This design comes from an exercise in tuning for small area on the open sky130 flow, not from production work.
RTL that was checked went through simulation tests only; none was proved equivalent to the original.
Not every run is shown, and edits may drop behaviour that the tests do not exercise.
No functional check of the RTL was part of run 8.

### Wire density map, run 1

22 x 22 tiles, from white (low) to dark blue (high), scaled to the fullest tile. Values are wire area over tile area, all layers added.
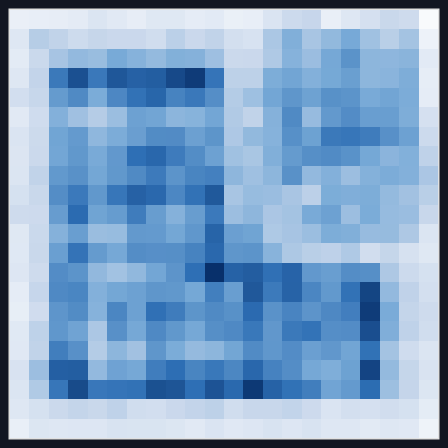
### Pin placement, run 1

(1 px per µm) Pins as bars across the die edge, other pins in grey.
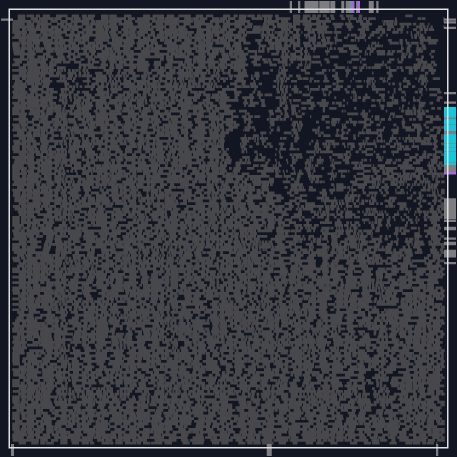
### Clock distribution, run 1

(1 px per µm)
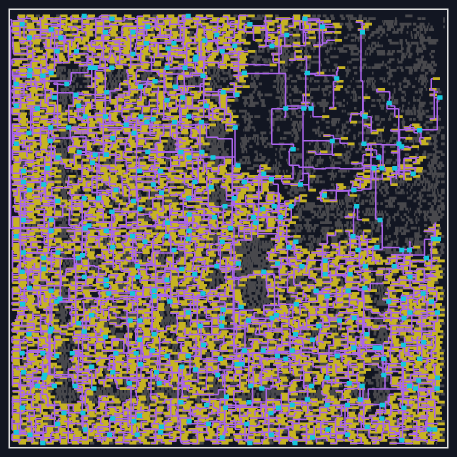
`flow/design.v`:
```
module core
#(
    parameter int unsigned NUM_HART = 4,
    parameter int unsigned REG_WIDTH = 32,
    parameter int unsigned MEM_ADDR_WIDTH = 12,
    localparam int unsigned BYTES_PER_REG = REG_WIDTH / 8
)(
    input  logic                        clk,
    input  logic                        rst,
    output logic                        imem_rd_en,
    output logic [MEM_ADDR_WIDTH-1:0]   imem_rd_addr,
    input  logic                        imem_rd_ack,
    input  logic [REG_WIDTH-1:0]        imem_rd_data,
    output logic [MEM_ADDR_WIDTH-1:0]   dmem_addr,
    output logic                        dmem_rd_en,
    output logic                        dmem_wr_en,
    output logic [REG_WIDTH-1:0]        dmem_wr_data,
    output logic [BYTES_PER_REG-1:0]    dmem_wr_ben,
    input  logic                        dmem_rd_ack,
    input  logic [REG_WIDTH-1:0]        dmem_rd_data,
    input  logic                        dmem_wr_ack
);
    logic fe;        
    logic z2, z3;    
    logic clr;       
    always_ff @(posedge clk) begin
        fe <= rst;
        z2 <= ~fe;
        z3 <= z2;
    end
    always_comb clr = ~rst | ~fe | z2 | z3;
    logic [31:2] pc_f, pc_d, pc_e, pc_m;
    logic [31:2] pc_next;
    always_ff @(posedge clk) begin
        pc_f <= pc_next;
        pc_d <= pc_f;
        pc_e <= pc_d;
        pc_m <= pc_e;
    end
    logic [31:0] rf_d [1:31];
    logic [31:1] wr_sel;
    logic [31:0] wr_data;    
    logic [4:0]  wr_addr;
    logic        wr_en;
    logic        wr_clr;     
    for (genvar gi = 1; gi < 32; gi++) begin: gen_reg
        logic [31:0] f, d, e, m;
        always_ff @(posedge clk) begin
            f <= m;
            d <= wr_sel[gi] ? wr_data : f;
            e <= d;
            m <= e;
        end
        assign rf_d[gi] = d;
    end
    always_comb begin
        for (int i = 1; i < 32; i++) wr_sel[i] = wr_clr | (wr_en && wr_addr == 5'(i));
    end
    logic [31:2] i1, i2, i3;
    logic        v1, v2, v3;
    always_comb imem_rd_en = fe;
    always_comb imem_rd_addr = { pc_f[MEM_ADDR_WIDTH-1:2], 2'b00 };
    always_ff @(posedge clk) begin
        v1 <= rst & imem_rd_ack;
        v2 <= rst & v1;
        v3 <= rst & v2;
        i1 <= imem_rd_data[31:2];
        i2 <= i1;
        i3 <= i2;
    end
    logic d_b6, d_b5, d_b3, d_b2;
    logic [4:0] d_rs1, d_rs2;
    always_comb { d_b6, d_b5, d_b3, d_b2 } = { i1[6:5], i1[3:2] };
    always_comb d_rs1 = i1[19:15];
    always_comb d_rs2 = i1[24:20];
    logic d_use_pc, d_use_rs1;
    always_comb d_use_pc  = (~d_b6 & ~d_b5 & d_b2) | (d_b6 & d_b3);
    always_comb d_use_rs1 = ~(~d_b6 & d_b2) & ~(d_b6 & d_b3);
    logic [31:0] rv1, rv2;
    always_comb begin
        rv1 = d_use_pc ? { pc_d, 2'b00 } : '0;
        rv2 = '0;
        for (int i = 1; i < 32; i++) begin
            rv1 = rv1 | ({32{d_use_rs1 && d_rs1 == 5'(i)}} & rf_d[i]);
            rv2 = rv2 | ({32{d_rs2 == 5'(i)}} & rf_d[i]);
        end
    end
    logic [31:0] a, rs2v;
    always_ff @(posedge clk) begin
        a    <= rv1;
        rs2v <= rv2;
    end
    logic e_b6, e_b5, e_b4, e_b3, e_b2;
    logic [2:0] e_f3;
    always_comb { e_b6, e_b5, e_b4, e_b3, e_b2 } = i2[6:2];
    always_comb e_f3  = i2[14:12];
    logic e_store, e_branch, e_jal, e_lui, e_auipc, e_alu, e_op;
    always_comb e_store  = ~e_b6 &  e_b5 & ~e_b4;
    always_comb e_branch =  e_b6 & ~e_b2;
    always_comb e_jal    =  e_b6 &  e_b3;
    always_comb e_lui    = ~e_b6 &  e_b5 &  e_b2;
    always_comb e_auipc  = ~e_b6 & ~e_b5 &  e_b2;
    always_comb e_alu    = ~e_b6 &  e_b4 & ~e_b2;        
    always_comb e_op     = ~e_b6 &  e_b5 &  e_b4 & ~e_b2;
    logic use_rs2;
    always_comb use_rs2 = e_op | e_branch;
    logic [31:0] imm;
    always_comb begin
        if (e_store)
            imm = { {20{i2[31]}}, i2[31:25], i2[11:7] };
        else if (e_lui | e_auipc)
            imm = { i2[31:12], 12'b0 };
        else if (e_jal)
            imm = { {11{i2[31]}}, i2[31], i2[19:12], i2[20], i2[30:21], 1'b0 };
        else
            imm = { {20{i2[31]}}, i2[31:20] };
    end
    logic [31:0] b, bx;
    logic        sub;
    logic [32:0] sum;
    always_comb b = use_rs2 ? rs2v : imm;
    always_comb sub = e_branch | (e_alu & ((e_f3 == 3'b000 & e_op & i2[30]) | (e_f3[2:1] == 2'b01)));
    always_comb bx = b ^ {32{sub}};
    always_comb sum = { 1'b0, a } + { 1'b0, bx } + { 32'b0, sub };
    logic uns, lt, eq, taken;
    always_comb uns = e_branch ? e_f3[1] : e_f3[0];
    always_comb lt = (a[31] ^ b[31]) ? (uns ? b[31] : a[31]) : ~sum[32];
    always_comb eq = (a == b);
    always_comb taken = (e_f3[2] ? lt : eq) ^ e_f3[0];
    logic [31:0] sh_in, sh_out, sh_rev;
    logic        sh_left, sh_fill;
    logic [4:0]  shamt;
    always_comb shamt = b[4:0];
    always_comb sh_left = ~e_f3[2];
    always_comb sh_fill = i2[30] & a[31] & ~sh_left;
    always_comb begin
        for (int i = 0; i < 32; i++) sh_in[i] = sh_left ? a[31-i] : a[i];
    end
    always_comb sh_out = 32'($signed({ sh_fill, sh_in }) >>> shamt);
    always_comb begin
        for (int i = 0; i < 32; i++) sh_rev[i] = sh_out[31-i];
    end
    logic [31:0] alu;
    always_comb begin
        if (!e_alu) begin
            alu = sum[31:0];
        end else begin
            case (e_f3)
                3'b000:  alu = sum[31:0];
                3'b001:  alu = sh_rev;
                3'b010:  alu = { 31'b0, lt };
                3'b011:  alu = { 31'b0, lt };
                3'b100:  alu = a ^ b;
                3'b101:  alu = sh_out;
                3'b110:  alu = a | b;
                default: alu = a & b;
            endcase
        end
    end
    logic [31:0] st_data;
    always_comb st_data = {
        e_f3[1] ? rs2v[31:24] : e_f3[0] ? rs2v[15:8] : rs2v[7:0],
        e_f3[1] ? rs2v[23:16] : rs2v[7:0],
        e_f3[1] | e_f3[0] ? rs2v[15:8] : rs2v[7:0],
        rs2v[7:0]
    };
    logic [31:0] r3;
    logic [11:0] a3;
    logic        t3;
    always_ff @(posedge clk) begin
        r3 <= e_store ? st_data : alu;
        a3 <= sum[11:0];
        t3 <= taken;
    end
    logic b6, b5, b4, b3, b2;
    logic [2:0] f3;
    logic [4:0] rd;
    always_comb { b6, b5, b4, b3, b2 } = i3[6:2];
    always_comb f3  = i3[14:12];
    always_comb rd  = i3[11:7];
    logic is_load, is_store, is_branch, is_jump;
    always_comb is_load   = ~b6 & ~b5 & ~b4;
    always_comb is_store  = ~b6 &  b5 & ~b4;
    always_comb is_branch =  b6 & ~b2;
    always_comb is_jump   =  b6 &  b2;
    logic [1:0]  la;
    logic [31:0] ld;
    logic [7:0]  ld_b;
    logic [15:0] ld_h;
    always_comb la = a3[1:0];
    always_comb begin
        case (la)
            2'd0:    ld_b = dmem_rd_data[7:0];
            2'd1:    ld_b = dmem_rd_data[15:8];
            2'd2:    ld_b = dmem_rd_data[23:16];
            default: ld_b = dmem_rd_data[31:24];
        endcase
    end
    always_comb ld_h = la[1] ? dmem_rd_data[31:16] : dmem_rd_data[15:0];
    always_comb begin
        case (f3[1:0])
            2'b00:   ld = { {24{ld_b[7] & ~f3[2]}}, ld_b };
            2'b01:   ld = { {16{ld_h[15] & ~f3[2]}}, ld_h };
            default: ld = dmem_rd_data;
        endcase
    end
    always_comb dmem_addr = { a3[MEM_ADDR_WIDTH-1:2], 2'b00 };
    always_comb dmem_rd_en = v3 & is_load;
    always_comb dmem_wr_en = v3 & is_store;
    always_comb dmem_wr_data = r3;
    always_comb begin
        case (f3[1:0])
            2'b00:   dmem_wr_ben = 4'b0001 << la;
            2'b01:   dmem_wr_ben = la[1] ? 4'b1100 : 4'b0011;
            default: dmem_wr_ben = 4'b1111;
        endcase
    end
    logic retire, we;
    always_comb retire = v3 & ~(is_load & ~dmem_rd_ack) & ~(is_store & ~dmem_wr_ack);
    always_comb we = retire & ~is_store & ~is_branch;
    logic [31:2] pc_inc, pc_br;
    always_comb pc_inc = pc_m + 30'd1;
    always_comb pc_br = pc_m + { {20{i3[31]}}, i3[7], i3[30:25], i3[11:9] };
    logic [31:0] res;
    always_comb begin
        if (is_load)
            res = ld;
        else if (is_jump)
            res = { pc_inc, 2'b00 };
        else
            res = r3;
    end
    always_ff @(posedge clk) begin
        wr_clr  <= clr;
        wr_en   <= ~clr & we;
        wr_addr <= rd;
        wr_data <= clr ? '0 : res;
    end
    always_comb begin
        if (clr)
            pc_next = '0;
        else if (!retire)
            pc_next = pc_m;
        else if (is_jump)
            pc_next = r3[31:2];
        else if (is_branch & t3)
            pc_next = pc_br;
        else
            pc_next = pc_inc;
    end
endmodule
```
`flow/run.sh`:
```
#!/bin/bash
# synth_recipe.tcl (not shown) runs the flow's synth.tcl, then flattens the netlist and writes it again
# the make line also repeats each setting of config.mk as NAME=value (left out here)
make -C /OpenROAD-flow-scripts/flow DESIGN_CONFIG=/design/flow/config.mk WORK_HOME=/design/flow/orfs CLKGATE_MAP_FILE= SYNTH_SCRIPT=/design/flow/synth_recipe.tcl finish
```
`flow/config.mk`:
```
export PLATFORM = sky130hd
export DESIGN_NAME = core
export DESIGN_NICKNAME = core
export VERILOG_FILES = /design/flow/design.v
export SDC_FILE = /design/flow/constraint.sdc
export NUM_CORES = 8
export LEC_CHECK = 0
export CAP_MARGIN = 20
export CORE_MARGIN = 2
export CORE_UTILIZATION = 65
export CTS_BUF_LIST = sky130_fd_sc_hd__clkbuf_8
export CTS_CLUSTER_DIAMETER = 50
export CTS_CLUSTER_SIZE = 16
export SLEW_MARGIN = 20
```
`flow/constraint.sdc`:
```
create_clock -name core_clock -period 5.0 [get_ports {clk}]
set_input_delay 1.0000 -clock core_clock [delete_from_list [all_inputs] [get_ports {clk}]]
set_output_delay 1.0000 -clock core_clock [all_outputs]
set_load 0.01 [all_outputs]
```
==> results.tsv, run 1 <==
stage	metric	value	unit
outcome	outcome	no timing/DRC/antenna violations	
synthesis	synth_top_area_share	71.0	%
cts	post_cts_buffers	0	
worst_hold_path	worstHoldStart	gen_reg[22].e[31]$_DFF_P_	
timing	postLayoutSetupSlackWorst	0.239	ns
global_routing	antenna_found_initial	49	
detailed_routing	drt_wl_total	448000	µm
floorplanning	coreArea	186000	µm²
worst_hold_path	worstHoldPathType	reg2reg	
synthesis	synthTopCellsByArea	dfxtp_1, mux2_2, a22oi_1	
detailed_routing	drc	0	
worst_setup_path	critPathArrivalTime	5.71	ns
synthesis	yosysUniqueCellTypes	96	
cts	clk_latency	1.17	ns
timing	whs	0.267	ns
worst_setup_path	cp_common_cell	buf_4	
detailed_routing	post_drt_via_cell_ratio	6.87	
cts	cts_tree	built	
synthesis	synth.yosys.warnings	2	
synthesis	syn_inst	9101	
worst_setup_path	r2r-end	r3[30]$_DFF_P_	
synthesis	synth_common_cells	dfxtp_1, mux2_2, a22oi_1	
worst_setup_path	critPathBufInv	4	
timing	hold_viol_final	0	
global_routing	grt-ovfl-total	0	
floorplanning	start_util	65.6	%
placement	placed_cells	11430	
worst_setup_path	worstSetupEndpoint	r3[30]$_DFF_P_	
worst_setup_path	crit_path_max_fanout	18	
synthesis	synth_xor_area_share	0.761	%
global_routing	grt_pass1_vias	76986	
worst_setup_path	r2r_cells	19	
finish	fin_area	133000	µm²
finish	fin_cells	11910	
synthesis	synth_fa_ha_area_share	1.32	%
placement	routabilityCongestion	1.03	
cts	cts_buffers	340	
synthesis	synth_mux_area_share	10.1	%
synthesis	synth_seq_cells	4321	
synthesis	netlist_area	122000	µm²
cts	htreeDepth	5	
floorplanning	ios	132	
timing	tightest_slew	1.28	ns
worst_setup_path	max_stage_delay	0.46	ns
timing	setup-tns-final	0	ns
finish	postLayoutCoreUtil	71.7	%
timing	setup_violations	0	
synthesis	synth_ff_type	dfxtp_1	
placement	dp_hpwl	278000	µm
synthesis	synth_top_family_by_area	compound AO/OA/AOI/OAI gates	
finish	drive_gt1_share	19.8	%
synthesis	synth-seq-area-share	71.0	%
worst_setup_path	slowest_stage	fa_1	
flow_run	max_cap_violations	0	
detailed_routing	routed-via-count	81816	
detailed_routing	avgRoutedWirePerCell	37.6	µm
timing	period_needed	4.76	ns
detailed_routing	drt_iter0_markers	13783	
worst_setup_path	end_kind	flip-flop	
finish	fillers	12264	
synthesis	synth_top_area_cell	dfxtp_1	
worst_setup_path	startpoint_type	flip-flop	
floorplanning	rows	158	
cts	cts.sink_count	4321	
cts	cts.clk_slew.worst_paths	0.09	ns
floorplanning	die_w	437	µm
synthesis	yosys.area_share.simple	4.20	%
floorplanning	die_h	437	µm
worst_setup_path	cp.depth	19	
synthesis	synth-compound-area-share	10.5	%
worst_setup_path	worstPathRequired	5.95	ns
worst_setup_path	rrSetupSlack	0.24	ns
synthesis	synth-async-reset-ratio	0	%
worst_setup_path	crit_type	reg2reg	
timing	finalMaxSlewViolations	0	
detailed_routing	detail-route-antenna-nets	0	
worst_hold_path	holdPathEnd	gen_reg[22].m[31]$_DFF_P_	
finish	final_nets	9490	
worst_setup_path	crit_path_start	i2[6]$_DFF_P_	
cts	clock_path_buffers	4	
global_routing	grt.total_usage	45.8	%
detailed_routing	drt_first_pass_iters	12	
synthesis	syn-mean-instance-area	13.4	µm²
timing	fmax	210	MHz
cts	root_buffer	clkbuf_8	
global_routing	grt_max_degree	83	
placement	io_buffers	125	
synthesis	synth_edf_count	0	
timing	rsz0062_at_grt	no	
worst_hold_path	hold_depth	0	
floorplanning	dieArea	191000	µm²
worst_setup_path	path_cells	buf_4 > a21oi_2 > buf_4 > or3_1 > nand2_2 > xnor2_1 > inv_1 > fa_1 > nand2b_1 > a21oi_1 > o31ai_1 > buf_4 > a21oi_1 > o41ai_2 > a21oi_2 > a31oi_1 > xnor2_1 > a221oi_2 > o21ai_1	
timing	max_slew_margin	14.4	%
placement	preCtsSetupSlack	0.190	ns
worst_setup_path	worstReg2RegStart	i2[6]$_DFF_P_	
worst_setup_path	crit_family	compound AO/OA/AOI/OAI gates	
finish	area_growth	9.23	%
global_routing	grt_pass1_wl	609000	µm
placement	place_area	128000	µm²
synthesis	yosysMostFrequentCell	dfxtp_1	
timing	post-route-period-util	95.2	%
About 'Wire density map':
- mean over tiles: 0.43
- tiles over half the peak: 45%
- fullest tile: 0.96

About 'Pin placement':
- dmem_wr_en: green (pins 1; direction output; edge top)
- dmem_wr_data: cyan (pins 32; direction output; edge right)
- dmem_wr_ben: purple (pins 4; direction output; edge 3 top, 1 right)
- all pins by edge: 81 right, 43 top, 7 bottom, 1 left

About 'Clock distribution':
- clock wires: purple (length 38.4 mm)
- cells driving clock nets: cyan (count 340)
- flip-flops: yellow (count 4321)
- routed clock nets: 341
- flops lie: spread over the die
Final Skew: 0.125 ns

## run 1: sequential cells by signal, indices dropped and copies added, names as in the netlist, 5 cells and up
register / flops
a: 32
a3: 12
gen.d: 992
gen.e: 992
gen.f: 992
gen.m: 992
i1: 30
i2: 30
i3: 19
pc_d: 30
pc_e: 30
pc_f: 30
pc_m: 30
r3: 32
rs2v: 32
wr_addr: 5
wr_data: 32
## run 1: cell usage in the layout (no fill, tap or decap), drive strengths merged, types with 16 or more instances in the layout
| master | count |
|---|---|
| a221oi | 168 |
| clkdlybuf4s50 | 125 |
| a22oi | 709 |
| nor3 | 43 |
| nor4 | 19 |
| or4 | 60 |
| or3 | 16 |
| a31oi | 32 |
| diode | 82 |
| inv | 124 |
| mux2i | 81 |
| xor2 | 46 |
| ha | 125 |
| xnor2 | 60 |
| a21oi | 207 |
| o221ai | 18 |
| nand4 | 127 |
| o21ai | 165 |
| a222oi | 36 |
| nand2 | 254 |
| clkbuf | 351 |
| buf | 280 |
| a22o | 135 |
| o211ai | 49 |
| o22ai | 30 |
| a21o | 52 |
| mux2 | 1007 |
| nor2 | 239 |
| nand2b | 28 |
| a211oi | 46 |
| and3 | 16 |
| nand3 | 183 |
| dfxtp | 4321 |
## run 1: per-layer routing
layer	part of all wire, %	up-vias	GRT usage [%]
met2	39	7084	62.1
met4	8.6	31	30.7
met5	0.067	-	0.252
li1	-	32795	-
met3	15	2252	19.4
met1	37	39654	59.3
## run 1: layout make-up
| class | count | area [µm²] | share of cell area (%) |
|---|---|---|---|
| Multi-Input combinational cell | 4124 | 33700 | 25.3 |
| Inverter | 102 | 385 | 0.289 |
| Tap cell | 2480 | 3100 | 2.33 |
| Clock inverter | 45 | 494 | 0.371 |
| Timing Repair Buffer | 405 | 3900 | 2.93 |
| Sequential cell | 4321 | 86500 | 65.0 |
| Clock buffer | 351 | 4830 | 3.63 |
| Antenna cell | 82 | 205 | 0.154 |
## run 1: timing repair
item / 4_1_cts / 5_1_grt
hold buffers: 0 / 0
endpoints found under the setup margin: 0 / 4
resized for setup: 0 / 8
### Cell outlines without signal wires, run 1

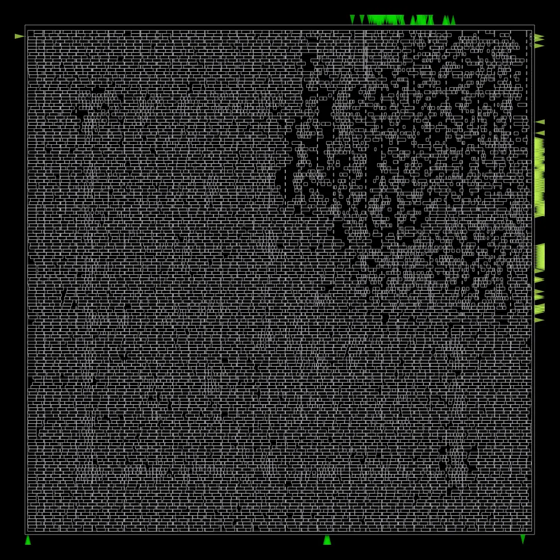

## Run 2: files that changed since run 1, shown whole
==> flow/design.v <==
module core
#(
    parameter int unsigned NUM_HART = 4,
    parameter int unsigned REG_WIDTH = 32,
    parameter int unsigned MEM_ADDR_WIDTH = 12,
    localparam int unsigned BYTES_PER_REG = REG_WIDTH / 8
)(
    input  logic                        clk,
    input  logic                        rst,
    output logic                        imem_rd_en,
    output logic [MEM_ADDR_WIDTH-1:0]   imem_rd_addr,
    input  logic                        imem_rd_ack,
    input  logic [REG_WIDTH-1:0]        imem_rd_data,
    output logic [MEM_ADDR_WIDTH-1:0]   dmem_addr,
    output logic                        dmem_rd_en,
    output logic                        dmem_wr_en,
    output logic [REG_WIDTH-1:0]        dmem_wr_data,
    output logic [BYTES_PER_REG-1:0]    dmem_wr_ben,
    input  logic                        dmem_rd_ack,
    input  logic [REG_WIDTH-1:0]        dmem_rd_data,
    input  logic                        dmem_wr_ack
);
    logic fe;        
    logic z2, z3;    
    logic clr;       
    always_ff @(posedge clk) begin
        fe <= rst;
        z2 <= ~fe;
        z3 <= z2;
    end
    always_comb clr = ~rst | ~fe | z2 | z3;
    logic [31:2] pc_f, pc_d, pc_e, pc_m;
    logic [31:2] pc_next;
    always_ff @(posedge clk) begin
        pc_f <= pc_next;
        pc_d <= pc_f;
        pc_e <= pc_d;
        pc_m <= pc_e;
    end
    logic [31:0] rf_d [1:31];    
    logic [31:1] wr_sel;
    logic [31:0] wr_data;
    logic [31:0] wr_word;        
    logic        wr_clr;         
    logic        q_f, q_d, q_e, q_m;
    always_ff @(posedge clk) begin
        wr_clr <= clr;
        q_f <= ~wr_clr & ~q_m;
        q_d <= q_f;
        q_e <= q_d;
        q_m <= q_e;
    end
    always_comb wr_word = wr_data ^ {32{wr_clr | q_m}};
    logic [31:1] wr_sel_n;
    always_comb wr_sel_n = ~wr_sel;
    for (genvar gi = 1; gi < 32; gi++) begin: gen_reg
        logic [31:0] f, d, e, m, fy;
        for (genvar gj = 0; gj < 32; gj++) begin: gen_bit
            wbit i_wbit (
                .s  (wr_sel[gi]),
                .sn (wr_sel_n[gi]),
                .w  (wr_word[gj]),
                .m  (m[gj]),
                .y  (fy[gj])
            );
        end
        always_ff @(posedge clk) begin
            f <= fy;
            d <= f;
            e <= d;
            m <= e;
        end
        assign rf_d[gi] = d;
    end
    logic [31:2] i1, i2, i3;
    logic        v1, v2, v3;
    always_comb imem_rd_en = fe;
    always_comb imem_rd_addr = { pc_f[MEM_ADDR_WIDTH-1:2], 2'b00 };
    always_ff @(posedge clk) begin
        v1 <= rst & imem_rd_ack;
        v2 <= rst & v1;
        v3 <= rst & v2;
        i1 <= imem_rd_data[31:2];
        i2 <= i1;
        i3 <= i2;
    end
    logic d_b6, d_b5, d_b3, d_b2;
    logic [4:0] d_rs1, d_rs2;
    always_comb { d_b6, d_b5, d_b3, d_b2 } = { i1[6:5], i1[3:2] };
    always_comb d_rs1 = i1[19:15];
    always_comb d_rs2 = i1[24:20];
    logic d_use_pc, d_use_rs1;
    always_comb d_use_pc  = (~d_b6 & ~d_b5 & d_b2) | (d_b6 & d_b3);
    always_comb d_use_rs1 = ~(~d_b6 & d_b2) & ~(d_b6 & d_b3);
    logic [31:0] rv1, rv2;
    logic [31:1] sel1, sel2;
    logic [31:0] rm1_n, rm2_n;       
    always_comb begin
        for (int i = 1; i < 32; i++) begin
            sel1[i] = d_use_rs1 && d_rs1 == 5'(i);
            sel2[i] = d_rs2 == 5'(i);
        end
    end
    for (genvar gj = 0; gj < 32; gj++) begin: gen_rd
        logic [31:1] col;
        for (genvar gi = 1; gi < 32; gi++) begin: gen_col
            assign col[gi] = rf_d[gi][gj];
        end
        rdbit i_rd1 (.s(sel1), .d(col), .yn(rm1_n[gj]));
        rdbit i_rd2 (.s(sel2), .d(col), .yn(rm2_n[gj]));
    end
    always_comb begin
        rv1 = (d_use_pc ? { pc_d, 2'b00 } : '0) |
              (~rm1_n ^ {32{q_d & d_use_rs1 & (d_rs1 != 5'd0)}});
        rv2 = ~rm2_n ^ {32{q_d & (d_rs2 != 5'd0)}};
    end
    logic [31:0] a, rs2v;
    logic        use_rs2, sub;
    always_ff @(posedge clk) begin
        a       <= rv1;
        rs2v    <= rv2;
        use_rs2 <= i1[4] ? (i1[5] & ~i1[2]) : i1[6] & ~i1[2];
        sub     <= (i1[6] & ~i1[2]) |
                   (~i1[6] & i1[4] & ~i1[2] & ((i1[14:12] == 3'b000 & i1[5] & i1[30]) | (i1[14:13] == 2'b01)));
    end
    logic e_b6, e_b5, e_b4, e_b3, e_b2;
    logic [2:0] e_f3;
    always_comb { e_b6, e_b5, e_b4, e_b3, e_b2 } = i2[6:2];
    always_comb e_f3  = i2[14:12];
    logic e_store, e_branch, e_jal, e_lui, e_auipc, e_alu, e_op;
    always_comb e_store  = ~e_b6 &  e_b5 & ~e_b4;
    always_comb e_branch =  e_b6 & ~e_b2;
    always_comb e_jal    =  e_b6 &  e_b3;
    always_comb e_lui    = ~e_b6 &  e_b5 &  e_b2;
    always_comb e_auipc  = ~e_b6 & ~e_b5 &  e_b2;
    always_comb e_alu    = ~e_b6 &  e_b4 & ~e_b2;        
    always_comb e_op     = ~e_b6 &  e_b5 &  e_b4 & ~e_b2;
    logic [31:0] imm;
    always_comb begin
        if (e_store)
            imm = { {20{i2[31]}}, i2[31:25], i2[11:7] };
        else if (e_lui | e_auipc)
            imm = { i2[31:12], 12'b0 };
        else if (e_jal)
            imm = { {11{i2[31]}}, i2[31], i2[19:12], i2[20], i2[30:21], 1'b0 };
        else
            imm = { {20{i2[31]}}, i2[31:20] };
    end
    logic [31:0] b, bx;
    logic [31:0] g, p, sum;
    logic        cout, pall;
    always_comb b = use_rs2 ? rs2v : imm;
    always_comb bx = b ^ {32{sub}};
    always_comb g = a & bx;
    always_comb p = a ^ bx;
    adder #(.N(32)) i_adder (
        .g      (g),
        .p      (p),
        .cin    (sub),
        .sum    (sum),
        .cout   (cout),
        .pall   (pall)
    );
    logic uns, lt, eq, taken;
    always_comb uns = e_branch ? e_f3[1] : e_f3[0];
    always_comb lt = (a[31] ^ b[31]) ? (uns ? b[31] : a[31]) : ~cout;
    always_comb eq = pall;
    always_comb taken = (e_f3[2] ? lt : eq) ^ e_f3[0];
    logic [4:0] shamt, rot;
    always_comb shamt = b[4:0];
    always_comb rot = e_f3[2] ? shamt : 5'(0 - shamt);
    logic [31:0] alu;
    always_comb begin
        if (!e_alu) begin
            alu = sum;
        end else begin
            case (e_f3)
                3'b000:  alu = sum;
                3'b010:  alu = { 31'b0, lt };
                3'b011:  alu = { 31'b0, lt };
                3'b100:  alu = p;            
                3'b110:  alu = g | p;        
                3'b111:  alu = g;            
                default: alu = a;            
            endcase
        end
    end
    logic [31:0] st_data;
    always_comb st_data = {
        e_f3[1] ? rs2v[31:24] : e_f3[0] ? rs2v[15:8] : rs2v[7:0],
        e_f3[1] ? rs2v[23:16] : rs2v[7:0],
        e_f3[1] | e_f3[0] ? rs2v[15:8] : rs2v[7:0],
        rs2v[7:0]
    };
    logic [31:0] r3;
    logic [11:0] a3;
    logic        t3;
    logic [4:0]  k3;
    logic        sf3;
    always_ff @(posedge clk) begin
        r3 <= clr ? '0 : e_store ? st_data : alu;
        a3 <= sum[11:0];
        t3 <= taken;
        k3 <= rot;
        sf3 <= ~clr & i2[30] & a[31];
    end
    logic b6, b5, b4, b3, b2;
    logic [2:0] f3;
    logic [4:0] rd;
    always_comb { b6, b5, b4, b3, b2 } = i3[6:2];
    always_comb f3  = i3[14:12];
    always_comb rd  = i3[11:7];
    logic is_load, is_store, is_branch, is_jump;
    always_comb is_load   = ~b6 & ~b5 & ~b4;
    always_comb is_store  = ~b6 &  b5 & ~b4;
    always_comb is_branch =  b6 & ~b2;
    always_comb is_jump   =  b6 &  b2;
    logic is_shift;
    always_comb is_shift = ~b6 & b4 & ~b2 & (f3[1:0] == 2'b01);
    logic        ld_sel;
    logic [1:0]  la;
    logic [31:0] rot_a, rot_b, rot_c, rot_x, rot_y, rot_z, rot_res;
    logic [1:0]  k_hi;
    always_comb ld_sel = v3 & is_load;
    always_comb la = a3[1:0];
    always_comb rot_a = k3[0] ? { r3[0],   r3[31:1] }    : r3;
    always_comb rot_b = k3[1] ? { rot_a[1:0], rot_a[31:2] } : rot_a;
    always_comb rot_c = k3[2] ? { rot_b[3:0], rot_b[31:4] } : rot_b;
    always_comb rot_x = ld_sel ? dmem_rd_data : rot_c;
    always_comb k_hi = ld_sel ? la : k3[4:3];
    always_comb rot_y = k_hi[0] ? { rot_x[7:0],  rot_x[31:8] }  : rot_x;
    always_comb rot_z = k_hi[1] ? { rot_y[15:0], rot_y[31:16] } : rot_y;
    logic [31:0] keep, keep_r;
    logic        kz, fill;
    always_comb kz = (k3 == 5'd0);
    always_comb begin
        for (int i = 0; i < 32; i++) keep_r[i] = (5'(i) <= ~k3);
    end
    always_comb begin
        if (ld_sel)
            keep = f3[1] ? 32'hffffffff : f3[0] ? 32'h0000ffff : 32'h000000ff;
        else if (f3[2])
            keep = keep_r;                   
        else
            keep = ~keep_r | {32{kz}};       
    end
    always_comb fill = ld_sel ? ~f3[2] & (f3[0] ? rot_z[15] : rot_z[7]) : sf3;
    always_comb rot_res = (rot_z & keep) | ({32{fill}} & ~keep);
    always_comb dmem_addr = { a3[MEM_ADDR_WIDTH-1:2], 2'b00 };
    always_comb dmem_rd_en = v3 & is_load;
    always_comb dmem_wr_en = v3 & is_store;
    always_comb dmem_wr_data = r3;
    always_comb begin
        case (f3[1:0])
            2'b00:   dmem_wr_ben = 4'b0001 << la;
            2'b01:   dmem_wr_ben = la[1] ? 4'b1100 : 4'b0011;
            default: dmem_wr_ben = 4'b1111;
        endcase
    end
    logic retire, we;
    always_comb retire = v3 & ~(is_load & ~dmem_rd_ack) & ~(is_store & ~dmem_wr_ack);
    always_comb we = retire & ~is_store & ~is_branch;
    logic [31:2] pc_add, pc_seq;
    logic        pc_cout, pc_pall;
    always_comb pc_add = (is_branch & t3) ? { {20{i3[31]}}, i3[7], i3[30:25], i3[11:9] } : 30'd1;
    adder #(.N(30)) i_pc_adder (
        .g      (pc_m & pc_add),
        .p      (pc_m ^ pc_add),
        .cin    (1'b0),
        .sum    (pc_seq),
        .cout   (pc_cout),
        .pall   (pc_pall)
    );
    always_comb begin
        if (ld_sel | is_shift)
            wr_data = rot_res;
        else if (v3 & is_jump)
            wr_data = { pc_seq, 2'b00 };
        else
            wr_data = r3;
    end
    always_comb begin
        for (int i = 1; i < 32; i++) wr_sel[i] = wr_clr | (we && rd == 5'(i));
    end
    always_comb begin
        if (clr)
            pc_next = '0;
        else if (!retire)
            pc_next = pc_m;
        else if (is_jump)
            pc_next = r3[31:2];
        else
            pc_next = pc_seq;
    end
endmodule
module adder
#(
    parameter int unsigned N = 32
)(
    input  logic [N-1:0]    g,
    input  logic [N-1:0]    p,
    input  logic            cin,
    output logic [N-1:0]    sum,
    output logic            cout,
    output logic            pall
);
    logic [N-1:0] gg, pp;
    always_comb begin
        gg = g;
        pp = p;
        gg[0] = g[0] | (p[0] & cin);
        for (int l = 1; l < N; l = l * 2) begin
            for (int i = 2 * l - 1; i < N; i = i + 2 * l) begin
                gg[i] = gg[i] | (pp[i] & gg[i - l]);
                pp[i] = pp[i] & pp[i - l];
            end
        end
        for (int l = 1 << ($clog2(N) - 2); l >= 1; l = l / 2) begin
            for (int i = 3 * l - 1; i < N; i = i + 2 * l) begin
                gg[i] = gg[i] | (pp[i] & gg[i - l]);
                pp[i] = pp[i] & pp[i - l];
            end
        end
    end
    always_comb sum = p ^ { gg[N-2:0], cin };
    always_comb cout = gg[N-1];
    always_comb pall = pp[N-1];
endmodule
module wbit (
    input  logic s,
    input  logic sn,
    input  logic w,
    input  logic m,
    output logic y
);
    always_comb y = ~((sn | w) & (s | m));
endmodule
module rdbit (
    input  logic [31:1] s,
    input  logic [31:1] d,
    output logic        yn
);
    logic [9:0] g;
    for (genvar gk = 0; gk < 10; gk++) begin: gen_grp
        ao222n i_ao (
            .a0 (s[3*gk+1]), .b0 (d[3*gk+1]),
            .a1 (s[3*gk+2]), .b1 (d[3*gk+2]),
            .a2 (s[3*gk+3]), .b2 (d[3*gk+3]),
            .y  (g[gk])
        );
    end
    always_comb yn = ~(~&g[3:0] | ~&g[7:4] | ~&{ g[9:8], ~(s[31] & d[31]) });
endmodule
module ao222n (
    input  logic a0,
    input  logic b0,
    input  logic a1,
    input  logic b1,
    input  logic a2,
    input  logic b2,
    output logic y
);
    always_comb y = ~(a0 & b0 | a1 & b1 | a2 & b2);
endmodule
==> flow/config.mk <==
export PLATFORM = sky130hd
export DESIGN_NAME = core
export DESIGN_NICKNAME = core
export VERILOG_FILES = /design/flow/design.v
export SDC_FILE = /design/flow/constraint.sdc
export NUM_CORES = 8
export LEC_CHECK = 0
export CAP_MARGIN = 20
export CORE_MARGIN = 2
export CORE_UTILIZATION = 65
export CTS_BUF_LIST = sky130_fd_sc_hd__clkbuf_8
export CTS_CLUSTER_DIAMETER = 50
export CTS_CLUSTER_SIZE = 16
export SLEW_MARGIN = 20
export SYNTH_HIERARCHICAL = 1
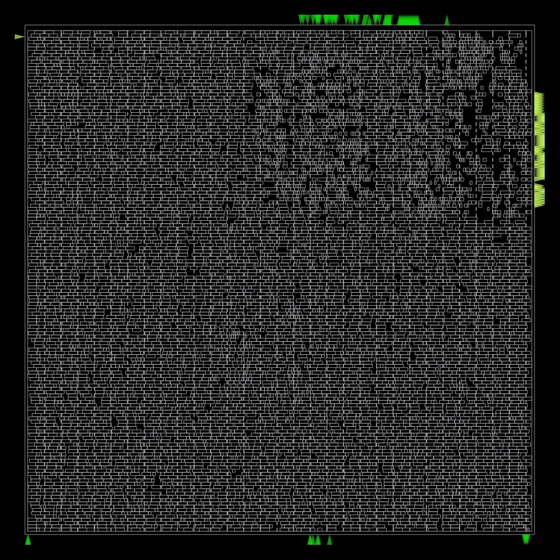
*Cell outlines without signal wires, run 2*
final core utilization: 72.9%
seq_cells: 4295
sequential share of cell area: 67.7%

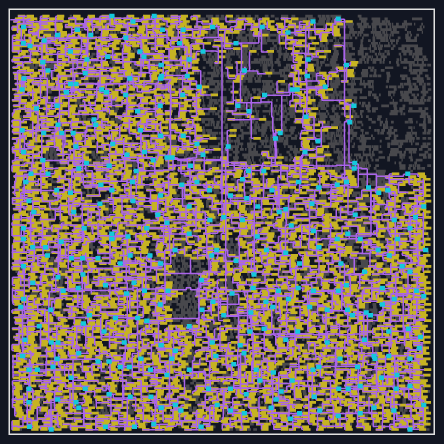
*Clock distribution, run 2*
(1 px per µm)
- flip-flops: yellow (count 4295)
- clock wires: purple (length 37.3 mm)
- cells driving clock nets: cyan (count 325)
- flops lie: spread over the die
Skew-Pair Late Insertion Delay: 1.12 ns

==> run 2 against run 1 <==
  * Clock skew fell by 0.0071 ns
  * Final cell count is 5.0% lower
  * Register-to-register slack got worse by 0.08 ns
  * Critical path depth down 10
  * Die area fell by 6.1%
  * Via count down 5.8%
  * Final area shrank 4.6%
  * Synthesized cell count decreased by 8.5%
==> results.tsv, run 2 <==
stage	metric	value	unit	change
floorplanning	start_util	65.6	%	about the same
floorplanning	ios	132		unchanged
detailed_routing	drc	0		unchanged
global_routing	grt_pass1_wl	532000	µm	-13%
worst_setup_path	crit_type	reg2reg		
global_routing	grt_max_degree	75		-9.6%
outcome	outcome	no timing/DRC/antenna violations		
worst_hold_path	holdPathEnd	gen_reg[15].d[7]$_DFF_P_		
floorplanning	die_h	424	µm	-3.1%
cts	clock_path_buffers	4		unchanged
worst_setup_path	worstPathRequired	5.96	ns	about the same
synthesis	syn-mean-instance-area	13.7	µm²	+2.6%
worst_hold_path	hold_depth	0		unchanged
timing	setup_violations	0		unchanged
floorplanning	dieArea	179000	µm²	-6.1%
cts	cts.sink_count	4295		-0.60%
cts	cts_tree	built		
synthesis	synth.yosys.warnings	13		+11
worst_setup_path	path_cells	and3_1 > nand3_1 > nor2_4 > buf_4 > a222oi_1 > nand4_1 > a2111oi_2 > xnor2_1 > nand2_1		
timing	tightest_slew	1.30	ns	+0.0213 ns
worst_setup_path	r2r-end	a[11]$_DFF_P_		
floorplanning	die_w	424	µm	-3.1%
worst_setup_path	critPathArrivalTime	5.80	ns	+0.09 ns
global_routing	grt.total_usage	41.2	%	-4.6 points
worst_hold_path	worstHoldStart	gen_reg[15].f[7]$_DFF_P_		
placement	dp_hpwl	243000	µm	-13%
timing	finalMaxSlewViolations	0		unchanged
worst_setup_path	max_stage_delay	1.03	ns	+0.57 ns
placement	preCtsSetupSlack	0.0945	ns	-0.0955 ns
timing	fin_skew	0.118	ns	-0.00709 ns
finish	final_nets	9144		-3.6%
cts	cts.clk_slew.worst_paths	0.10	ns	about the same
floorplanning	coreArea	174000	µm²	-6.2%
finish	area_growth	11.0	%	
detailed_routing	detail-route-antenna-nets	0		unchanged
synthesis	netlist_area	114000	µm²	-6.1%
worst_hold_path	worstHoldPathType	reg2reg		
cts	htreeDepth	5		unchanged
timing	fmax	207	MHz	-1.6%
worst_setup_path	crit_path_max_fanout	22		+4
worst_setup_path	end_kind	flip-flop		
finish	drive_gt1_share	11.4	%	-8.4 points
worst_setup_path	rrSetupSlack	0.16	ns	-0.08 ns
cts	cts_buffers	325		-4.4%
worst_setup_path	crit_family	simple AND/OR/NAND/NOR gates		
worst_setup_path	r2r_cells	9		-10
timing	hold_viol_final	0		unchanged
global_routing	antenna_found_initial	15		-69%
timing	setup-tns-final	0	ns	unchanged
timing	postLayoutSetupSlackWorst	0.162	ns	-0.0771 ns
global_routing	grt_pass1_vias	74205		-3.6%
placement	io_buffers	125		unchanged
worst_setup_path	slowest_stage	nor2_4		
cts	root_buffer	clkbuf_8		
timing	period_needed	4.84	ns	+0.0771 ns
synthesis	syn_inst	8328		-8.5%
worst_setup_path	startpoint_type	flip-flop		
placement	routabilityCongestion	1.01		-2.5%
placement	place_area	122000	µm²	-4.3%
worst_setup_path	worstReg2RegStart	i1[19]$_DFF_P_		
detailed_routing	avgRoutedWirePerCell	33.5	µm	-11%
finish	layout.cells.most_common	dfxtp_1		
run 2: layout make-up:
class | count | area [µm²] | area share, %
antenna | 7 | 17.5 | 0.0138
sequential | 4295 | 86000 | 67.7
clock inverter | 28 | 292 | 0.229
clock buffer | 334 | 4600 | 3.62
multi-input combinational | 3725 | 28200 | 22.2
inverter | 111 | 417 | 0.328
timing repair buffer | 489 | 4610 | 3.63
tap | 2325 | 2910 | 2.29
run 2: repair_timing:
item	in CTS	in global routing
buffers inserted	0	1
setup endpoints to repair	0	4
resized for setup	0	7
hold buffers	0	0
run 2: through the flow:
stage,cells
6_report,11314
5_1_grt,11310
4_1_cts,11304
3_5_place_dp,10942
3_3_place_gp,10942
2_1_floorplan,8332
run 2: metal layers:
| layer | track usage, % | part of all wire, % | up-vias |
|---|---|---|---|
| met3 | 12.3 | 13 | 1158 |
| met4 | 24.6 | 6.8 | 8 |
| li1 | - | - | 32647 |
| met2 | 58.5 | 41 | 5416 |
| met5 | 0 | 0.014 | - |
| met1 | 55.7 | 39 | 37812 |
run 2: worst max path at each step:
| stage | start | endpoint | cells past startpoint |
|---|---|---|---|
| finish | i1[19]$_DFF_P_ | a[11]$_DFF_P_ | 9 |
| global route | i2[5]$_DFF_P_ | r3[0]$_SDFF_PP0_ | 23 |
| CTS | i2[6]$_DFF_P_ | r3[0]$_SDFF_PP0_ | 22 |
| detailed placement | i2[6]$_DFF_P_ | r3[0]$_SDFF_PP0_ | 22 |
| global placement | i2[5]$_DFF_P_ | r3[0]$_SDFF_PP0_ | 22 |
| floorplan | i3[6]$_DFF_P_ | gen_reg[10].f[17]$_DFF_P_ | 18 |
### Pin placement, run 2

(1 px per µm) Pins as bars across the die edge, other pins in grey.
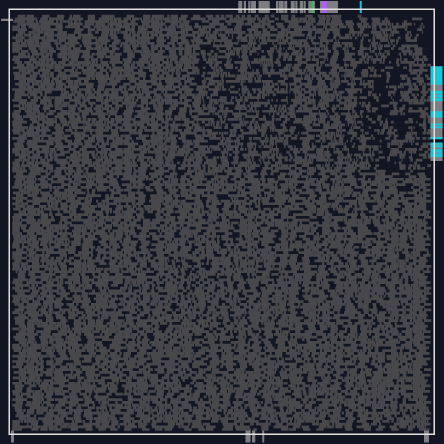

==> run 3: changes to the inputs <==
==> flow/flow/run.sh (new file) <==
#!/bin/bash
# Layout flow: the standard flow (standard.sh), with two changes to how the layout is
# made: the clock tree is built from clkbuf_8 buffers without dummy loads, and the port
# buffers are the smallest buffer. Each tool's output goes to the ORFS logs under orfs/logs;
# the make output goes to flow.log here.
set -euo pipefail
export CTS_ARGS="-sink_clustering_enable -repair_clock_nets -dont_use_dummy_load -buf_list sky130_fd_sc_hd__clkbuf_8 -sink_clustering_size 16 -sink_clustering_max_diameter 50"
export BUFFER_PORTS_ARGS="-buffer_cell sky130_fd_sc_hd__buf_1"
bash standard.sh > flow.log 2>&1
==> flow/standard.sh (new file) <==
#!/bin/bash
# synth_recipe.tcl (not shown) runs the flow's synth.tcl, then flattens the netlist and writes it again
# the make line also repeats each setting of config.mk as NAME=value (left out here)
make -C /OpenROAD-flow-scripts/flow DESIGN_CONFIG=/design/flow/config.mk WORK_HOME=/design/flow/orfs CLKGATE_MAP_FILE= SYNTH_SCRIPT=/design/flow/synth_recipe.tcl "${@:-finish}"
--- a/flow/config.mk
+++ b/flow/config.mk
@@ -8,8 +8,5 @@
 export CAP_MARGIN = 20
 export CORE_MARGIN = 2
 export CORE_UTILIZATION = 65
-export CTS_BUF_LIST = sky130_fd_sc_hd__clkbuf_8
-export CTS_CLUSTER_DIAMETER = 50
-export CTS_CLUSTER_SIZE = 16
 export SLEW_MARGIN = 20
 export SYNTH_HIERARCHICAL = 1
removed: flow/run.sh
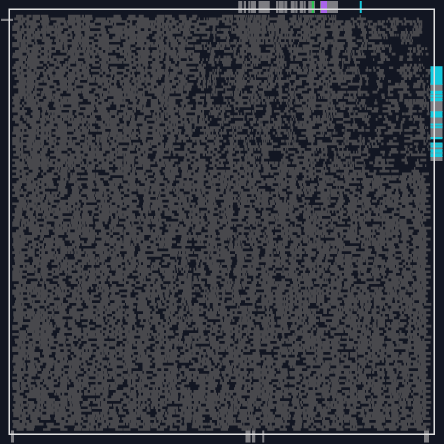
*Pin placement, run 3*
(1 px per µm) Pins as bars across the die edge, other pins in grey.
- dmem_wr_en: green (pins 1; direction output; edge top)
- dmem_wr_data: cyan (pins 32; direction output; edge 31 right, 1 top)
- dmem_wr_ben: purple (pins 4; direction output; edge top)
- all pins by edge: 66 right, 53 top, 12 bottom, 1 left

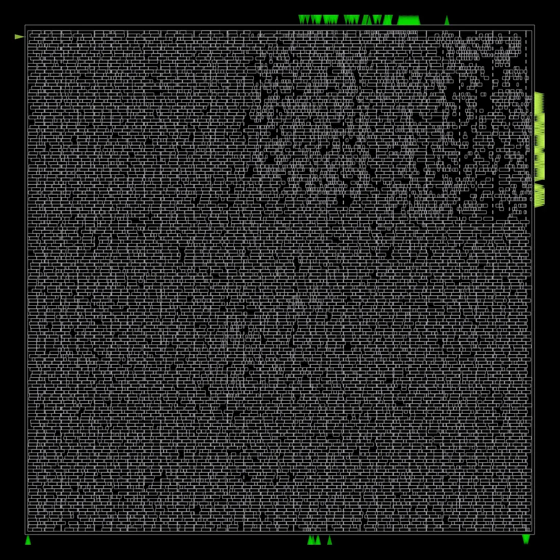
*Cell outlines without signal wires, run 3*
n_taps: 2325
sequential share of cell area: 68.3%
final core utilization: 72.2%
fillcell total: 11777
row count: 153

==> run 3 against run 2 <==
  * Critical endpoint is now r3[0]$_SDFF_PP0_
  * Register-to-register slack better by 0.21 ns
  * Global-route usage grew 0.11 points
  * Area after synthesis did not move
  * Final area down 0.88%
  * Utilization is 0.64 points lower
  * Worst hold slack worse by 0.21 ns
  * First-iteration DRC count is 3.7% lower
  * Die area unchanged
==> results.tsv, run 3 <==
stage	metric	value	unit	change
outcome	outcome	no timing/DRC/antenna violations		
finish	layout.cells.most_common	dfxtp_1		
timing	hold_viol_final	0		unchanged
global_routing	top_usage_layer	met2		
global_routing	use_met2	58.8	%	+0.33 points
global_routing	grt-ovfl-total	0		
synthesis	syn-mean-instance-area	13.7	µm²	unchanged
timing	tightest_slew	1.22	ns	-0.0776 ns
cts	clk_latency	1.11	ns	about the same
worst_setup_path	worstPathRequired	5.96	ns	about the same
timing	max_slew_margin	17.3	%	
timing	postLayoutSetupSlackWorst	0.367	ns	+0.205 ns
detailed_routing	drc	0		unchanged
worst_setup_path	r2r-end	r3[0]$_SDFF_PP0_		
synthesis	syn_inst	8328		unchanged
worst_setup_path	rrSetupSlack	0.37	ns	+0.21 ns
floorplanning	ios	132		unchanged
placement	preCtsSetupSlack	0.263	ns	+0.168 ns
worst_setup_path	crit_family	compound AO/OA/AOI/OAI gates		
finish	fin_area	126000	µm²	
detailed_routing	drt_iter0_markers	11875		
floorplanning	die_h	424	µm	unchanged
worst_setup_path	critPathArrivalTime	5.59	ns	-0.21 ns
floorplanning	dieArea	179000	µm²	unchanged
worst_setup_path	crit_path_max_fanout	39		+77%
worst_setup_path	critPathBufInv	3		
worst_hold_path	holdPathEnd	i1[4]$_DFF_P_		
cts	cts.clk_slew.worst_paths	0.09	ns	about the same
detailed_routing	drt_wl_total	380000	µm	
placement	io_buffers	125		unchanged
worst_hold_path	worstHoldPathType	in2reg		
detailed_routing	drt_first_pass_iters	15		
cts	clock_path_buffers	4		unchanged
timing	finalMaxSlewViolations	0		unchanged
detailed_routing	avgRoutedWirePerCell	33.8	µm	+0.72%
detailed_routing	routed-via-count	76854		
worst_hold_path	worstHoldStart	imem_rd_data[4]		
cts	htreeDepth	5		unchanged
detailed_routing	detail-route-antenna-nets	0		unchanged
worst_setup_path	end_kind	flip-flop		
timing	fin_skew	0.175	ns	+0.0573 ns
global_routing	antenna_found_initial	22		+7
worst_setup_path	startpoint_type	flip-flop		
finish	final_nets	9130		-0.15%
synthesis	netlist_area	114000	µm²	unchanged
cts	root_buffer	clkbuf_8		
flow_run	max_cap_violations	0		
cts	cts_buffers	330		+1.5%
worst_setup_path	slowest_stage	buf_4		
global_routing	use_met3	12.4	%	+0.11 points
cts	cts.sink_count	4295		unchanged
placement	dp_hpwl	239000	µm	-1.5%
timing	setup_violations	0		unchanged
worst_setup_path	max_stage_delay	0.49	ns	-0.54 ns
global_routing	grt_pass1_vias	74572		+0.49%
timing	fmax	216	MHz	+4.4%
floorplanning	start_util	65.6	%	unchanged
finish	drive_gt1_share	10.7	%	-0.66 points
worst_setup_path	r2r_cells	22		+13
global_routing	grt_pass1_wl	533000	µm	+0.32%
floorplanning	die_w	424	µm	unchanged
detailed_routing	post_drt_via_cell_ratio	6.82		
worst_setup_path	worstReg2RegStart	i2[5]$_DFF_P_		
finish	area_growth	10.1	%	
worst_hold_path	hold_depth	1		+1
timing	period_needed	4.63	ns	-0.205 ns
timing	post-route-period-util	92.7	%	
finish	most-common-layout-cells	dfxtp_1, o22ai_1, a222oi_1		
global_routing	met1_usage	56.2	%	+0.46 points
floorplanning	coreArea	174000	µm²	unchanged
worst_setup_path	crit_type	reg2reg		
timing	whs	0.0799	ns	
placement	place_area	121000	µm²	-0.85%
global_routing	grt_max_degree	75		unchanged
placement	routabilityCongestion	1.02		+1.4%
synthesis	synth.yosys.warnings	13		unchanged
cts	cts_tree	built		
global_routing	grt.total_usage	41.3	%	+0.11 points
worst_setup_path	path_cells	nor2b_2 > nor2b_4 > buf_4 > buf_4 > a22oi_1 > nor2_1 > a21oi_1 > xnor2_1 > inv_1 > ha_1 > nand2_1 > nor2_1 > a21o_1 > a21o_1 > a21oi_2 > o21ai_2 > maj3_1 > mux2i_2 > mux2i_1 > o211ai_1 > o211ai_1 > a211oi_1		
==> run 3: cell type report <==
type | instances | area (µm²)
Inverter | 111 | 417
Antenna cell | 8 | 20.0
Timing Repair Buffer | 470 | 3810
Multi-Input combinational cell | 3725 | 28200
Clock buffer | 330 | 4540
Tap cell | 2325 | 2910
Sequential cell | 4295 | 86000
Fill cell | 11777 | 48500
==> run 3: what timing repair did <==
action,in CTS,in global routing
buffers inserted,0,2
endpoints found under the setup margin,0,3
hold buffers,26,0
resized for setup,0,10
hold endpoints to repair,26,0
==> run 3: layer usage <==
layer	part of all wire (%)	up-vias
li1	-	32539
met1	39	37823
met2	41	5394
met3	13	1082
met4	6.4	16
met5	0.029	-
==> run 3: through the flow <==
| step | util [%] | instances | TNS (ns) |
|---|---|---|---|
| 6_report | 72.2 | 11264 | 0 |
| 2_1_floorplan | - | 8332 | 0 |
| 4_1_cts | 72.1 | 11252 | 0 |
| 5_1_grt | 72.2 | 11261 | -0.0131 |
| 3_5_place_dp | 69.4 | 10896 | 0 |
| 3_3_place_gp | 69.4 | 10896 | 0 |
==> run 3: worst max path at each step <==
stage | from | endpoint | slack, ns | cells past startpoint
6_report | i2[5]$_DFF_P_ | r3[0]$_SDFF_PP0_ | 0.37 | 22
2_1_floorplan | i3[6]$_DFF_P_ | gen_reg[10].f[17]$_DFF_P_ | 0.03 | 18
3_5_place_dp | i2[5]$_DFF_P_ | r3[0]$_SDFF_PP0_ | 0.26 | 23
3_3_place_gp | i2[5]$_DFF_P_ | r3[0]$_SDFF_PP0_ | 0.25 | 23
4_1_cts | i2[5]$_DFF_P_ | r3[0]$_SDFF_PP0_ | 0.21 | 23
5_1_grt | i2[5]$_DFF_P_ | r3[0]$_SDFF_PP0_ | -0.01 | 23
### Wire density map, run 3

(1 px per µm) 21 x 21 tiles, from white (low) to dark blue (high), scaled to the fullest tile. Values are wire area over tile area, all layers added.
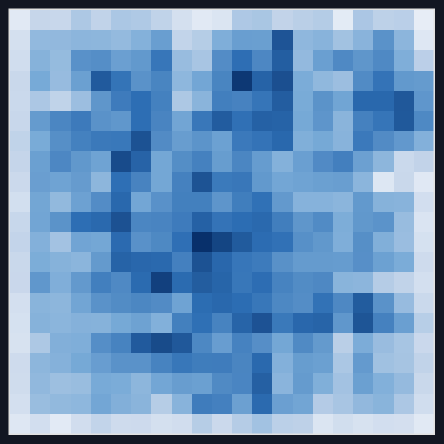

==> run 4: changes to the inputs <==
--- a/flow/design.v
+++ b/flow/design.v
@@ -92,64 +92,64 @@
     logic d_use_pc, d_use_rs1;
     always_comb d_use_pc  = (~d_b6 & ~d_b5 & d_b2) | (d_b6 & d_b3);
     always_comb d_use_rs1 = ~(~d_b6 & d_b2) & ~(d_b6 & d_b3);
+    logic d_use_rs2;
+    logic [31:0] d_imm;
+    always_comb d_use_rs2 = ~d_b2 & (d_b6 | d_b5);
+    always_comb begin
+        if (~d_b6 & d_b2)
+            d_imm = { i1[31:12], 12'b0 };
+        else if (d_b6 & d_b3)
+            d_imm = { {11{i1[31]}}, i1[31], i1[19:12], i1[20], i1[30:21], 1'b0 };
+        else
+            d_imm = { {20{i1[31]}}, i1[31:20] };
+    end
     logic [31:0] rv1, rv2;
-    logic [31:1] sel1, sel2;
+    logic [32:1] sel1, sel2;
     logic [31:0] rm1_n, rm2_n;       
     always_comb begin
         for (int i = 1; i < 32; i++) begin
             sel1[i] = d_use_rs1 && d_rs1 == 5'(i);
-            sel2[i] = d_rs2 == 5'(i);
+            sel2[i] = d_use_rs2 && d_rs2 == 5'(i);
         end
+        sel1[32] = d_use_pc;
+        sel2[32] = ~d_use_rs2;
     end
+    logic [31:0] pc_dw;
+    always_comb pc_dw = { pc_d, 2'b00 };
     for (genvar gj = 0; gj < 32; gj++) begin: gen_rd
         logic [31:1] col;
         for (genvar gi = 1; gi < 32; gi++) begin: gen_col
             assign col[gi] = rf_d[gi][gj];
         end
-        rdbit i_rd1 (.s(sel1), .d(col), .yn(rm1_n[gj]));
-        rdbit i_rd2 (.s(sel2), .d(col), .yn(rm2_n[gj]));
+        rdbit i_rd1 (.s(sel1), .d({ pc_dw[gj], col }), .yn(rm1_n[gj]));
+        rdbit i_rd2 (.s(sel2), .d({ d_imm[gj], col }), .yn(rm2_n[gj]));
     end
     always_comb begin
-        rv1 = (d_use_pc ? { pc_d, 2'b00 } : '0) |
-              (~rm1_n ^ {32{q_d & d_use_rs1 & (d_rs1 != 5'd0)}});
-        rv2 = ~rm2_n ^ {32{q_d & (d_rs2 != 5'd0)}};
+        rv1 = ~rm1_n ^ {32{q_d & d_use_rs1 & (d_rs1 != 5'd0)}};
+        rv2 = ~rm2_n ^ {32{q_d & d_use_rs2 & (d_rs2 != 5'd0)}};
     end
     logic [31:0] a, rs2v;
-    logic        use_rs2, sub;
+    logic        bst, sub;
     always_ff @(posedge clk) begin
-        a       <= rv1;
-        rs2v    <= rv2;
-        use_rs2 <= i1[4] ? (i1[5] & ~i1[2]) : i1[6] & ~i1[2];
-        sub     <= (i1[6] & ~i1[2]) |
-                   (~i1[6] & i1[4] & ~i1[2] & ((i1[14:12] == 3'b000 & i1[5] & i1[30]) | (i1[14:13] == 2'b01)));
+        a    <= rv1;
+        rs2v <= rv2;
+        bst  <= ~d_b6 & d_b5 & ~i1[4];
+        sub  <= (i1[6] & ~i1[2]) |
+                (~i1[6] & i1[4] & ~i1[2] & ((i1[14:12] == 3'b000 & i1[5] & i1[30]) | (i1[14:13] == 2'b01)));
     end
     logic e_b6, e_b5, e_b4, e_b3, e_b2;
     logic [2:0] e_f3;
     always_comb { e_b6, e_b5, e_b4, e_b3, e_b2 } = i2[6:2];
     always_comb e_f3  = i2[14:12];
-    logic e_store, e_branch, e_jal, e_lui, e_auipc, e_alu, e_op;
+    logic e_store, e_branch, e_alu, e_shift;
     always_comb e_store  = ~e_b6 &  e_b5 & ~e_b4;
     always_comb e_branch =  e_b6 & ~e_b2;
-    always_comb e_jal    =  e_b6 &  e_b3;
-    always_comb e_lui    = ~e_b6 &  e_b5 &  e_b2;
-    always_comb e_auipc  = ~e_b6 & ~e_b5 &  e_b2;
     always_comb e_alu    = ~e_b6 &  e_b4 & ~e_b2;        
-    always_comb e_op     = ~e_b6 &  e_b5 &  e_b4 & ~e_b2;
-    logic [31:0] imm;
-    always_comb begin
-        if (e_store)
-            imm = { {20{i2[31]}}, i2[31:25], i2[11:7] };
-        else if (e_lui | e_auipc)
-            imm = { i2[31:12], 12'b0 };
-        else if (e_jal)
-            imm = { {11{i2[31]}}, i2[31], i2[19:12], i2[20], i2[30:21], 1'b0 };
-        else
-            imm = { {20{i2[31]}}, i2[31:20] };
-    end
+    always_comb e_shift  = e_alu & (e_f3[1:0] == 2'b01);
     logic [31:0] b, bx;
     logic [31:0] g, p, sum;
     logic        cout, pall;
-    always_comb b = use_rs2 ? rs2v : imm;
+    always_comb b = bst ? { {20{i2[31]}}, i2[31:25], i2[11:7] } : rs2v;
     always_comb bx = b ^ {32{sub}};
     always_comb g = a & bx;
     always_comb p = a ^ bx;
@@ -194,15 +194,21 @@
     };
     logic [31:0] r3;
     logic [11:0] a3;
-    logic        t3;
     logic [4:0]  k3;
-    logic        sf3;
+    logic        t3, sf3;
+    always_comb k3 = a3[4:0];
+    always_comb sf3 = a3[5];
+    always_comb t3 = a3[11];
     always_ff @(posedge clk) begin
         r3 <= clr ? '0 : e_store ? st_data : alu;
-        a3 <= sum[11:0];
-        t3 <= taken;
-        k3 <= rot;
-        sf3 <= ~clr & i2[30] & a[31];
+        if (clr)
+            a3 <= '0;
+        else if (e_branch)
+            a3 <= { taken, i2[31], i2[7], i2[30:25], i2[11:9] };
+        else if (e_shift)
+            a3 <= { 6'b0, i2[30] & a[31], rot };
+        else
+            a3 <= sum[11:0];
     end
     logic b6, b5, b4, b3, b2;
     logic [2:0] f3;
@@ -262,7 +268,7 @@
     always_comb we = retire & ~is_store & ~is_branch;
     logic [31:2] pc_add, pc_seq;
     logic        pc_cout, pc_pall;
-    always_comb pc_add = (is_branch & t3) ? { {20{i3[31]}}, i3[7], i3[30:25], i3[11:9] } : 30'd1;
+    always_comb pc_add = (is_branch & t3) ? { {20{a3[10]}}, a3[9:0] } : 30'd1;
     adder #(.N(30)) i_pc_adder (
         .g      (pc_m & pc_add),
         .p      (pc_m ^ pc_add),
@@ -336,8 +342,8 @@
     always_comb y = ~((sn | w) & (s | m));
 endmodule
 module rdbit (
-    input  logic [31:1] s,
-    input  logic [31:1] d,
+    input  logic [32:1] s,
+    input  logic [32:1] d,
     output logic        yn
 );
     logic [9:0] g;
@@ -349,7 +355,7 @@
             .y  (g[gk])
         );
     end
-    always_comb yn = ~(~&g[3:0] | ~&g[7:4] | ~&{ g[9:8], ~(s[31] & d[31]) });
+    always_comb yn = ~(~&g[3:0] | ~&g[7:4] | ~&{ g[9:8], ~(s[31] & d[31] | s[32] & d[32]) });
 endmodule
 module ao222n (
     input  logic a0,
--- a/flow/config.mk
+++ b/flow/config.mk
@@ -7,6 +7,7 @@
 export LEC_CHECK = 0
 export CAP_MARGIN = 20
 export CORE_MARGIN = 2
-export CORE_UTILIZATION = 65
+export CORE_UTILIZATION = 75
+export GPL_ROUTABILITY_DRIVEN = 0
 export SLEW_MARGIN = 20
 export SYNTH_HIERARCHICAL = 1
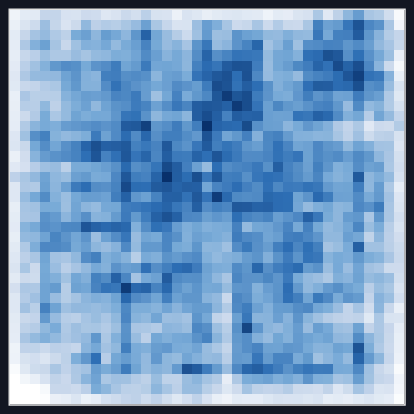
*Wire density map, run 4*
(1 px per µm) 39 x 39 tiles, from white (low) to dark blue (high), scaled to the fullest tile. Values are wire area over tile area, all layers added.
- mean over tiles: 0.46
- nearly empty tiles: 0.50%
- fullest tile: 0.92
- tiles over half the peak: 52%
- densest ninth of the die: middle
Vias: 78864
wire per inst: 34.6 µm
gr usage total: 47.4%
DRT Wirelength: 379000 µm

==> run 4 against run 3 <==
  * Global-route usage grew 6.2 points
  * Final cell count fell by 2.8%
  * Worst hold slack got worse by 0.035 ns
  * Non-clock buffer count decreased by 66
  * Worst setup slack got worse by 0.28 ns
  * Register-to-register slack got worse by 0.28 ns
  * First-iteration DRC count grew 24%
  * Utilization rose by 10 points
  * Fmax is 5.6% lower
  * Clock-buffer cell count decreased by 7
  * Critical path type unchanged
  * Critical endpoint is now gen_reg[25].f[29]$_DFF_P_
  * Largest cell class unchanged
==> results.tsv, run 4 <==
stage	metric	value	unit	change
outcome	outcome	no timing/DRC/antenna violations		
timing	setup_violations	0		unchanged
worst_setup_path	critPathBufInv	2		-1
timing	rsz0062_at_grt	no		
timing	post-route-period-util	98.2	%	+5.5 points
floorplanning	die_w	394	µm	-7.0%
cts	cts_buffers	323		-2.1%
worst_setup_path	crit_path_max_fanout	31		-21%
worst_hold_path	worstHoldPathType	in2reg		
detailed_routing	detail-route-antenna-nets	0		unchanged
finish	area_growth	9.14	%	
global_routing	grt_pass1_wl	533000	µm	-0.12%
detailed_routing	post_drt_via_cell_ratio	7.20		+5.6%
cts	hold_buffers	0		-100%
detailed_routing	drt_iter0_markers	14666		+24%
worst_setup_path	path_cells	nand2b_1 > or3_1 > ha_1 > or2_2 > ha_1 > o211ai_1 > a21boi_2 > o211ai_1 > and2_1 > a31oi_1 > ha_1 > nor2_1 > xnor2_1 > nand2_1 > and3_1 > a311oi_1 > buf_4 > xnor2_4 > buf_12 > o22ai_1		
synthesis	netlist_area	114000	µm²	-0.24%
global_routing	antenna_found_initial	26		+18%
timing	period_needed	4.91	ns	+0.276 ns
timing	tightest_slew	1.21	ns	-0.0102 ns
cts	root_buffer	clkbuf_8		
timing	max_slew_margin	18.8	%	+1.6 points
detailed_routing	drt_first_pass_iters	14		-1
detailed_routing	drc	0		unchanged
finish	layout.cells.most_common	dfxtp_1		
cts	clock_path_buffers	4		unchanged
global_routing	grt_max_degree	72		-4.0%
synthesis	syn_inst	8380		+0.62%
detailed_routing	wl_met2	153000	µm	-3.0%
worst_setup_path	startpoint_type	flip-flop		
finish	final_nets	9108		-0.24%
timing	setup-tns-final	0	ns	unchanged
floorplanning	die_h	394	µm	-7.0%
timing	finalMaxSlewViolations	0		unchanged
cts	cts.sink_count	4270		-0.58%
cts	cts_tree	built		
floorplanning	start_util	75.3	%	+9.7 points
global_routing	grt_pass1_vias	76799		+3.0%
timing	hold_viol_final	0		unchanged
synthesis	syn-mean-instance-area	13.6	µm²	-0.86%
floorplanning	dieArea	155000	µm²	-13%
finish	drive_gt1_share	10.2	%	-0.55 points
worst_setup_path	crit_type	reg2reg		
cts	htreeDepth	5		unchanged
placement	io_buffers	125		unchanged
cts	cts.clk_slew.worst_paths	0.10	ns	about the same
worst_setup_path	cp_common_cell	ha_1		
floorplanning	rows	143		-6.5%
flow_run	max_cap_violations	0		unchanged
worst_setup_path	max_stage_delay	0.46	ns	-0.03 ns
floorplanning	ios	132		unchanged
placement	dp_hpwl	235000	µm	-1.8%
worst_setup_path	worstPathRequired	5.84	ns	-0.12 ns
worst_setup_path	crit_family	simple AND/OR/NAND/NOR gates		
finish	postLayoutCoreUtil	82.2	%	+10 points
detailed_routing	wl_met3	60100	µm	+19%
synthesis	synth.yosys.warnings	13		unchanged
detailed_routing	top_layer_used	met5		
detailed_routing	drt-met1-wl	132000	µm	-11%
worst_setup_path	end_kind	flip-flop		
finish	most-common-layout-cells	dfxtp_1, o22ai_1, a222oi_1		
floorplanning	coreArea	152000	µm²	-13%
global_routing	grt-ovfl-total	0		unchanged
worst_setup_path	slowest_stage	or3_1		
worst_setup_path	critPathArrivalTime	5.75	ns	+0.16 ns
timing	fmax	204	MHz	-5.6%
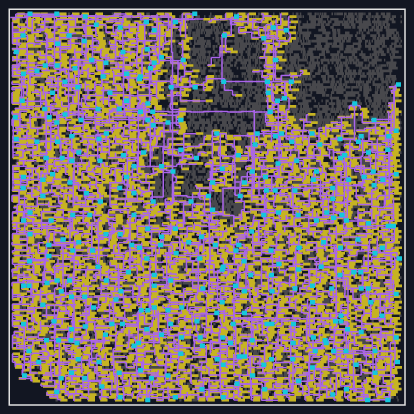
*Clock distribution, run 4*
(1 px per µm)
- cells driving clock nets: cyan (count 323)
- flip-flops: yellow (count 4270)
- clock wires: purple (length 35.3 mm)
- routed clock nets: 324
Final Skew: 0.131 ns
Skew-Pair Late Insertion Delay: 1.08 ns

run 4: changes by cell type in the layout (fill, tap and decap cells not counted), sizes merged, moves of 25 or more:
cell	change
dlygate4sd3	-26
dfxtp	-25
o21ai	+75
a2111oi	-67
nor4	+58
mux2	+29
buf	-40
a22o	+55
run 4: path summary, 6_finish.rpt:
| check | startpoint | to | slack [ns] | cells past startpoint |
|---|---|---|---|---|
| max reg2reg | i3[0]$_DFF_P_ | gen_reg[25].f[29]$_DFF_P_ | 0.09 | 20 |
| min | imem_rd_data[10] | i1[10]$_DFF_P_ | 0.04 | 1 |
| min reg2reg | gen_reg[20].e[30]$_DFF_P_ | gen_reg[20].m[30]$_DFF_P_ | 0.26 | 0 |
| max | i3[0]$_DFF_P_ | gen_reg[25].f[29]$_DFF_P_ | 0.09 | 20 |
run 4: worst reg2reg max path, delay by kind of cell (launching register included):
kind	cells	cell delay, ns
adder cells (fa/ha/maj)	3	0.59
flip-flops	1	0.32
buffers and inverters	2	0.48
XOR/XNOR	2	0.29
AND/OR/NAND/NOR	7	1.59
AO/OA/AOI/OAI	6	1.45
run 4: layer usage:
metal  up-vias  track usage (%)
met1     38108             60.1
met5         -            0.800
met4        20             33.2
met3      1701             18.8
li1      32575                -
met2      6460             66.5
run 4: per-stage QoR:
step	setup slack, ns	cell area [µm²]	cells	hold WS (ns)
after global routing	0.0219	125000	10943	0.0136
final	0.0915	125000	10948	0.0450
after global placement	0.360	120000	10614	0.309
after CTS	0.152	125000	10938	0.000454
after floorplan	0.0155	114000	8386	0.310
after detailed placement	0.246	120000	10615	0.312
run 4: cell type report:
| cell class | count | area [µm²] |
|---|---|---|
| Antenna cell | 9 | 22.5 |
| Sequential cell | 4270 | 85500 |
| Timing Repair Buffer | 404 | 3140 |
| Multi-Input combinational cell | 3800 | 28500 |
| Tap cell | 2030 | 2540 |
| Clock buffer | 323 | 4450 |
| Fill cell | 8163 | 27000 |
| Inverter | 112 | 420 |
run 4: repair_timing:
item / 4_1_cts / 5_1_grt
buffers inserted: 0 / 0
endpoints found under the setup margin: 0 / 31
gates resized for setup: 0 / 1
### Cell outlines without signal wires, run 4

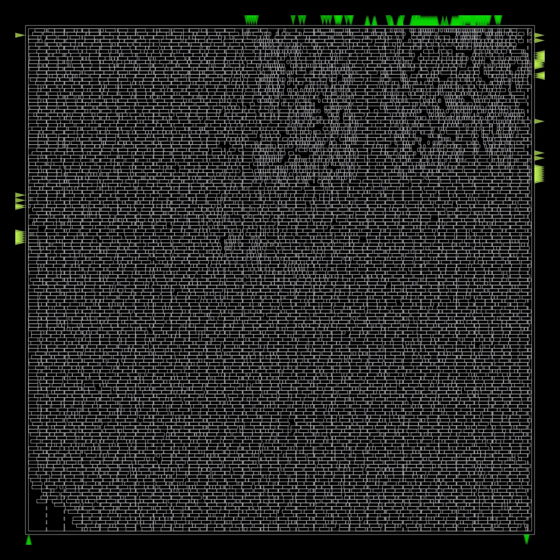

==> run 5: changes to the inputs <==
==> flow/run.sh (new file) <==
#!/bin/bash
# synth_recipe.tcl (not shown) runs the flow's synth.tcl, then flattens the netlist and writes it again
# the make line also repeats each setting of config.mk as NAME=value (left out here)
make -C /OpenROAD-flow-scripts/flow DESIGN_CONFIG=/design/flow/config.mk WORK_HOME=/design/flow/orfs CLKGATE_MAP_FILE= SYNTH_SCRIPT=/design/flow/synth_recipe.tcl finish
--- a/flow/config.mk
+++ b/flow/config.mk
@@ -7,7 +7,9 @@
 export LEC_CHECK = 0
 export CAP_MARGIN = 20
 export CORE_MARGIN = 2
-export CORE_UTILIZATION = 75
-export GPL_ROUTABILITY_DRIVEN = 0
+export CORE_UTILIZATION = 65
+export CTS_BUF_LIST = sky130_fd_sc_hd__clkbuf_8
+export CTS_CLUSTER_DIAMETER = 50
+export CTS_CLUSTER_SIZE = 16
 export SLEW_MARGIN = 20
 export SYNTH_HIERARCHICAL = 1
removed: flow/flow/run.sh
removed: flow/standard.sh
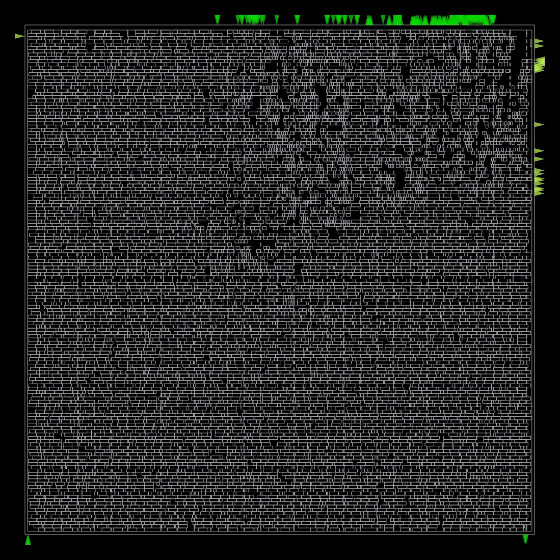
*Cell outlines without signal wires, run 5*
Post-Layout Cell Count: 11344
sequential share of cell area: 67.4%

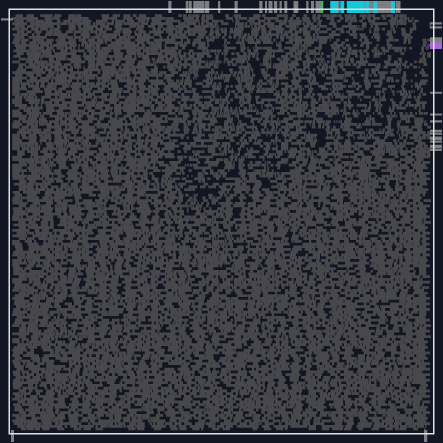
*Pin placement, run 5*
(1 px per µm) Pins as bars across the die edge, other pins in grey.
- dmem_wr_en: green (pins 1; direction output; edge top)
- dmem_wr_data: cyan (pins 32; direction output; edge top)
- dmem_wr_ben: purple (pins 4; direction output; edge right)

==> run 5 against run 4 <==
  * Still clean on timing, DRC and antenna
  * First-iteration DRC count shrank 12%
  * Worst hold slack gained 0.24 ns
  * Die area grew 15%
  * Via count shrank 2.1%
  * Register-to-register slack gained 0.19 ns
  * Largest cell class unchanged
  * Highest routed layer unchanged
==> results.tsv, run 5 <==
stage	metric	value	unit	change
worst_setup_path	cp_common_cell	ha_1		
timing	fin_skew	0.0975	ns	-0.0333 ns
timing	max_slew_margin	12.3	%	-6.5 points
worst_setup_path	rrSetupSlack	0.28	ns	+0.19 ns
flow_run	max_cap_violations	0		unchanged
detailed_routing	drt_wl_total	386000	µm	+1.8%
worst_setup_path	worstReg2RegStart	i3[0]$_DFF_P_		
worst_setup_path	crit_path_max_fanout	19		-39%
worst_setup_path	r2r-end	gen_reg[3].f[29]$_DFF_P_		
timing	post-route-period-util	94.3	%	-3.9 points
floorplanning	ios	132		unchanged
worst_hold_path	worstHoldStart	gen_reg[26].e[19]$_DFF_P_		
timing	setup-tns-final	0	ns	unchanged
finish	final_nets	9162		+0.59%
timing	whs	0.288	ns	+0.243 ns
cts	post_cts_buffers	0		unchanged
synthesis	syn-mean-instance-area	13.6	µm²	unchanged
finish	layout.cells.most_common	dfxtp_1		
global_routing	grt_max_degree	68		-5.6%
global_routing	grt-ovfl-total	0		unchanged
detailed_routing	routed-via-count	77171		-2.1%
finish	fillers	11623		+42%
global_routing	grt_pass1_vias	74479		-3.0%
finish	drive_gt1_share	11.3	%	+1.1 points
timing	finalMaxSlewViolations	0		unchanged
outcome	outcome	no timing/DRC/antenna violations		
placement	dp_hpwl	246000	µm	+5.0%
floorplanning	die_w	423	µm	+7.3%
worst_setup_path	slowest_stage	or3_1		
placement	preCtsSetupSlack	0.185	ns	-0.0604 ns
global_routing	antenna_found_initial	26		unchanged
detailed_routing	avgRoutedWirePerCell	34.0	µm	-1.7%
worst_setup_path	critPathBufInv	2		unchanged
global_routing	grt_pass1_wl	539000	µm	+1.2%
cts	root_buffer	clkbuf_8		
floorplanning	rows	153		+7.0%
timing	postLayoutSetupSlackWorst	0.285	ns	+0.193 ns
worst_setup_path	crit_family	simple AND/OR/NAND/NOR gates		
worst_hold_path	worstHoldPathType	reg2reg		
worst_setup_path	crit_type	reg2reg		
floorplanning	die_h	423	µm	+7.3%
detailed_routing	drc	0		unchanged
worst_setup_path	max_stage_delay	0.48	ns	+0.02 ns
detailed_routing	detail-route-antenna-nets	0		unchanged
floorplanning	start_util	65.5	%	-9.8 points
placement	io_buffers	125		unchanged
floorplanning	coreArea	174000	µm²	+15%
timing	tightest_slew	1.31	ns	+0.0940 ns
placement	place_area	122000	µm²	+1.4%
cts	clk_latency	1.13	ns	+0.05 ns
timing	hold_viol_final	0		unchanged
cts	cts_resized	0		unchanged
cts	cts_tree	built		
worst_setup_path	end_kind	flip-flop		
worst_setup_path	path_cells	nand2b_1 > or3_1 > ha_1 > or2_2 > ha_1 > o211ai_1 > a21boi_2 > o211ai_1 > and2_1 > a31oi_1 > ha_1 > nor2_1 > xnor2_1 > nand2_1 > and3_1 > a311oi_2 > buf_4 > xnor2_4 > buf_12 > o22ai_1		
detailed_routing	post_drt_via_cell_ratio	6.80		-5.6%
cts	htreeDepth	5		unchanged
worst_hold_path	hold_depth	0		-1
finish	most-common-layout-cells	dfxtp_1, o22ai_1, a222oi_1		
worst_setup_path	r2r_cells	20		unchanged
placement	routabilityCongestion	1.02		
cts	cts.clk_slew.worst_paths	0.10	ns	about the same
detailed_routing	drt_first_pass_iters	8		-6
worst_setup_path	startpoint_type	flip-flop		
finish	area_growth	11.1	%	
cts	cts_buffers	328		+1.5%
synthesis	syn_inst	8380		unchanged
synthesis	netlist_area	114000	µm²	unchanged
timing	setup_violations	0		unchanged
global_routing	grt.total_usage	42.0	%	-5.4 points
worst_hold_path	holdPathEnd	gen_reg[26].m[19]$_DFF_P_		
timing	period_needed	4.72	ns	-0.193 ns
cts	clock_path_buffers	4		unchanged
cts	cts.sink_count	4270		unchanged
floorplanning	dieArea	179000	µm²	+15%
detailed_routing	drt_iter0_markers	12930		-12%
cts	hold_buffers	0		unchanged
finish	fin_area	127000	µm²	+1.8%
timing	fmax	212	MHz	+4.1%
synthesis	synth.yosys.warnings	13		unchanged
timing	rsz0062_at_grt	no		
worst_setup_path	worstPathRequired	5.94	ns	+0.10 ns
worst_setup_path	critPathArrivalTime	5.65	ns	-0.10 ns
[run 5: layout make-up]
cell class	count	area (µm²)	area share (%)
flip-flops and latches	4270	85500	67.4
multi-input cells	3800	28500	22.5
clock buffers	337	4640	3.66
repair buffers	453	4440	3.50
well taps	2325	2910	2.29
inverters	112	420	0.331
clock inverters	37	370	0.292
diodes	10	25.0	0.0197
[run 5: worst max path at each step]
| stage | startpoint | endpoint | slack (ns) | cells past startpoint |
|---|---|---|---|---|
| after floorplan | a3[0]$_SDFF_PP0_ | gen_reg[28].f[18]$_DFF_P_ | 0.02 | 21 |
| after global placement | i3[0]$_DFF_P_ | gen_reg[31].f[29]$_DFF_P_ | 0.22 | 20 |
| after detailed placement | i3[0]$_DFF_P_ | gen_reg[2].f[29]$_DFF_P_ | 0.19 | 20 |
| after CTS | i3[0]$_DFF_P_ | gen_reg[31].f[29]$_DFF_P_ | 0.15 | 20 |
| after global routing | i3[0]$_DFF_P_ | gen_reg[3].f[29]$_DFF_P_ | 0.05 | 21 |
| final | i3[0]$_DFF_P_ | gen_reg[3].f[29]$_DFF_P_ | 0.28 | 20 |
[run 5: metrics by stage]
stage               cells  util [%]
finish              11344      72.8
CTS                 11333      72.8
detailed placement  10959      69.9
floorplan            8386         -
global placement    10958      69.9
global route        11335      72.8
[run 5: metal layers]
metal	up-vias	share of wire (%)	wire, µm	global-route usage [%]
met5	-	0.027	105	0
met4	14	7.3	28100	27.1
met3	1229	13	52100	13.4
met2	5272	41	159000	59.2
met1	37906	38	147000	55.8
li1	32750	-	-	-
### Clock distribution, run 5

(1 px per µm)
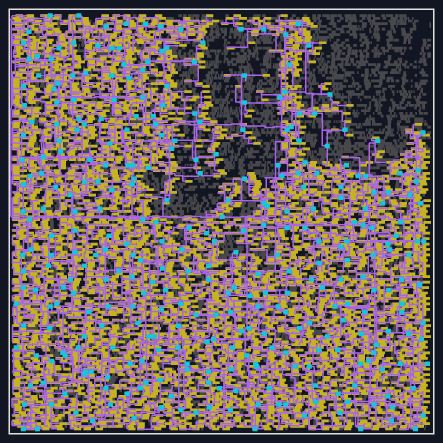

==> run 6: changes to the inputs <==
--- a/flow/design.v
+++ b/flow/design.v
@@ -39,34 +39,42 @@
     end
     logic [31:0] rf_d [1:31];    
     logic [31:1] wr_sel;
-    logic [31:0] wr_data;
+    logic [31:0] wr_data;        
+    logic [31:0] wr_data_r;      
+    logic [4:0]  wr_addr_r;
+    logic        wr_en_r;
     logic [31:0] wr_word;        
     logic        wr_clr;         
+    logic        wr_clr1;
     logic        q_f, q_d, q_e, q_m;
     always_ff @(posedge clk) begin
-        wr_clr <= clr;
-        q_f <= ~wr_clr & ~q_m;
-        q_d <= q_f;
+        wr_clr1 <= clr;
+        wr_clr <= wr_clr1;
+        q_f <= q_m;
+        q_d <= ~wr_clr & ~q_f;
         q_e <= q_d;
         q_m <= q_e;
     end
-    always_comb wr_word = wr_data ^ {32{wr_clr | q_m}};
+    always_comb wr_word = wr_data_r ^ {32{wr_clr | q_f}};
     logic [31:1] wr_sel_n;
+    always_comb begin
+        for (int i = 1; i < 32; i++) wr_sel[i] = wr_clr | (wr_en_r && wr_addr_r == 5'(i));
+    end
     always_comb wr_sel_n = ~wr_sel;
     for (genvar gi = 1; gi < 32; gi++) begin: gen_reg
-        logic [31:0] f, d, e, m, fy;
+        logic [31:0] f, d, e, m, dy;
         for (genvar gj = 0; gj < 32; gj++) begin: gen_bit
             wbit i_wbit (
                 .s  (wr_sel[gi]),
                 .sn (wr_sel_n[gi]),
                 .w  (wr_word[gj]),
-                .m  (m[gj]),
-                .y  (fy[gj])
+                .m  (f[gj]),
+                .y  (dy[gj])
             );
         end
         always_ff @(posedge clk) begin
-            f <= fy;
-            d <= f;
+            f <= m;
+            d <= dy;
             e <= d;
             m <= e;
         end
@@ -200,10 +208,8 @@
     always_comb sf3 = a3[5];
     always_comb t3 = a3[11];
     always_ff @(posedge clk) begin
-        r3 <= clr ? '0 : e_store ? st_data : alu;
-        if (clr)
-            a3 <= '0;
-        else if (e_branch)
+        r3 <= e_store ? st_data : alu;
+        if (e_branch)
             a3 <= { taken, i2[31], i2[7], i2[30:25], i2[11:9] };
         else if (e_shift)
             a3 <= { 6'b0, i2[30] & a[31], rot };
@@ -285,8 +291,10 @@
         else
             wr_data = r3;
     end
-    always_comb begin
-        for (int i = 1; i < 32; i++) wr_sel[i] = wr_clr | (we && rd == 5'(i));
+    always_ff @(posedge clk) begin
+        wr_data_r <= wr_clr1 ? '0 : wr_data;
+        wr_addr_r <= rd;
+        wr_en_r   <= we;
     end
     always_comb begin
         if (clr)
==> flow/flow/run.sh (new file) <==
#!/bin/bash
# Layout flow: the standard flow (standard.sh), with three changes to how the layout
# is made: after synthesis every combinational cell gets the smallest drive strength of
# its function (flow/downsize.tcl; repair sizes up where needed), the clock tree is
# built from clkbuf_8 buffers without dummy loads, and the port buffers are the smallest
# buffer. Each tool's output goes to the ORFS logs under orfs/logs; the make output goes
# to flow.log here.
set -euo pipefail
here=$(pwd)
export POST_SYNTH_TCL="$here/flow/downsize.tcl"
export CTS_ARGS="-sink_clustering_enable -repair_clock_nets -dont_use_dummy_load -buf_list sky130_fd_sc_hd__clkbuf_8 -sink_clustering_size 16 -sink_clustering_max_diameter 50"
export BUFFER_PORTS_ARGS="-buffer_cell sky130_fd_sc_hd__buf_1"
bash standard.sh > flow.log 2>&1
==> flow/flow/downsize.tcl (new file) <==
# After synthesis: give every combinational cell the smallest drive strength of its
# function (same cell name but for the _N suffix). The flow's own repair sizes cells up
# again where the layout needs it. Flip-flops keep the cell synthesis gave them.
set block [ord::get_db_block]
set db [ord::get_db]
set smallest [dict create]
foreach lib [$db getLibs] {
  foreach master [$lib getMasters] {
    set name [$master getName]
    if {![regexp {^(sky130_fd_sc_hd__[a-z0-9]+)_([0-9]+)$} $name -> base drive]} continue
    set area [expr {[$master getWidth] * [$master getHeight]}]
    if {![dict exists $smallest $base] || $area < [lindex [dict get $smallest $base] 1]} {
      dict set smallest $base [list $name $area]
    }
  }
}
set n 0
foreach inst [$block getInsts] {
  set master [$inst getMaster]
  set name [$master getName]
  if {![regexp {^(sky130_fd_sc_hd__[a-z0-9]+)_([0-9]+)$} $name -> base drive]} continue
  if {[regexp {^sky130_fd_sc_hd__(df|edf|sdf|dl|conb|tap|fill|decap|diode|clkbuf|buf|clkdly|dlygate)} $name]} continue
  set best [lindex [dict get $smallest $base] 0]
  if {$best ne $name} {
    replace_cell [$inst getName] $best
    incr n
  }
}
puts "downsize: replaced $n cells"
==> flow/standard.sh (new file) <==
#!/bin/bash
# synth_recipe.tcl (not shown) runs the flow's synth.tcl, then flattens the netlist and writes it again
# the make line also repeats each setting of config.mk as NAME=value (left out here)
make -C /OpenROAD-flow-scripts/flow DESIGN_CONFIG=/design/flow/config.mk WORK_HOME=/design/flow/orfs CLKGATE_MAP_FILE= SYNTH_SCRIPT=/design/flow/synth_recipe.tcl "${@:-finish}"
==> flow/config.mk (replaced) <==
export PLATFORM = sky130hd
export DESIGN_NAME = core
export DESIGN_NICKNAME = core
export VERILOG_FILES = /design/flow/design.v
export SDC_FILE = /design/flow/constraint.sdc
export NUM_CORES = 8
export LEC_CHECK = 0
export CAP_MARGIN = 20
export CORE_MARGIN = 2
export CORE_UTILIZATION = 75
export GPL_ROUTABILITY_DRIVEN = 0
export SLEW_MARGIN = 20
export SYNTH_HIERARCHICAL = 1
removed: flow/run.sh
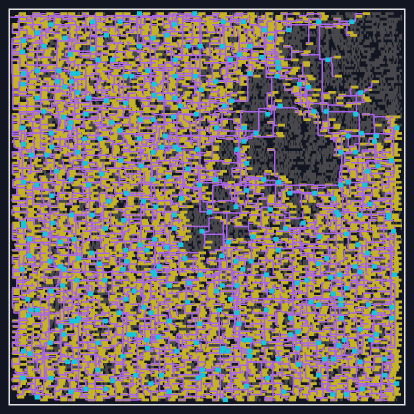
*Clock distribution, run 6*
(1 px per µm)
- cells driving clock nets: cyan (count 327)
- flip-flops: yellow (count 4309)
- clock wires: purple (length 36.5 mm)
- flops lie: spread over the die

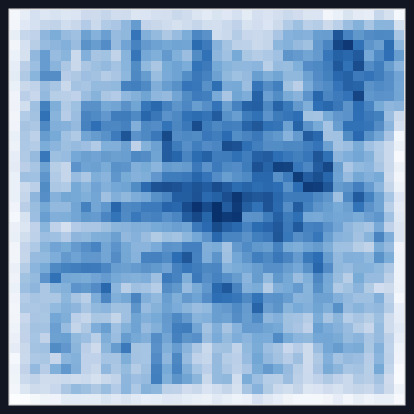
*Wire density map, run 6*
(1 px per µm) 39 x 39 tiles, from white (low) to dark blue (high), scaled to the fullest tile. Values are wire area over tile area, all layers added.
- densest ninth of the die: middle
- mean over tiles: 0.46
- fullest tile: 0.98
- nearly empty tiles: 0.10%
Vias: 79160
wire per inst: 34.8 µm
DRT Wirelength: 380000 µm

==> run 6 against run 5 <==
  * Fmax is 2.9% higher
  * First-iteration DRC count up 15%
  * Highest routed layer unchanged
  * Largest cell class unchanged
  * Still clean on timing, DRC and antenna
  * Wire length shrank 1.4%
  * Utilization up 8.8 points
  * Critical path depth fell by 2
  * Final area is 2.4% lower
  * Critical path type unchanged
==> results.tsv, run 6 <==
stage	metric	value	unit	change
finish	multi_input_area	27200	µm²	-4.6%
cts	cts.clk_slew.worst_paths	0.11	ns	about the same
timing	postLayoutSetupSlackWorst	0.418	ns	+0.133 ns
worst_setup_path	slowest_stage	mux2i_1		
worst_setup_path	end_kind	flip-flop		
worst_setup_path	worstReg2RegStart	bst$_DFF_P_		
timing	post-route-period-util	91.6	%	-2.7 points
outcome	outcome	no timing/DRC/antenna violations		
floorplanning	dieArea	155000	µm²	-13%
timing	period_needed	4.58	ns	-0.133 ns
worst_setup_path	crit_path_start	bst$_DFF_P_		
worst_hold_path	worstHoldStart	imem_rd_data[11]		
finish	area_growth	8.51	%	
placement	dp_hpwl	233000	µm	-5.5%
timing	fmax	218	MHz	+2.9%
detailed_routing	drt_first_pass_iters	14		+6
finish	fillers	8527		-27%
timing	max_slew_margin	18.0	%	+5.7 points
worst_hold_path	holdPathEnd	i1[11]$_DFF_P_		
cts	post_cts_buffers	0		unchanged
timing	fin_skew	0.130	ns	+0.0325 ns
worst_setup_path	r2r_cells	18		-10%
finish	ff_latch_area	86300	µm²	+0.91%
synthesis	synth.yosys.warnings	13		unchanged
flow_run	max_cap_violations	0		unchanged
synthesis	netlist_area	114000	µm²	-0.11%
cts	clk_latency	1.09	ns	-0.04 ns
floorplanning	die_h	394	µm	-6.9%
timing	rsz0062_at_grt	no		
finish	postLayoutCoreUtil	81.6	%	+8.8 points
worst_setup_path	crit_type	reg2reg		
synthesis	syn_inst	8364		-0.19%
global_routing	grt_pass1_wl	535000	µm	-0.76%
worst_setup_path	max_stage_delay	0.40	ns	-0.08 ns
worst_hold_path	hold_depth	1		+1
timing	setup-tns-final	0	ns	unchanged
floorplanning	start_util	75.2	%	+9.7 points
finish	final_nets	9088		-0.81%
detailed_routing	drt_iter0_markers	14903		+15%
placement	preCtsSetupSlack	0.574	ns	+0.388 ns
detailed_routing	drc	0		unchanged
cts	root_buffer	clkbuf_8		
cts	cts_tree	built		
worst_setup_path	cp_common_cell	ha_1		
worst_setup_path	rrSetupSlack	0.42	ns	+0.13 ns
finish	most-common-layout-cells	dfxtp_1, o22ai_1, a222oi_1		
detailed_routing	post_drt_via_cell_ratio	7.24		+6.4%
floorplanning	rows	143		-6.5%
global_routing	antenna_found_initial	37		+42%
timing	tightest_slew	1.22	ns	-0.0860 ns
worst_setup_path	critPathArrivalTime	5.52	ns	-0.13 ns
worst_setup_path	r2r-end	r3[0]$_DFF_P_		
cts	cts_buffers	327		-0.30%
synthesis	syn-mean-instance-area	13.6	µm²	about the same
worst_hold_path	worstHoldPathType	in2reg		
global_routing	grt_pass1_vias	76985		+3.4%
finish	drive_gt1_share	8.58	%	-2.7 points
worst_setup_path	startpoint_type	flip-flop		
cts	clock_path_buffers	4		unchanged
## run 6: per-layer routing
| layer | global-route usage, % | vias up | wire [µm] |
|---|---|---|---|
| li1 | - | 32533 | - |
| met1 | 59.6 | 37908 | 132000 |
| met2 | 66.3 | 6763 | 153000 |
| met3 | 20.9 | 1914 | 62000 |
| met4 | 33.7 | 42 | 33000 |
| met5 | 0.800 | - | 491 |
## run 6: layout make-up
class,count,share of cell area (%)
Sequential cell,4309,69.7
Multi-Input combinational cell,3743,22.0
Clock buffer,327,3.64
Timing Repair Buffer,389,2.18
Tap cell,2030,2.05
Inverter,121,0.367
Antenna cell,21,0.0425
## run 6: worst max path at each step
stage | endpoint | cells after the start
floorplan | wr_data_r[23]$_SDFF_PP0_ | 20
global placement | r3[0]$_DFF_P_ | 18
detailed placement | r3[0]$_DFF_P_ | 18
CTS | r3[0]$_DFF_P_ | 18
global route | wr_data_r[24]$_SDFF_PP0_ | 16
finish | r3[0]$_DFF_P_ | 18
## run 6: metrics by stage
| step | hold slack (ns) | cell area [µm²] | instances |
|---|---|---|---|
| floorplan | 0.310 | 114000 | 8370 |
| global placement | 0.310 | 119000 | 10587 |
| detailed placement | 0.312 | 119000 | 10589 |
| CTS | 0.000869 | 124000 | 10917 |
| global route | 0.0112 | 124000 | 10921 |
| finish | 0.0378 | 124000 | 10940 |
## run 6: what timing repair did
action,CTS,global route
hold buffers,1,0
hold endpoints to repair,1,0
setup endpoints to repair,0,1
resized for setup,0,1
## run 6: worst max-delay path, delay by kind of cell, from the launching register on
family,cells,cell delay [ns]
and+or+nand+nor,3,0.58
AOI/OAI and AO/OA,7,1.46
buffers and inverters,1,0.07
muxes,2,0.72
DFF,1,0.36
adders and majority gates,4,1.08
xor gates and xnor gates,1,0.21
### Pin placement, run 6

(1 px per µm) Pins as bars across the die edge, other pins in grey.
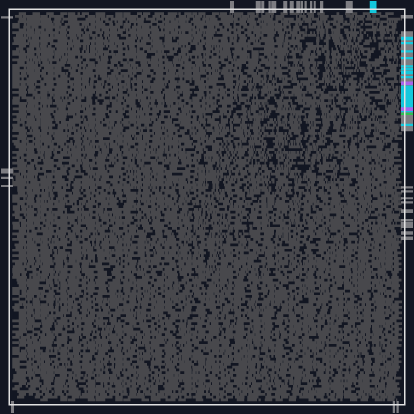

==> run 7: changes to the inputs <==
--- a/flow/config.mk
+++ b/flow/config.mk
@@ -7,7 +7,7 @@
 export LEC_CHECK = 0
 export CAP_MARGIN = 20
 export CORE_MARGIN = 2
-export CORE_UTILIZATION = 75
+export CORE_UTILIZATION = 80
 export GPL_ROUTABILITY_DRIVEN = 0
 export SLEW_MARGIN = 20
 export SYNTH_HIERARCHICAL = 1
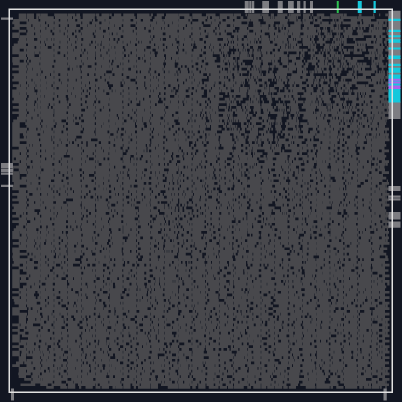
*Pin placement, run 7*
(1 px per µm) Pins as bars across the die edge, other pins in grey.
- dmem_wr_en: green (pins 1; direction output; edge top)
- dmem_wr_ben: purple (pins 4; direction output; edge right)
- dmem_wr_data: cyan (pins 32; direction output; edge 28 right, 4 top)
- all pins by edge: 93 right, 27 top, 8 left, 4 bottom

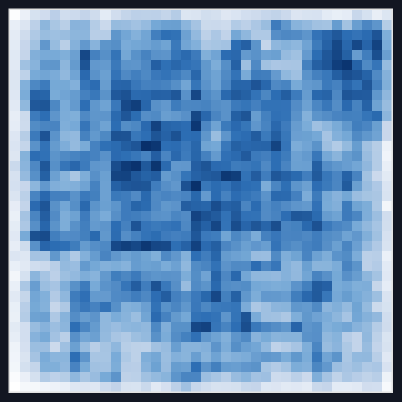
*Wire density map, run 7*
(1 px per µm) 38 x 38 tiles, from white (low) to dark blue (high), scaled to the fullest tile. Values are wire area over tile area, all layers added.
- fullest tile: 0.99
- tiles over half the peak: 61%
- mean over tiles: 0.54
- nearly empty tiles: 0.10%
- densest ninth of the die: middle
DRT Wirelength: 404000 µm
Vias: 83011
gr usage total: 54.2%

==> run 7 against run 6 <==
  * Utilization grew 5.5 points
  * Clock-buffer cell count shrank 1
  * Global-route usage grew 6.4 points
  * Final area shrank 0.33%
  * Flip-flop and latch count is the same
  * Wire length grew 6.2%
  * Critical path depth is the same
  * Area after synthesis is the same
  * Sequential share of layout area grew 0.23 points
  * Register-to-register slack lost 0.17 ns
  * Critical path type unchanged
==> results.tsv, run 7 <==
stage	metric	value	unit	change
finish	area_growth	8.15	%	
global_routing	antenna_found_initial	43		+16%
cts	post_cts_buffers	0		unchanged
worst_hold_path	worstHoldStart	imem_rd_data[10]		
timing	hold_viol_final	0		
detailed_routing	detail-route-antenna-nets	0		
finish	most-common-layout-cells	dfxtp_1, o22ai_1, a222oi_1		
detailed_routing	drt_first_pass_iters	13		-1
timing	fin_skew	0.116	ns	-0.0138 ns
worst_setup_path	worstReg2RegStart	i3[0]$_DFF_P_		
worst_hold_path	holdPathEnd	i1[10]$_DFF_P_		
floorplanning	die_w	382	µm	
floorplanning	start_util	80.5	%	+5.3 points
worst_setup_path	end_kind	flip-flop		
timing	setup_violations	0		
placement	preCtsSetupSlack	0.518	ns	-0.0555 ns
worst_setup_path	crit_path_start	i3[0]$_DFF_P_		
placement	io_buffers	125		
worst_setup_path	crit_path_max_fanout	6		
worst_setup_path	crit_type	reg2reg		
worst_setup_path	startpoint_type	flip-flop		
synthesis	netlist_area	114000	µm²	unchanged
flow_run	max_cap_violations	0		unchanged
global_routing	grt_pass1_vias	82427		+7.1%
timing	rsz0062_at_grt	no		
timing	setup-tns-final	0	ns	unchanged
worst_hold_path	worstHoldPathType	in2reg		
cts	clk_latency	1.08	ns	about the same
timing	period_needed	4.75	ns	+0.165 ns
outcome	outcome	no timing/DRC/antenna violations		
floorplanning	ios	132		
finish	fin_cells	10769		-1.6%
timing	fmax	211	MHz	-3.5%
cts	cts.sink_count	4309		
timing	max_slew_margin	13.3	%	-4.7 points
floorplanning	coreArea	142000	µm²	
finish	ff_latch_area	86300	µm²	unchanged
cts	hold_buffers	0		-1
floorplanning	die_h	382	µm	-3.1%
timing	tightest_slew	1.30	ns	+0.0767 ns
timing	finalMaxSlewViolations	0		
global_routing	grt_max_degree	56		
finish	multi_input_area	27200	µm²	about the same
floorplanning	rows	138		-3.5%
placement	placed_cells	10424		-1.6%
worst_setup_path	r2r-end	wr_data_r[25]$_SDFF_PP0_		
detailed_routing	drc	0		unchanged
global_routing	grt-ovfl-total	0		
timing	postLayoutSetupSlackWorst	0.253	ns	-0.165 ns
cts	htreeDepth	5		
finish	final_nets	9062		-0.29%
cts	clock_path_buffers	4		unchanged
worst_hold_path	hold_depth	1		unchanged
finish	fillers	6265		-27%
worst_setup_path	rrSetupSlack	0.25	ns	-0.17 ns
cts	cts.clk_slew.worst_paths	0.09	ns	-0.02 ns
placement	dp_hpwl	237000	µm	+1.9%
timing	whs	0.0620	ns	+0.0242 ns
cts	cts_tree	built		
worst_setup_path	worstPathRequired	5.90	ns	
global_routing	grt_pass1_wl	568000	µm	+6.1%
detailed_routing	post_drt_via_cell_ratio	7.71		+6.5%
cts	cts_buffers	326		-0.31%
worst_setup_path	r2r_cells	18		unchanged
detailed_routing	avgRoutedWirePerCell	37.5	µm	+7.9%
timing	post-route-period-util	94.9	%	+3.3 points
finish	layout.cells.most_common	dfxtp_1		
floorplanning	dieArea	146000	µm²	-6.2%
finish	drive_gt1_share	8.26	%	-0.32 points
detailed_routing	drt_iter0_markers	17383		+17%
synthesis	syn_inst	8364		unchanged
worst_setup_path	critPathArrivalTime	5.65	ns	+0.13 ns
cts	root_buffer	clkbuf_8		
synthesis	syn-mean-instance-area	13.6	µm²	unchanged
synthesis	synth.yosys.warnings	13		unchanged
run 7: what timing repair did:
item,CTS,global route
gates resized for setup,0,1
setup endpoints to repair,0,1
endpoints found under the hold margin,0,0
run 7: worst max-delay path: stages (launching register included):
cell and delay [ns]:
dfxtp_1 0.32, nand2b_1 0.23, or3_1 0.35, ha_1 0.21
or2_0 0.20, ha_1 0.19, o211ai_1 0.20, a21boi_0 0.32
nor2_1 0.23, inv_1 0.13, a221oi_2 0.52, o31ai_1 0.14
ha_1 0.20, nor2_1 0.11, xnor2_1 0.16, nand2_1 0.09
a31oi_1 0.67, o21ai_0 0.20, a211oi_1 0.20
run 7: cell type report:
class | instances | area share, %
inverter | 121 | 0.368
multi-input combinational | 3743 | 22.1
clock buffer | 326 | 3.64
tap | 1890 | 1.92
antenna | 16 | 0.0325
timing repair buffer | 364 | 2.04
sequential | 4309 | 70.0
run 7: worst max-delay path by stage:
stage                                to  slack (ns)
2_1_floorplan  wr_data_r[23]$_SDFF_PP0_        0.95
3_3_place_gp   wr_data_r[25]$_SDFF_PP0_        0.60
3_5_place_dp              r3[0]$_DFF_P_        0.52
4_1_cts                   r3[0]$_DFF_P_        0.44
5_1_grt                   r3[0]$_DFF_P_        0.07
6_report       wr_data_r[25]$_SDFF_PP0_        0.25
run 7: metrics by stage:
stage / cell area, µm² / utilization (%)
global route: 123000 / 87.1
detailed placement: 119000 / 83.9
finish: 123000 / 87.1
global placement: 119000 / 83.9
floorplan: 114000 / -
CTS: 123000 / 87.0
run 7: metal layers:
layer,vias to the layer above,share of wire [%],global-route usage [%],wire length (µm)
li1,32441,-,-,-
met1,39004,32,65.4,128000
met2,8674,40,74.3,160000
met3,2832,18,24.9,72600
met4,60,11,43.7,42900
met5,-,0.13,1.06,534
### Cell outlines without signal wires, run 7

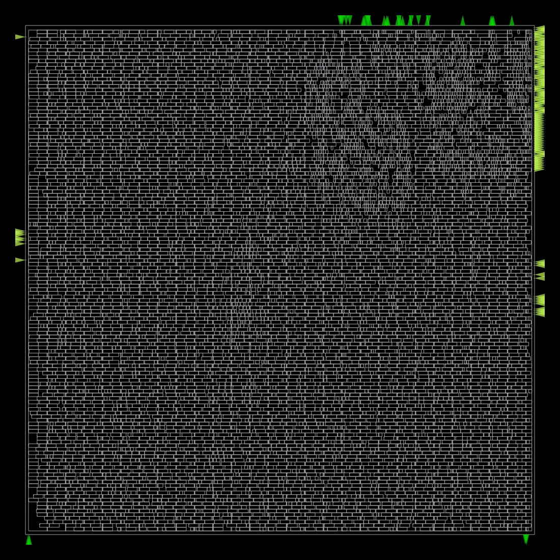

## Run 8: large edit since run 7, in outline
flow/design.v: 378 -> 1138 lines; modules unchanged: 0
  fetch: new, 27 lines
  decode: new, 267 lines
  tube_0c: new, 89 lines
  exec: new, 52 lines
  memrw: new, 73 lines
  regwr: new, 51 lines
  reg_file: new, 43 lines
  reg_group: new, 66 lines
  pipeline: new, 378 lines
  core: edited, 309 -> 92 lines
  removed: adder, wbit, rdbit, ao222n
==> module tube_0c as of run 8 <==
module tube_0c
#(
    parameter int unsigned REG_WIDTH = 32
)(
    input  logic                    in_valid,
    input  logic [REG_WIDTH-1:0]    in_data1,
    input  logic [REG_WIDTH-1:0]    in_data2,
    input  logic                    op_sign,
    input  logic                    op_inv2,
    input  logic                    op_cin,
    input  logic [1:0]              op_rsel,
    input  logic [1:0]              op_fsel,
    output logic                    out_valid,
    output logic [REG_WIDTH-1:0]    out_data
);
    localparam int unsigned SHAMT_WIDTH = $clog2(REG_WIDTH);
    logic sign1;
    logic sign2;
    logic [REG_WIDTH-1:0] data1;
    logic [REG_WIDTH-1:0] data2;
    logic [SHAMT_WIDTH-1:0] shamt;
    logic [REG_WIDTH-1:0] res_sum;
    logic res_carry;
    logic res_eq;
    logic res_ne;
    logic res_lt;
    logic res_ge;
    logic [REG_WIDTH-1:0] res_xor;
    logic [REG_WIDTH-1:0] res_or;
    logic [REG_WIDTH-1:0] res_and;
    logic [REG_WIDTH-1:0] res_sll;
    logic [REG_WIDTH-1:0] res_srl;
    logic [REG_WIDTH-1:0] res_sra;
    logic [REG_WIDTH-1:0] res_sr;
    logic [REG_WIDTH-1:0] final_sum;
    logic [REG_WIDTH-1:0] final_bool;
    logic [REG_WIDTH-1:0] final_bitvec;
    logic [REG_WIDTH-1:0] final_shift;
    always_comb sign1 = in_data1[REG_WIDTH-1];
    always_comb sign2 = in_data2[REG_WIDTH-1];
    always_comb data1 = in_data1;
    always_comb data2 = op_inv2 ? ~in_data2 : in_data2;
    always_comb shamt = data2[SHAMT_WIDTH-1:0];
    always_comb { res_carry, res_sum } = {1'b0, data1} + {1'b0, data2} + {{REG_WIDTH{1'b0}}, op_cin};
    always_comb res_eq = (res_xor == '0);
    always_comb res_ne = ~res_eq;
    always_comb res_lt = (op_sign & (sign1 ^ sign2)) ? res_carry : ~res_carry;
    always_comb res_ge = ~res_lt;
    always_comb res_xor = data1 ^ data2;
    always_comb res_or = data1 | data2;
    always_comb res_and = data1 & data2;
    always_comb res_sll = data1 << shamt;
    always_comb res_srl = data1 >> shamt;
    always_comb res_sra = $signed(data1) >>> shamt;
    always_comb res_sr = op_sign ? res_sra : res_srl;
    always_comb final_sum = res_sum;
    always_comb begin
        case (op_rsel)
            2'b00:   final_bool = { { REG_WIDTH-1 {1'b0} }, res_eq };
            2'b01:   final_bool = { { REG_WIDTH-1 {1'b0} }, res_ne };
            2'b10:   final_bool = { { REG_WIDTH-1 {1'b0} }, res_lt };
            default: final_bool = { { REG_WIDTH-1 {1'b0} }, res_ge };
        endcase
    end
    always_comb begin
        case (op_rsel)
            2'b00:   final_bitvec = res_xor;
            2'b10:   final_bitvec = res_or;
            2'b11:   final_bitvec = res_and;
            default: final_bitvec = 'x;
        endcase
    end
    always_comb begin
        case (op_rsel)
            2'b00:   final_shift = res_sll;
            2'b10:   final_shift = res_sr;
            default: final_shift = 'x;
        endcase
    end
    always_comb out_valid = in_valid;
    always_comb begin
        case (op_fsel)
            2'b00:   out_data = final_sum;
            2'b01:   out_data = final_bool;
            2'b10:   out_data = final_bitvec;
            default: out_data = final_shift;
        endcase
    end
endmodule
==> module core as of run 8 <==
module core
#(
    parameter int unsigned NUM_HART = 4,
    parameter int unsigned REG_WIDTH = 32,
    parameter int unsigned MEM_ADDR_WIDTH = 12,
    localparam int unsigned BYTES_PER_REG = REG_WIDTH / 8
)(
    input  logic                        clk,
    input  logic                        rst,
    output logic                        imem_rd_en,
    output logic [MEM_ADDR_WIDTH-1:0]   imem_rd_addr,
    input  logic                        imem_rd_ack,
    input  logic [REG_WIDTH-1:0]        imem_rd_data,
    output logic [MEM_ADDR_WIDTH-1:0]   dmem_addr,
    output logic                        dmem_rd_en,
    output logic                        dmem_wr_en,
    output logic [REG_WIDTH-1:0]        dmem_wr_data,
    output logic [BYTES_PER_REG-1:0]    dmem_wr_ben,
    input  logic                        dmem_rd_ack,
    input  logic [REG_WIDTH-1:0]        dmem_rd_data,
    input  logic                        dmem_wr_ack
);
    logic [NUM_HART-1:0]    pc_rd_hart_sel;
    logic [REG_WIDTH-1:0]   pc;
    logic [NUM_HART-1:0]    reg_rd_hart_sel;
    logic [4:0]             reg1_rd_addr;
    logic [4:0]             reg2_rd_addr;
    logic [REG_WIDTH-1:0]   reg1;
    logic [REG_WIDTH-1:0]   reg2;
    logic [NUM_HART-1:0]    pc_wr_hart_sel;
    logic                   pc_wr_en;
    logic [REG_WIDTH-1:0]   pc_wr_data;
    logic [NUM_HART-1:0]    reg_wr_hart_sel;
    logic                   reg_wr_en;
    logic [4:0]             reg_wr_addr;
    logic [REG_WIDTH-1:0]   reg_wr_data;
    pipeline #(
        .NUM_HART           (NUM_HART),
        .REG_WIDTH          (REG_WIDTH),
        .MEM_ADDR_WIDTH     (MEM_ADDR_WIDTH)
    ) i_pipeline (
        .clk                (clk),
        .rst                (rst),
        .pc_rd_hart_sel     (pc_rd_hart_sel),
        .pc                 (pc),
        .imem_rd_en         (imem_rd_en),
        .imem_rd_addr       (imem_rd_addr),
        .imem_rd_ack        (imem_rd_ack),
        .imem_rd_data       (imem_rd_data),
        .reg_rd_hart_sel    (reg_rd_hart_sel),
        .reg1_rd_addr       (reg1_rd_addr),
        .reg2_rd_addr       (reg2_rd_addr),
        .reg1               (reg1),
        .reg2               (reg2),
        .dmem_addr          (dmem_addr),
        .dmem_rd_en         (dmem_rd_en),
        .dmem_wr_en         (dmem_wr_en),
        .dmem_wr_data       (dmem_wr_data),
        .dmem_wr_ben        (dmem_wr_ben),
        .dmem_rd_ack        (dmem_rd_ack),
        .dmem_rd_data       (dmem_rd_data),
        .dmem_wr_ack        (dmem_wr_ack),
        .pc_wr_hart_sel     (pc_wr_hart_sel),
        .pc_wr_en           (pc_wr_en),
        .pc_wr_data         (pc_wr_data),
        .reg_wr_hart_sel    (reg_wr_hart_sel),
        .reg_wr_en          (reg_wr_en),
        .reg_wr_addr        (reg_wr_addr),
        .reg_wr_data        (reg_wr_data)
    );
    reg_group #(
        .NUM_HART           (NUM_HART),
        .REG_WIDTH          (REG_WIDTH)
    ) i_reg_group (
        .clk                (clk),
        .rst                (rst),
        .pc_wr_hart_sel     (pc_wr_hart_sel),
        .pc_wr_en           (pc_wr_en),
        .pc_wr_data         (pc_wr_data),
        .pc_rd_hart_sel     (pc_rd_hart_sel),
        .pc                 (pc),
        .reg_wr_hart_sel    (reg_wr_hart_sel),
        .reg_wr_en          (reg_wr_en),
        .reg_wr_addr        (reg_wr_addr),
        .reg_wr_data        (reg_wr_data),
        .reg_rd_hart_sel    (reg_rd_hart_sel),
        .reg1_rd_addr       (reg1_rd_addr),
        .reg2_rd_addr       (reg2_rd_addr),
        .reg1               (reg1),
        .reg2               (reg2)
    );
endmodule
==> flow/run.sh (new file) <==
#!/bin/bash
# synth_recipe.tcl (not shown) runs the flow's synth.tcl, then flattens the netlist and writes it again
# the make line also repeats each setting of config.mk as NAME=value (left out here)
make -C /OpenROAD-flow-scripts/flow DESIGN_CONFIG=/design/flow/config.mk WORK_HOME=/design/flow/orfs CLKGATE_MAP_FILE= SYNTH_SCRIPT=/design/flow/synth_recipe.tcl finish
--- a/flow/config.mk
+++ b/flow/config.mk
@@ -8,6 +8,4 @@
 export CAP_MARGIN = 20
 export CORE_MARGIN = 2
-export CORE_UTILIZATION = 80
-export GPL_ROUTABILITY_DRIVEN = 0
+export CORE_UTILIZATION = 40
 export SLEW_MARGIN = 20
-export SYNTH_HIERARCHICAL = 1
removed: flow/flow/run.sh
removed: flow/flow/downsize.tcl
removed: flow/standard.sh
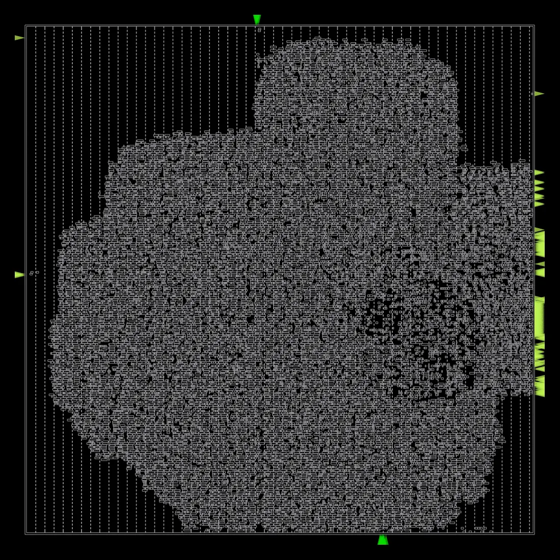
*Cell outlines without signal wires, run 8*
seq_cells: 4530
Core Region: 584000 µm²
n_taps: 7782

==> run 8 against run 7 <==
  * Die area rose to 4.1 times the previous value
  * Clock skew increased by 0.0052 ns
  * Global-route usage fell by 23 points
  * Still clean
  * Non-clock buffer count up 712
  * First-iteration DRC count rose by 60%
  * Wire length is 140% higher
  * Synthesized cell count grew to 2.9 times the previous value
  * Worst setup slack got worse by 0.075 ns
  * Utilization is 42 points lower
==> results.tsv, run 8 <==
stage	metric	value	unit	change
outcome	outcome	no timing/DRC/antenna violations		
detailed_routing	drt_iter0_markers	27731		+60%
finish	layout.cells.most_common	nand2_1		
cts	cts.sink_count	4530		+5.1%
worst_setup_path	crit_path_max_fanout	24		+18
synthesis	syn_inst	23982		+190%
floorplanning	rows	281		+100%
global_routing	grt.total_usage	31.2	%	-23 points
worst_setup_path	critPathBufInv	4		+3
floorplanning	dieArea	591000	µm²	+310%
detailed_routing	drt_wl_total	960000	µm	+140%
placement	io_buffers	129		+3.2%
worst_setup_path	path_cells	buf_12 > buf_12 > buf_12 > mux4_2 > mux4_2 > o211ai_1 > buf_4 > nand4_1 > a221o_1		
timing	post-route-period-util	96.4	%	+1.5 points
worst_hold_path	worstHoldPathType	in2reg		
cts	cts.clk_slew.worst_paths	0.06	ns	-0.03 ns
floorplanning	die_w	769	µm	+100%
placement	placed_cells	30228		+190%
finish	drive_gt1_share	19.8	%	+12 points
finish	fin_cells	31207		+190%
timing	hold_viol_final	0		unchanged
worst_setup_path	crit_type	reg2reg		
global_routing	grt_pass1_wl	1360000	µm	+140%
cts	clk_latency	1.14	ns	+0.06 ns
synthesis	synth.yosys.warnings	9		-4
detailed_routing	detail-route-antenna-nets	0		unchanged
floorplanning	die_h	769	µm	+100%
worst_setup_path	cp_common_cell	buf_12		
floorplanning	ios	132		unchanged
cts	post_cts_buffers	0		unchanged
detailed_routing	drt_first_pass_iters	10		-3
worst_setup_path	startpoint_type	flip-flop		
detailed_routing	post_drt_via_cell_ratio	6.30		-18%
global_routing	grt_max_degree	218		+290%
timing	finalMaxSlewViolations	0		unchanged
worst_setup_path	end_kind	flip-flop		
cts	cts_tree	built		
timing	setup_violations	0		unchanged
synthesis	syn-mean-instance-area	9.76	µm²	-28%
detailed_routing	routed-via-count	196657		+140%
cts	root_buffer	clkbuf_16		
cts	hold_buffers	0		unchanged
worst_setup_path	critPathArrivalTime	5.81	ns	+0.16 ns
worst_setup_path	rrSetupSlack	0.18	ns	-0.07 ns
detailed_routing	avgRoutedWirePerCell	30.8	µm	-18%
flow_run	max_cap_violations	0		unchanged
worst_setup_path	slowest_stage	dfxtp_4		
timing	tightest_slew	1.40	ns	+0.0963 ns
worst_setup_path	max_stage_delay	1.01	ns	+0.34 ns
cts	cts_buffers	518		+59%
floorplanning	start_util	40.1	%	-40 points
finish	area_growth	12.8	%	
timing	fin_skew	0.121	ns	+0.00522 ns
global_routing	grt-ovfl-total	0		unchanged
timing	fmax	207	MHz	-1.6%
finish	final_nets	23136		+160%
global_routing	antenna_found_initial	84		+95%
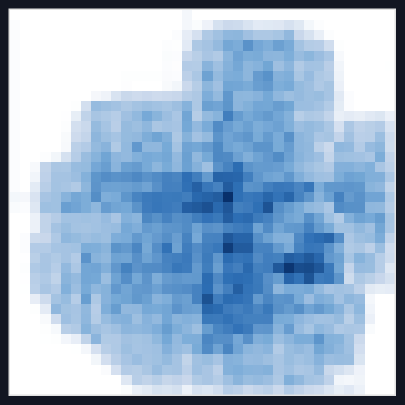
*Wire density map, run 8*
(0.5 px per µm) 38 x 38 tiles, from white (low) to dark blue (high), scaled to the fullest tile. Values are wire area over tile area, all layers added.
- densest ninth of the die: middle
- emptiest ninth of the die: top left
- fullest tile: 0.84
- tiles over half the peak: 29%
- mean over tiles: 0.29

run 8: routing by layer:
layer / GRT usage, % / part of all wire [%]
met5: 0.179 / 0.046
met4: 19.7 / 7.5
met3: 8.65 / 12
met2: 45.9 / 43
met1: 40.7 / 38
run 8: kinds of logic after synthesis:
group	count (synthesis)	share of synthesized area [%]
AOI/OAI and AO/OA	4433	11.8
xor gates and xnor gates	97	0.387
adders and majority gates	100	0.544
buffers and inverters	2740	4.70
DFF	4530	38.7
muxes	4164	30.6
other	1	0.00160
and+or+nand+nor	7917	13.3
run 8: worst reg2reg max path: stages (launching register included):
cell      delay (ns)
dfxtp_4         1.01
buf_12          0.29
buf_12          0.22
buf_12          0.31
mux4_2          0.51
mux4_2          0.61
o211ai_1        0.86
buf_4           0.24
nand4_1         0.19
a221o_1         0.42
run 8: per-stage QoR:
step	util, %	TNS [ns]	hold slack [ns]	setup WS (ns)	cell area (µm²)
final	45.2	0	0.206	0.178	264000
after global routing	45.2	0	0.176	0.316	264000
after CTS	45.2	0	0.147	0.314	264000
after detailed placement	42.1	0	0.444	0.373	246000
after global placement	42.1	-0.0662	0.437	-0.0662	246000
after floorplan	-	0	0.427	1.20	234000
run 8: final cells by class:
cell class | count | area, µm²
clock buffer | 759 | 15300
multi-input combinational | 16713 | 134000
fill | 54482 | 320000
inverter | 128 | 495
antenna | 50 | 125
tap | 7782 | 9740
timing repair buffer | 1076 | 11400
clock inverter | 169 | 2490
sequential | 4530 | 90800
run 8: final timing paths:
path	start	to	cells after the start
setup reg to reg	i_pipeline.fd_instr[20]$_SDFFE_PN0P_	i_pipeline.de_lane_d[15]$_SDFFE_PN0P_	9
setup / recovery	i_pipeline.fd_instr[20]$_SDFFE_PN0P_	i_pipeline.de_lane_d[15]$_SDFFE_PN0P_	9
hold / removal	rst	i_pipeline.hf_hart_valid$_DFF_P_	1
hold reg to reg	i_pipeline.de_reg_wr_size[0]$_SDFFE_PN0P_	i_pipeline.em_reg_wr_size[0]$_SDFFE_PN0P_	2

## static timing again, ports no longer ideal
In the flow no input, the clock included, has a driving cell. The finished layouts below were timed again as built, in two steps.
Step 1 assumes that a clkbuf_16 drives the clock port and a buf_2 every other input.
Step 2 times the ports against the registers' clock, not the clock port: input delays grow and output delays shrink by t, the midpoint of the rising clock arrivals with the driver on.
a / b / c = no drivers / after step 1 / after step 2; a / b = the first two.
| run | t (ns) | setup WS [ns] | hold WS [ns] | worst setup path after step 2 | slew at the worst register clock pin (ns) | cell pins on the clock port's net |
|---|---|---|---|---|---|---|
| run 1 | 1.190 | 0.239 / 0.239 / 0.239 | 0.267 / 0.264 / 0.267 | register to register | 0.11 / 0.11 | 1 |
| run 2 | 1.162 | 0.162 / 0.162 / 0.162 | 0.285 / 0.285 / 0.285 | register to register | 0.10 / 0.10 | 1 |
| run 3 | 1.099 | 0.367 / 0.367 / 0.367 | 0.080 / 0.022 / 0.254 | register to register | 0.10 / 0.10 | 1 |
| run 4 | 1.107 | 0.092 / 0.092 / 0.092 | 0.045 / -0.021 / 0.263 | register to register | 0.10 / 0.10 | 1 |
| run 5 | 1.154 | 0.285 / 0.285 / 0.285 | 0.288 / 0.268 / 0.288 | register to register | 0.10 / 0.10 | 1 |
| run 6 | 1.115 | 0.418 / 0.418 / 0.418 | 0.038 / -0.032 / 0.263 | register to register | 0.11 / 0.11 | 1 |
| run 7 | 1.101 | 0.253 / 0.253 / 0.253 | 0.062 / 0.015 / 0.283 | register to register | 0.11 / 0.11 | 1 |
| run 8 | 1.217 | 0.178 / 0.178 / 0.178 | 0.206 / 0.102 / 0.427 | register to register | 0.08 / 0.08 | 1 |
After both steps every run listed still meets setup and hold.
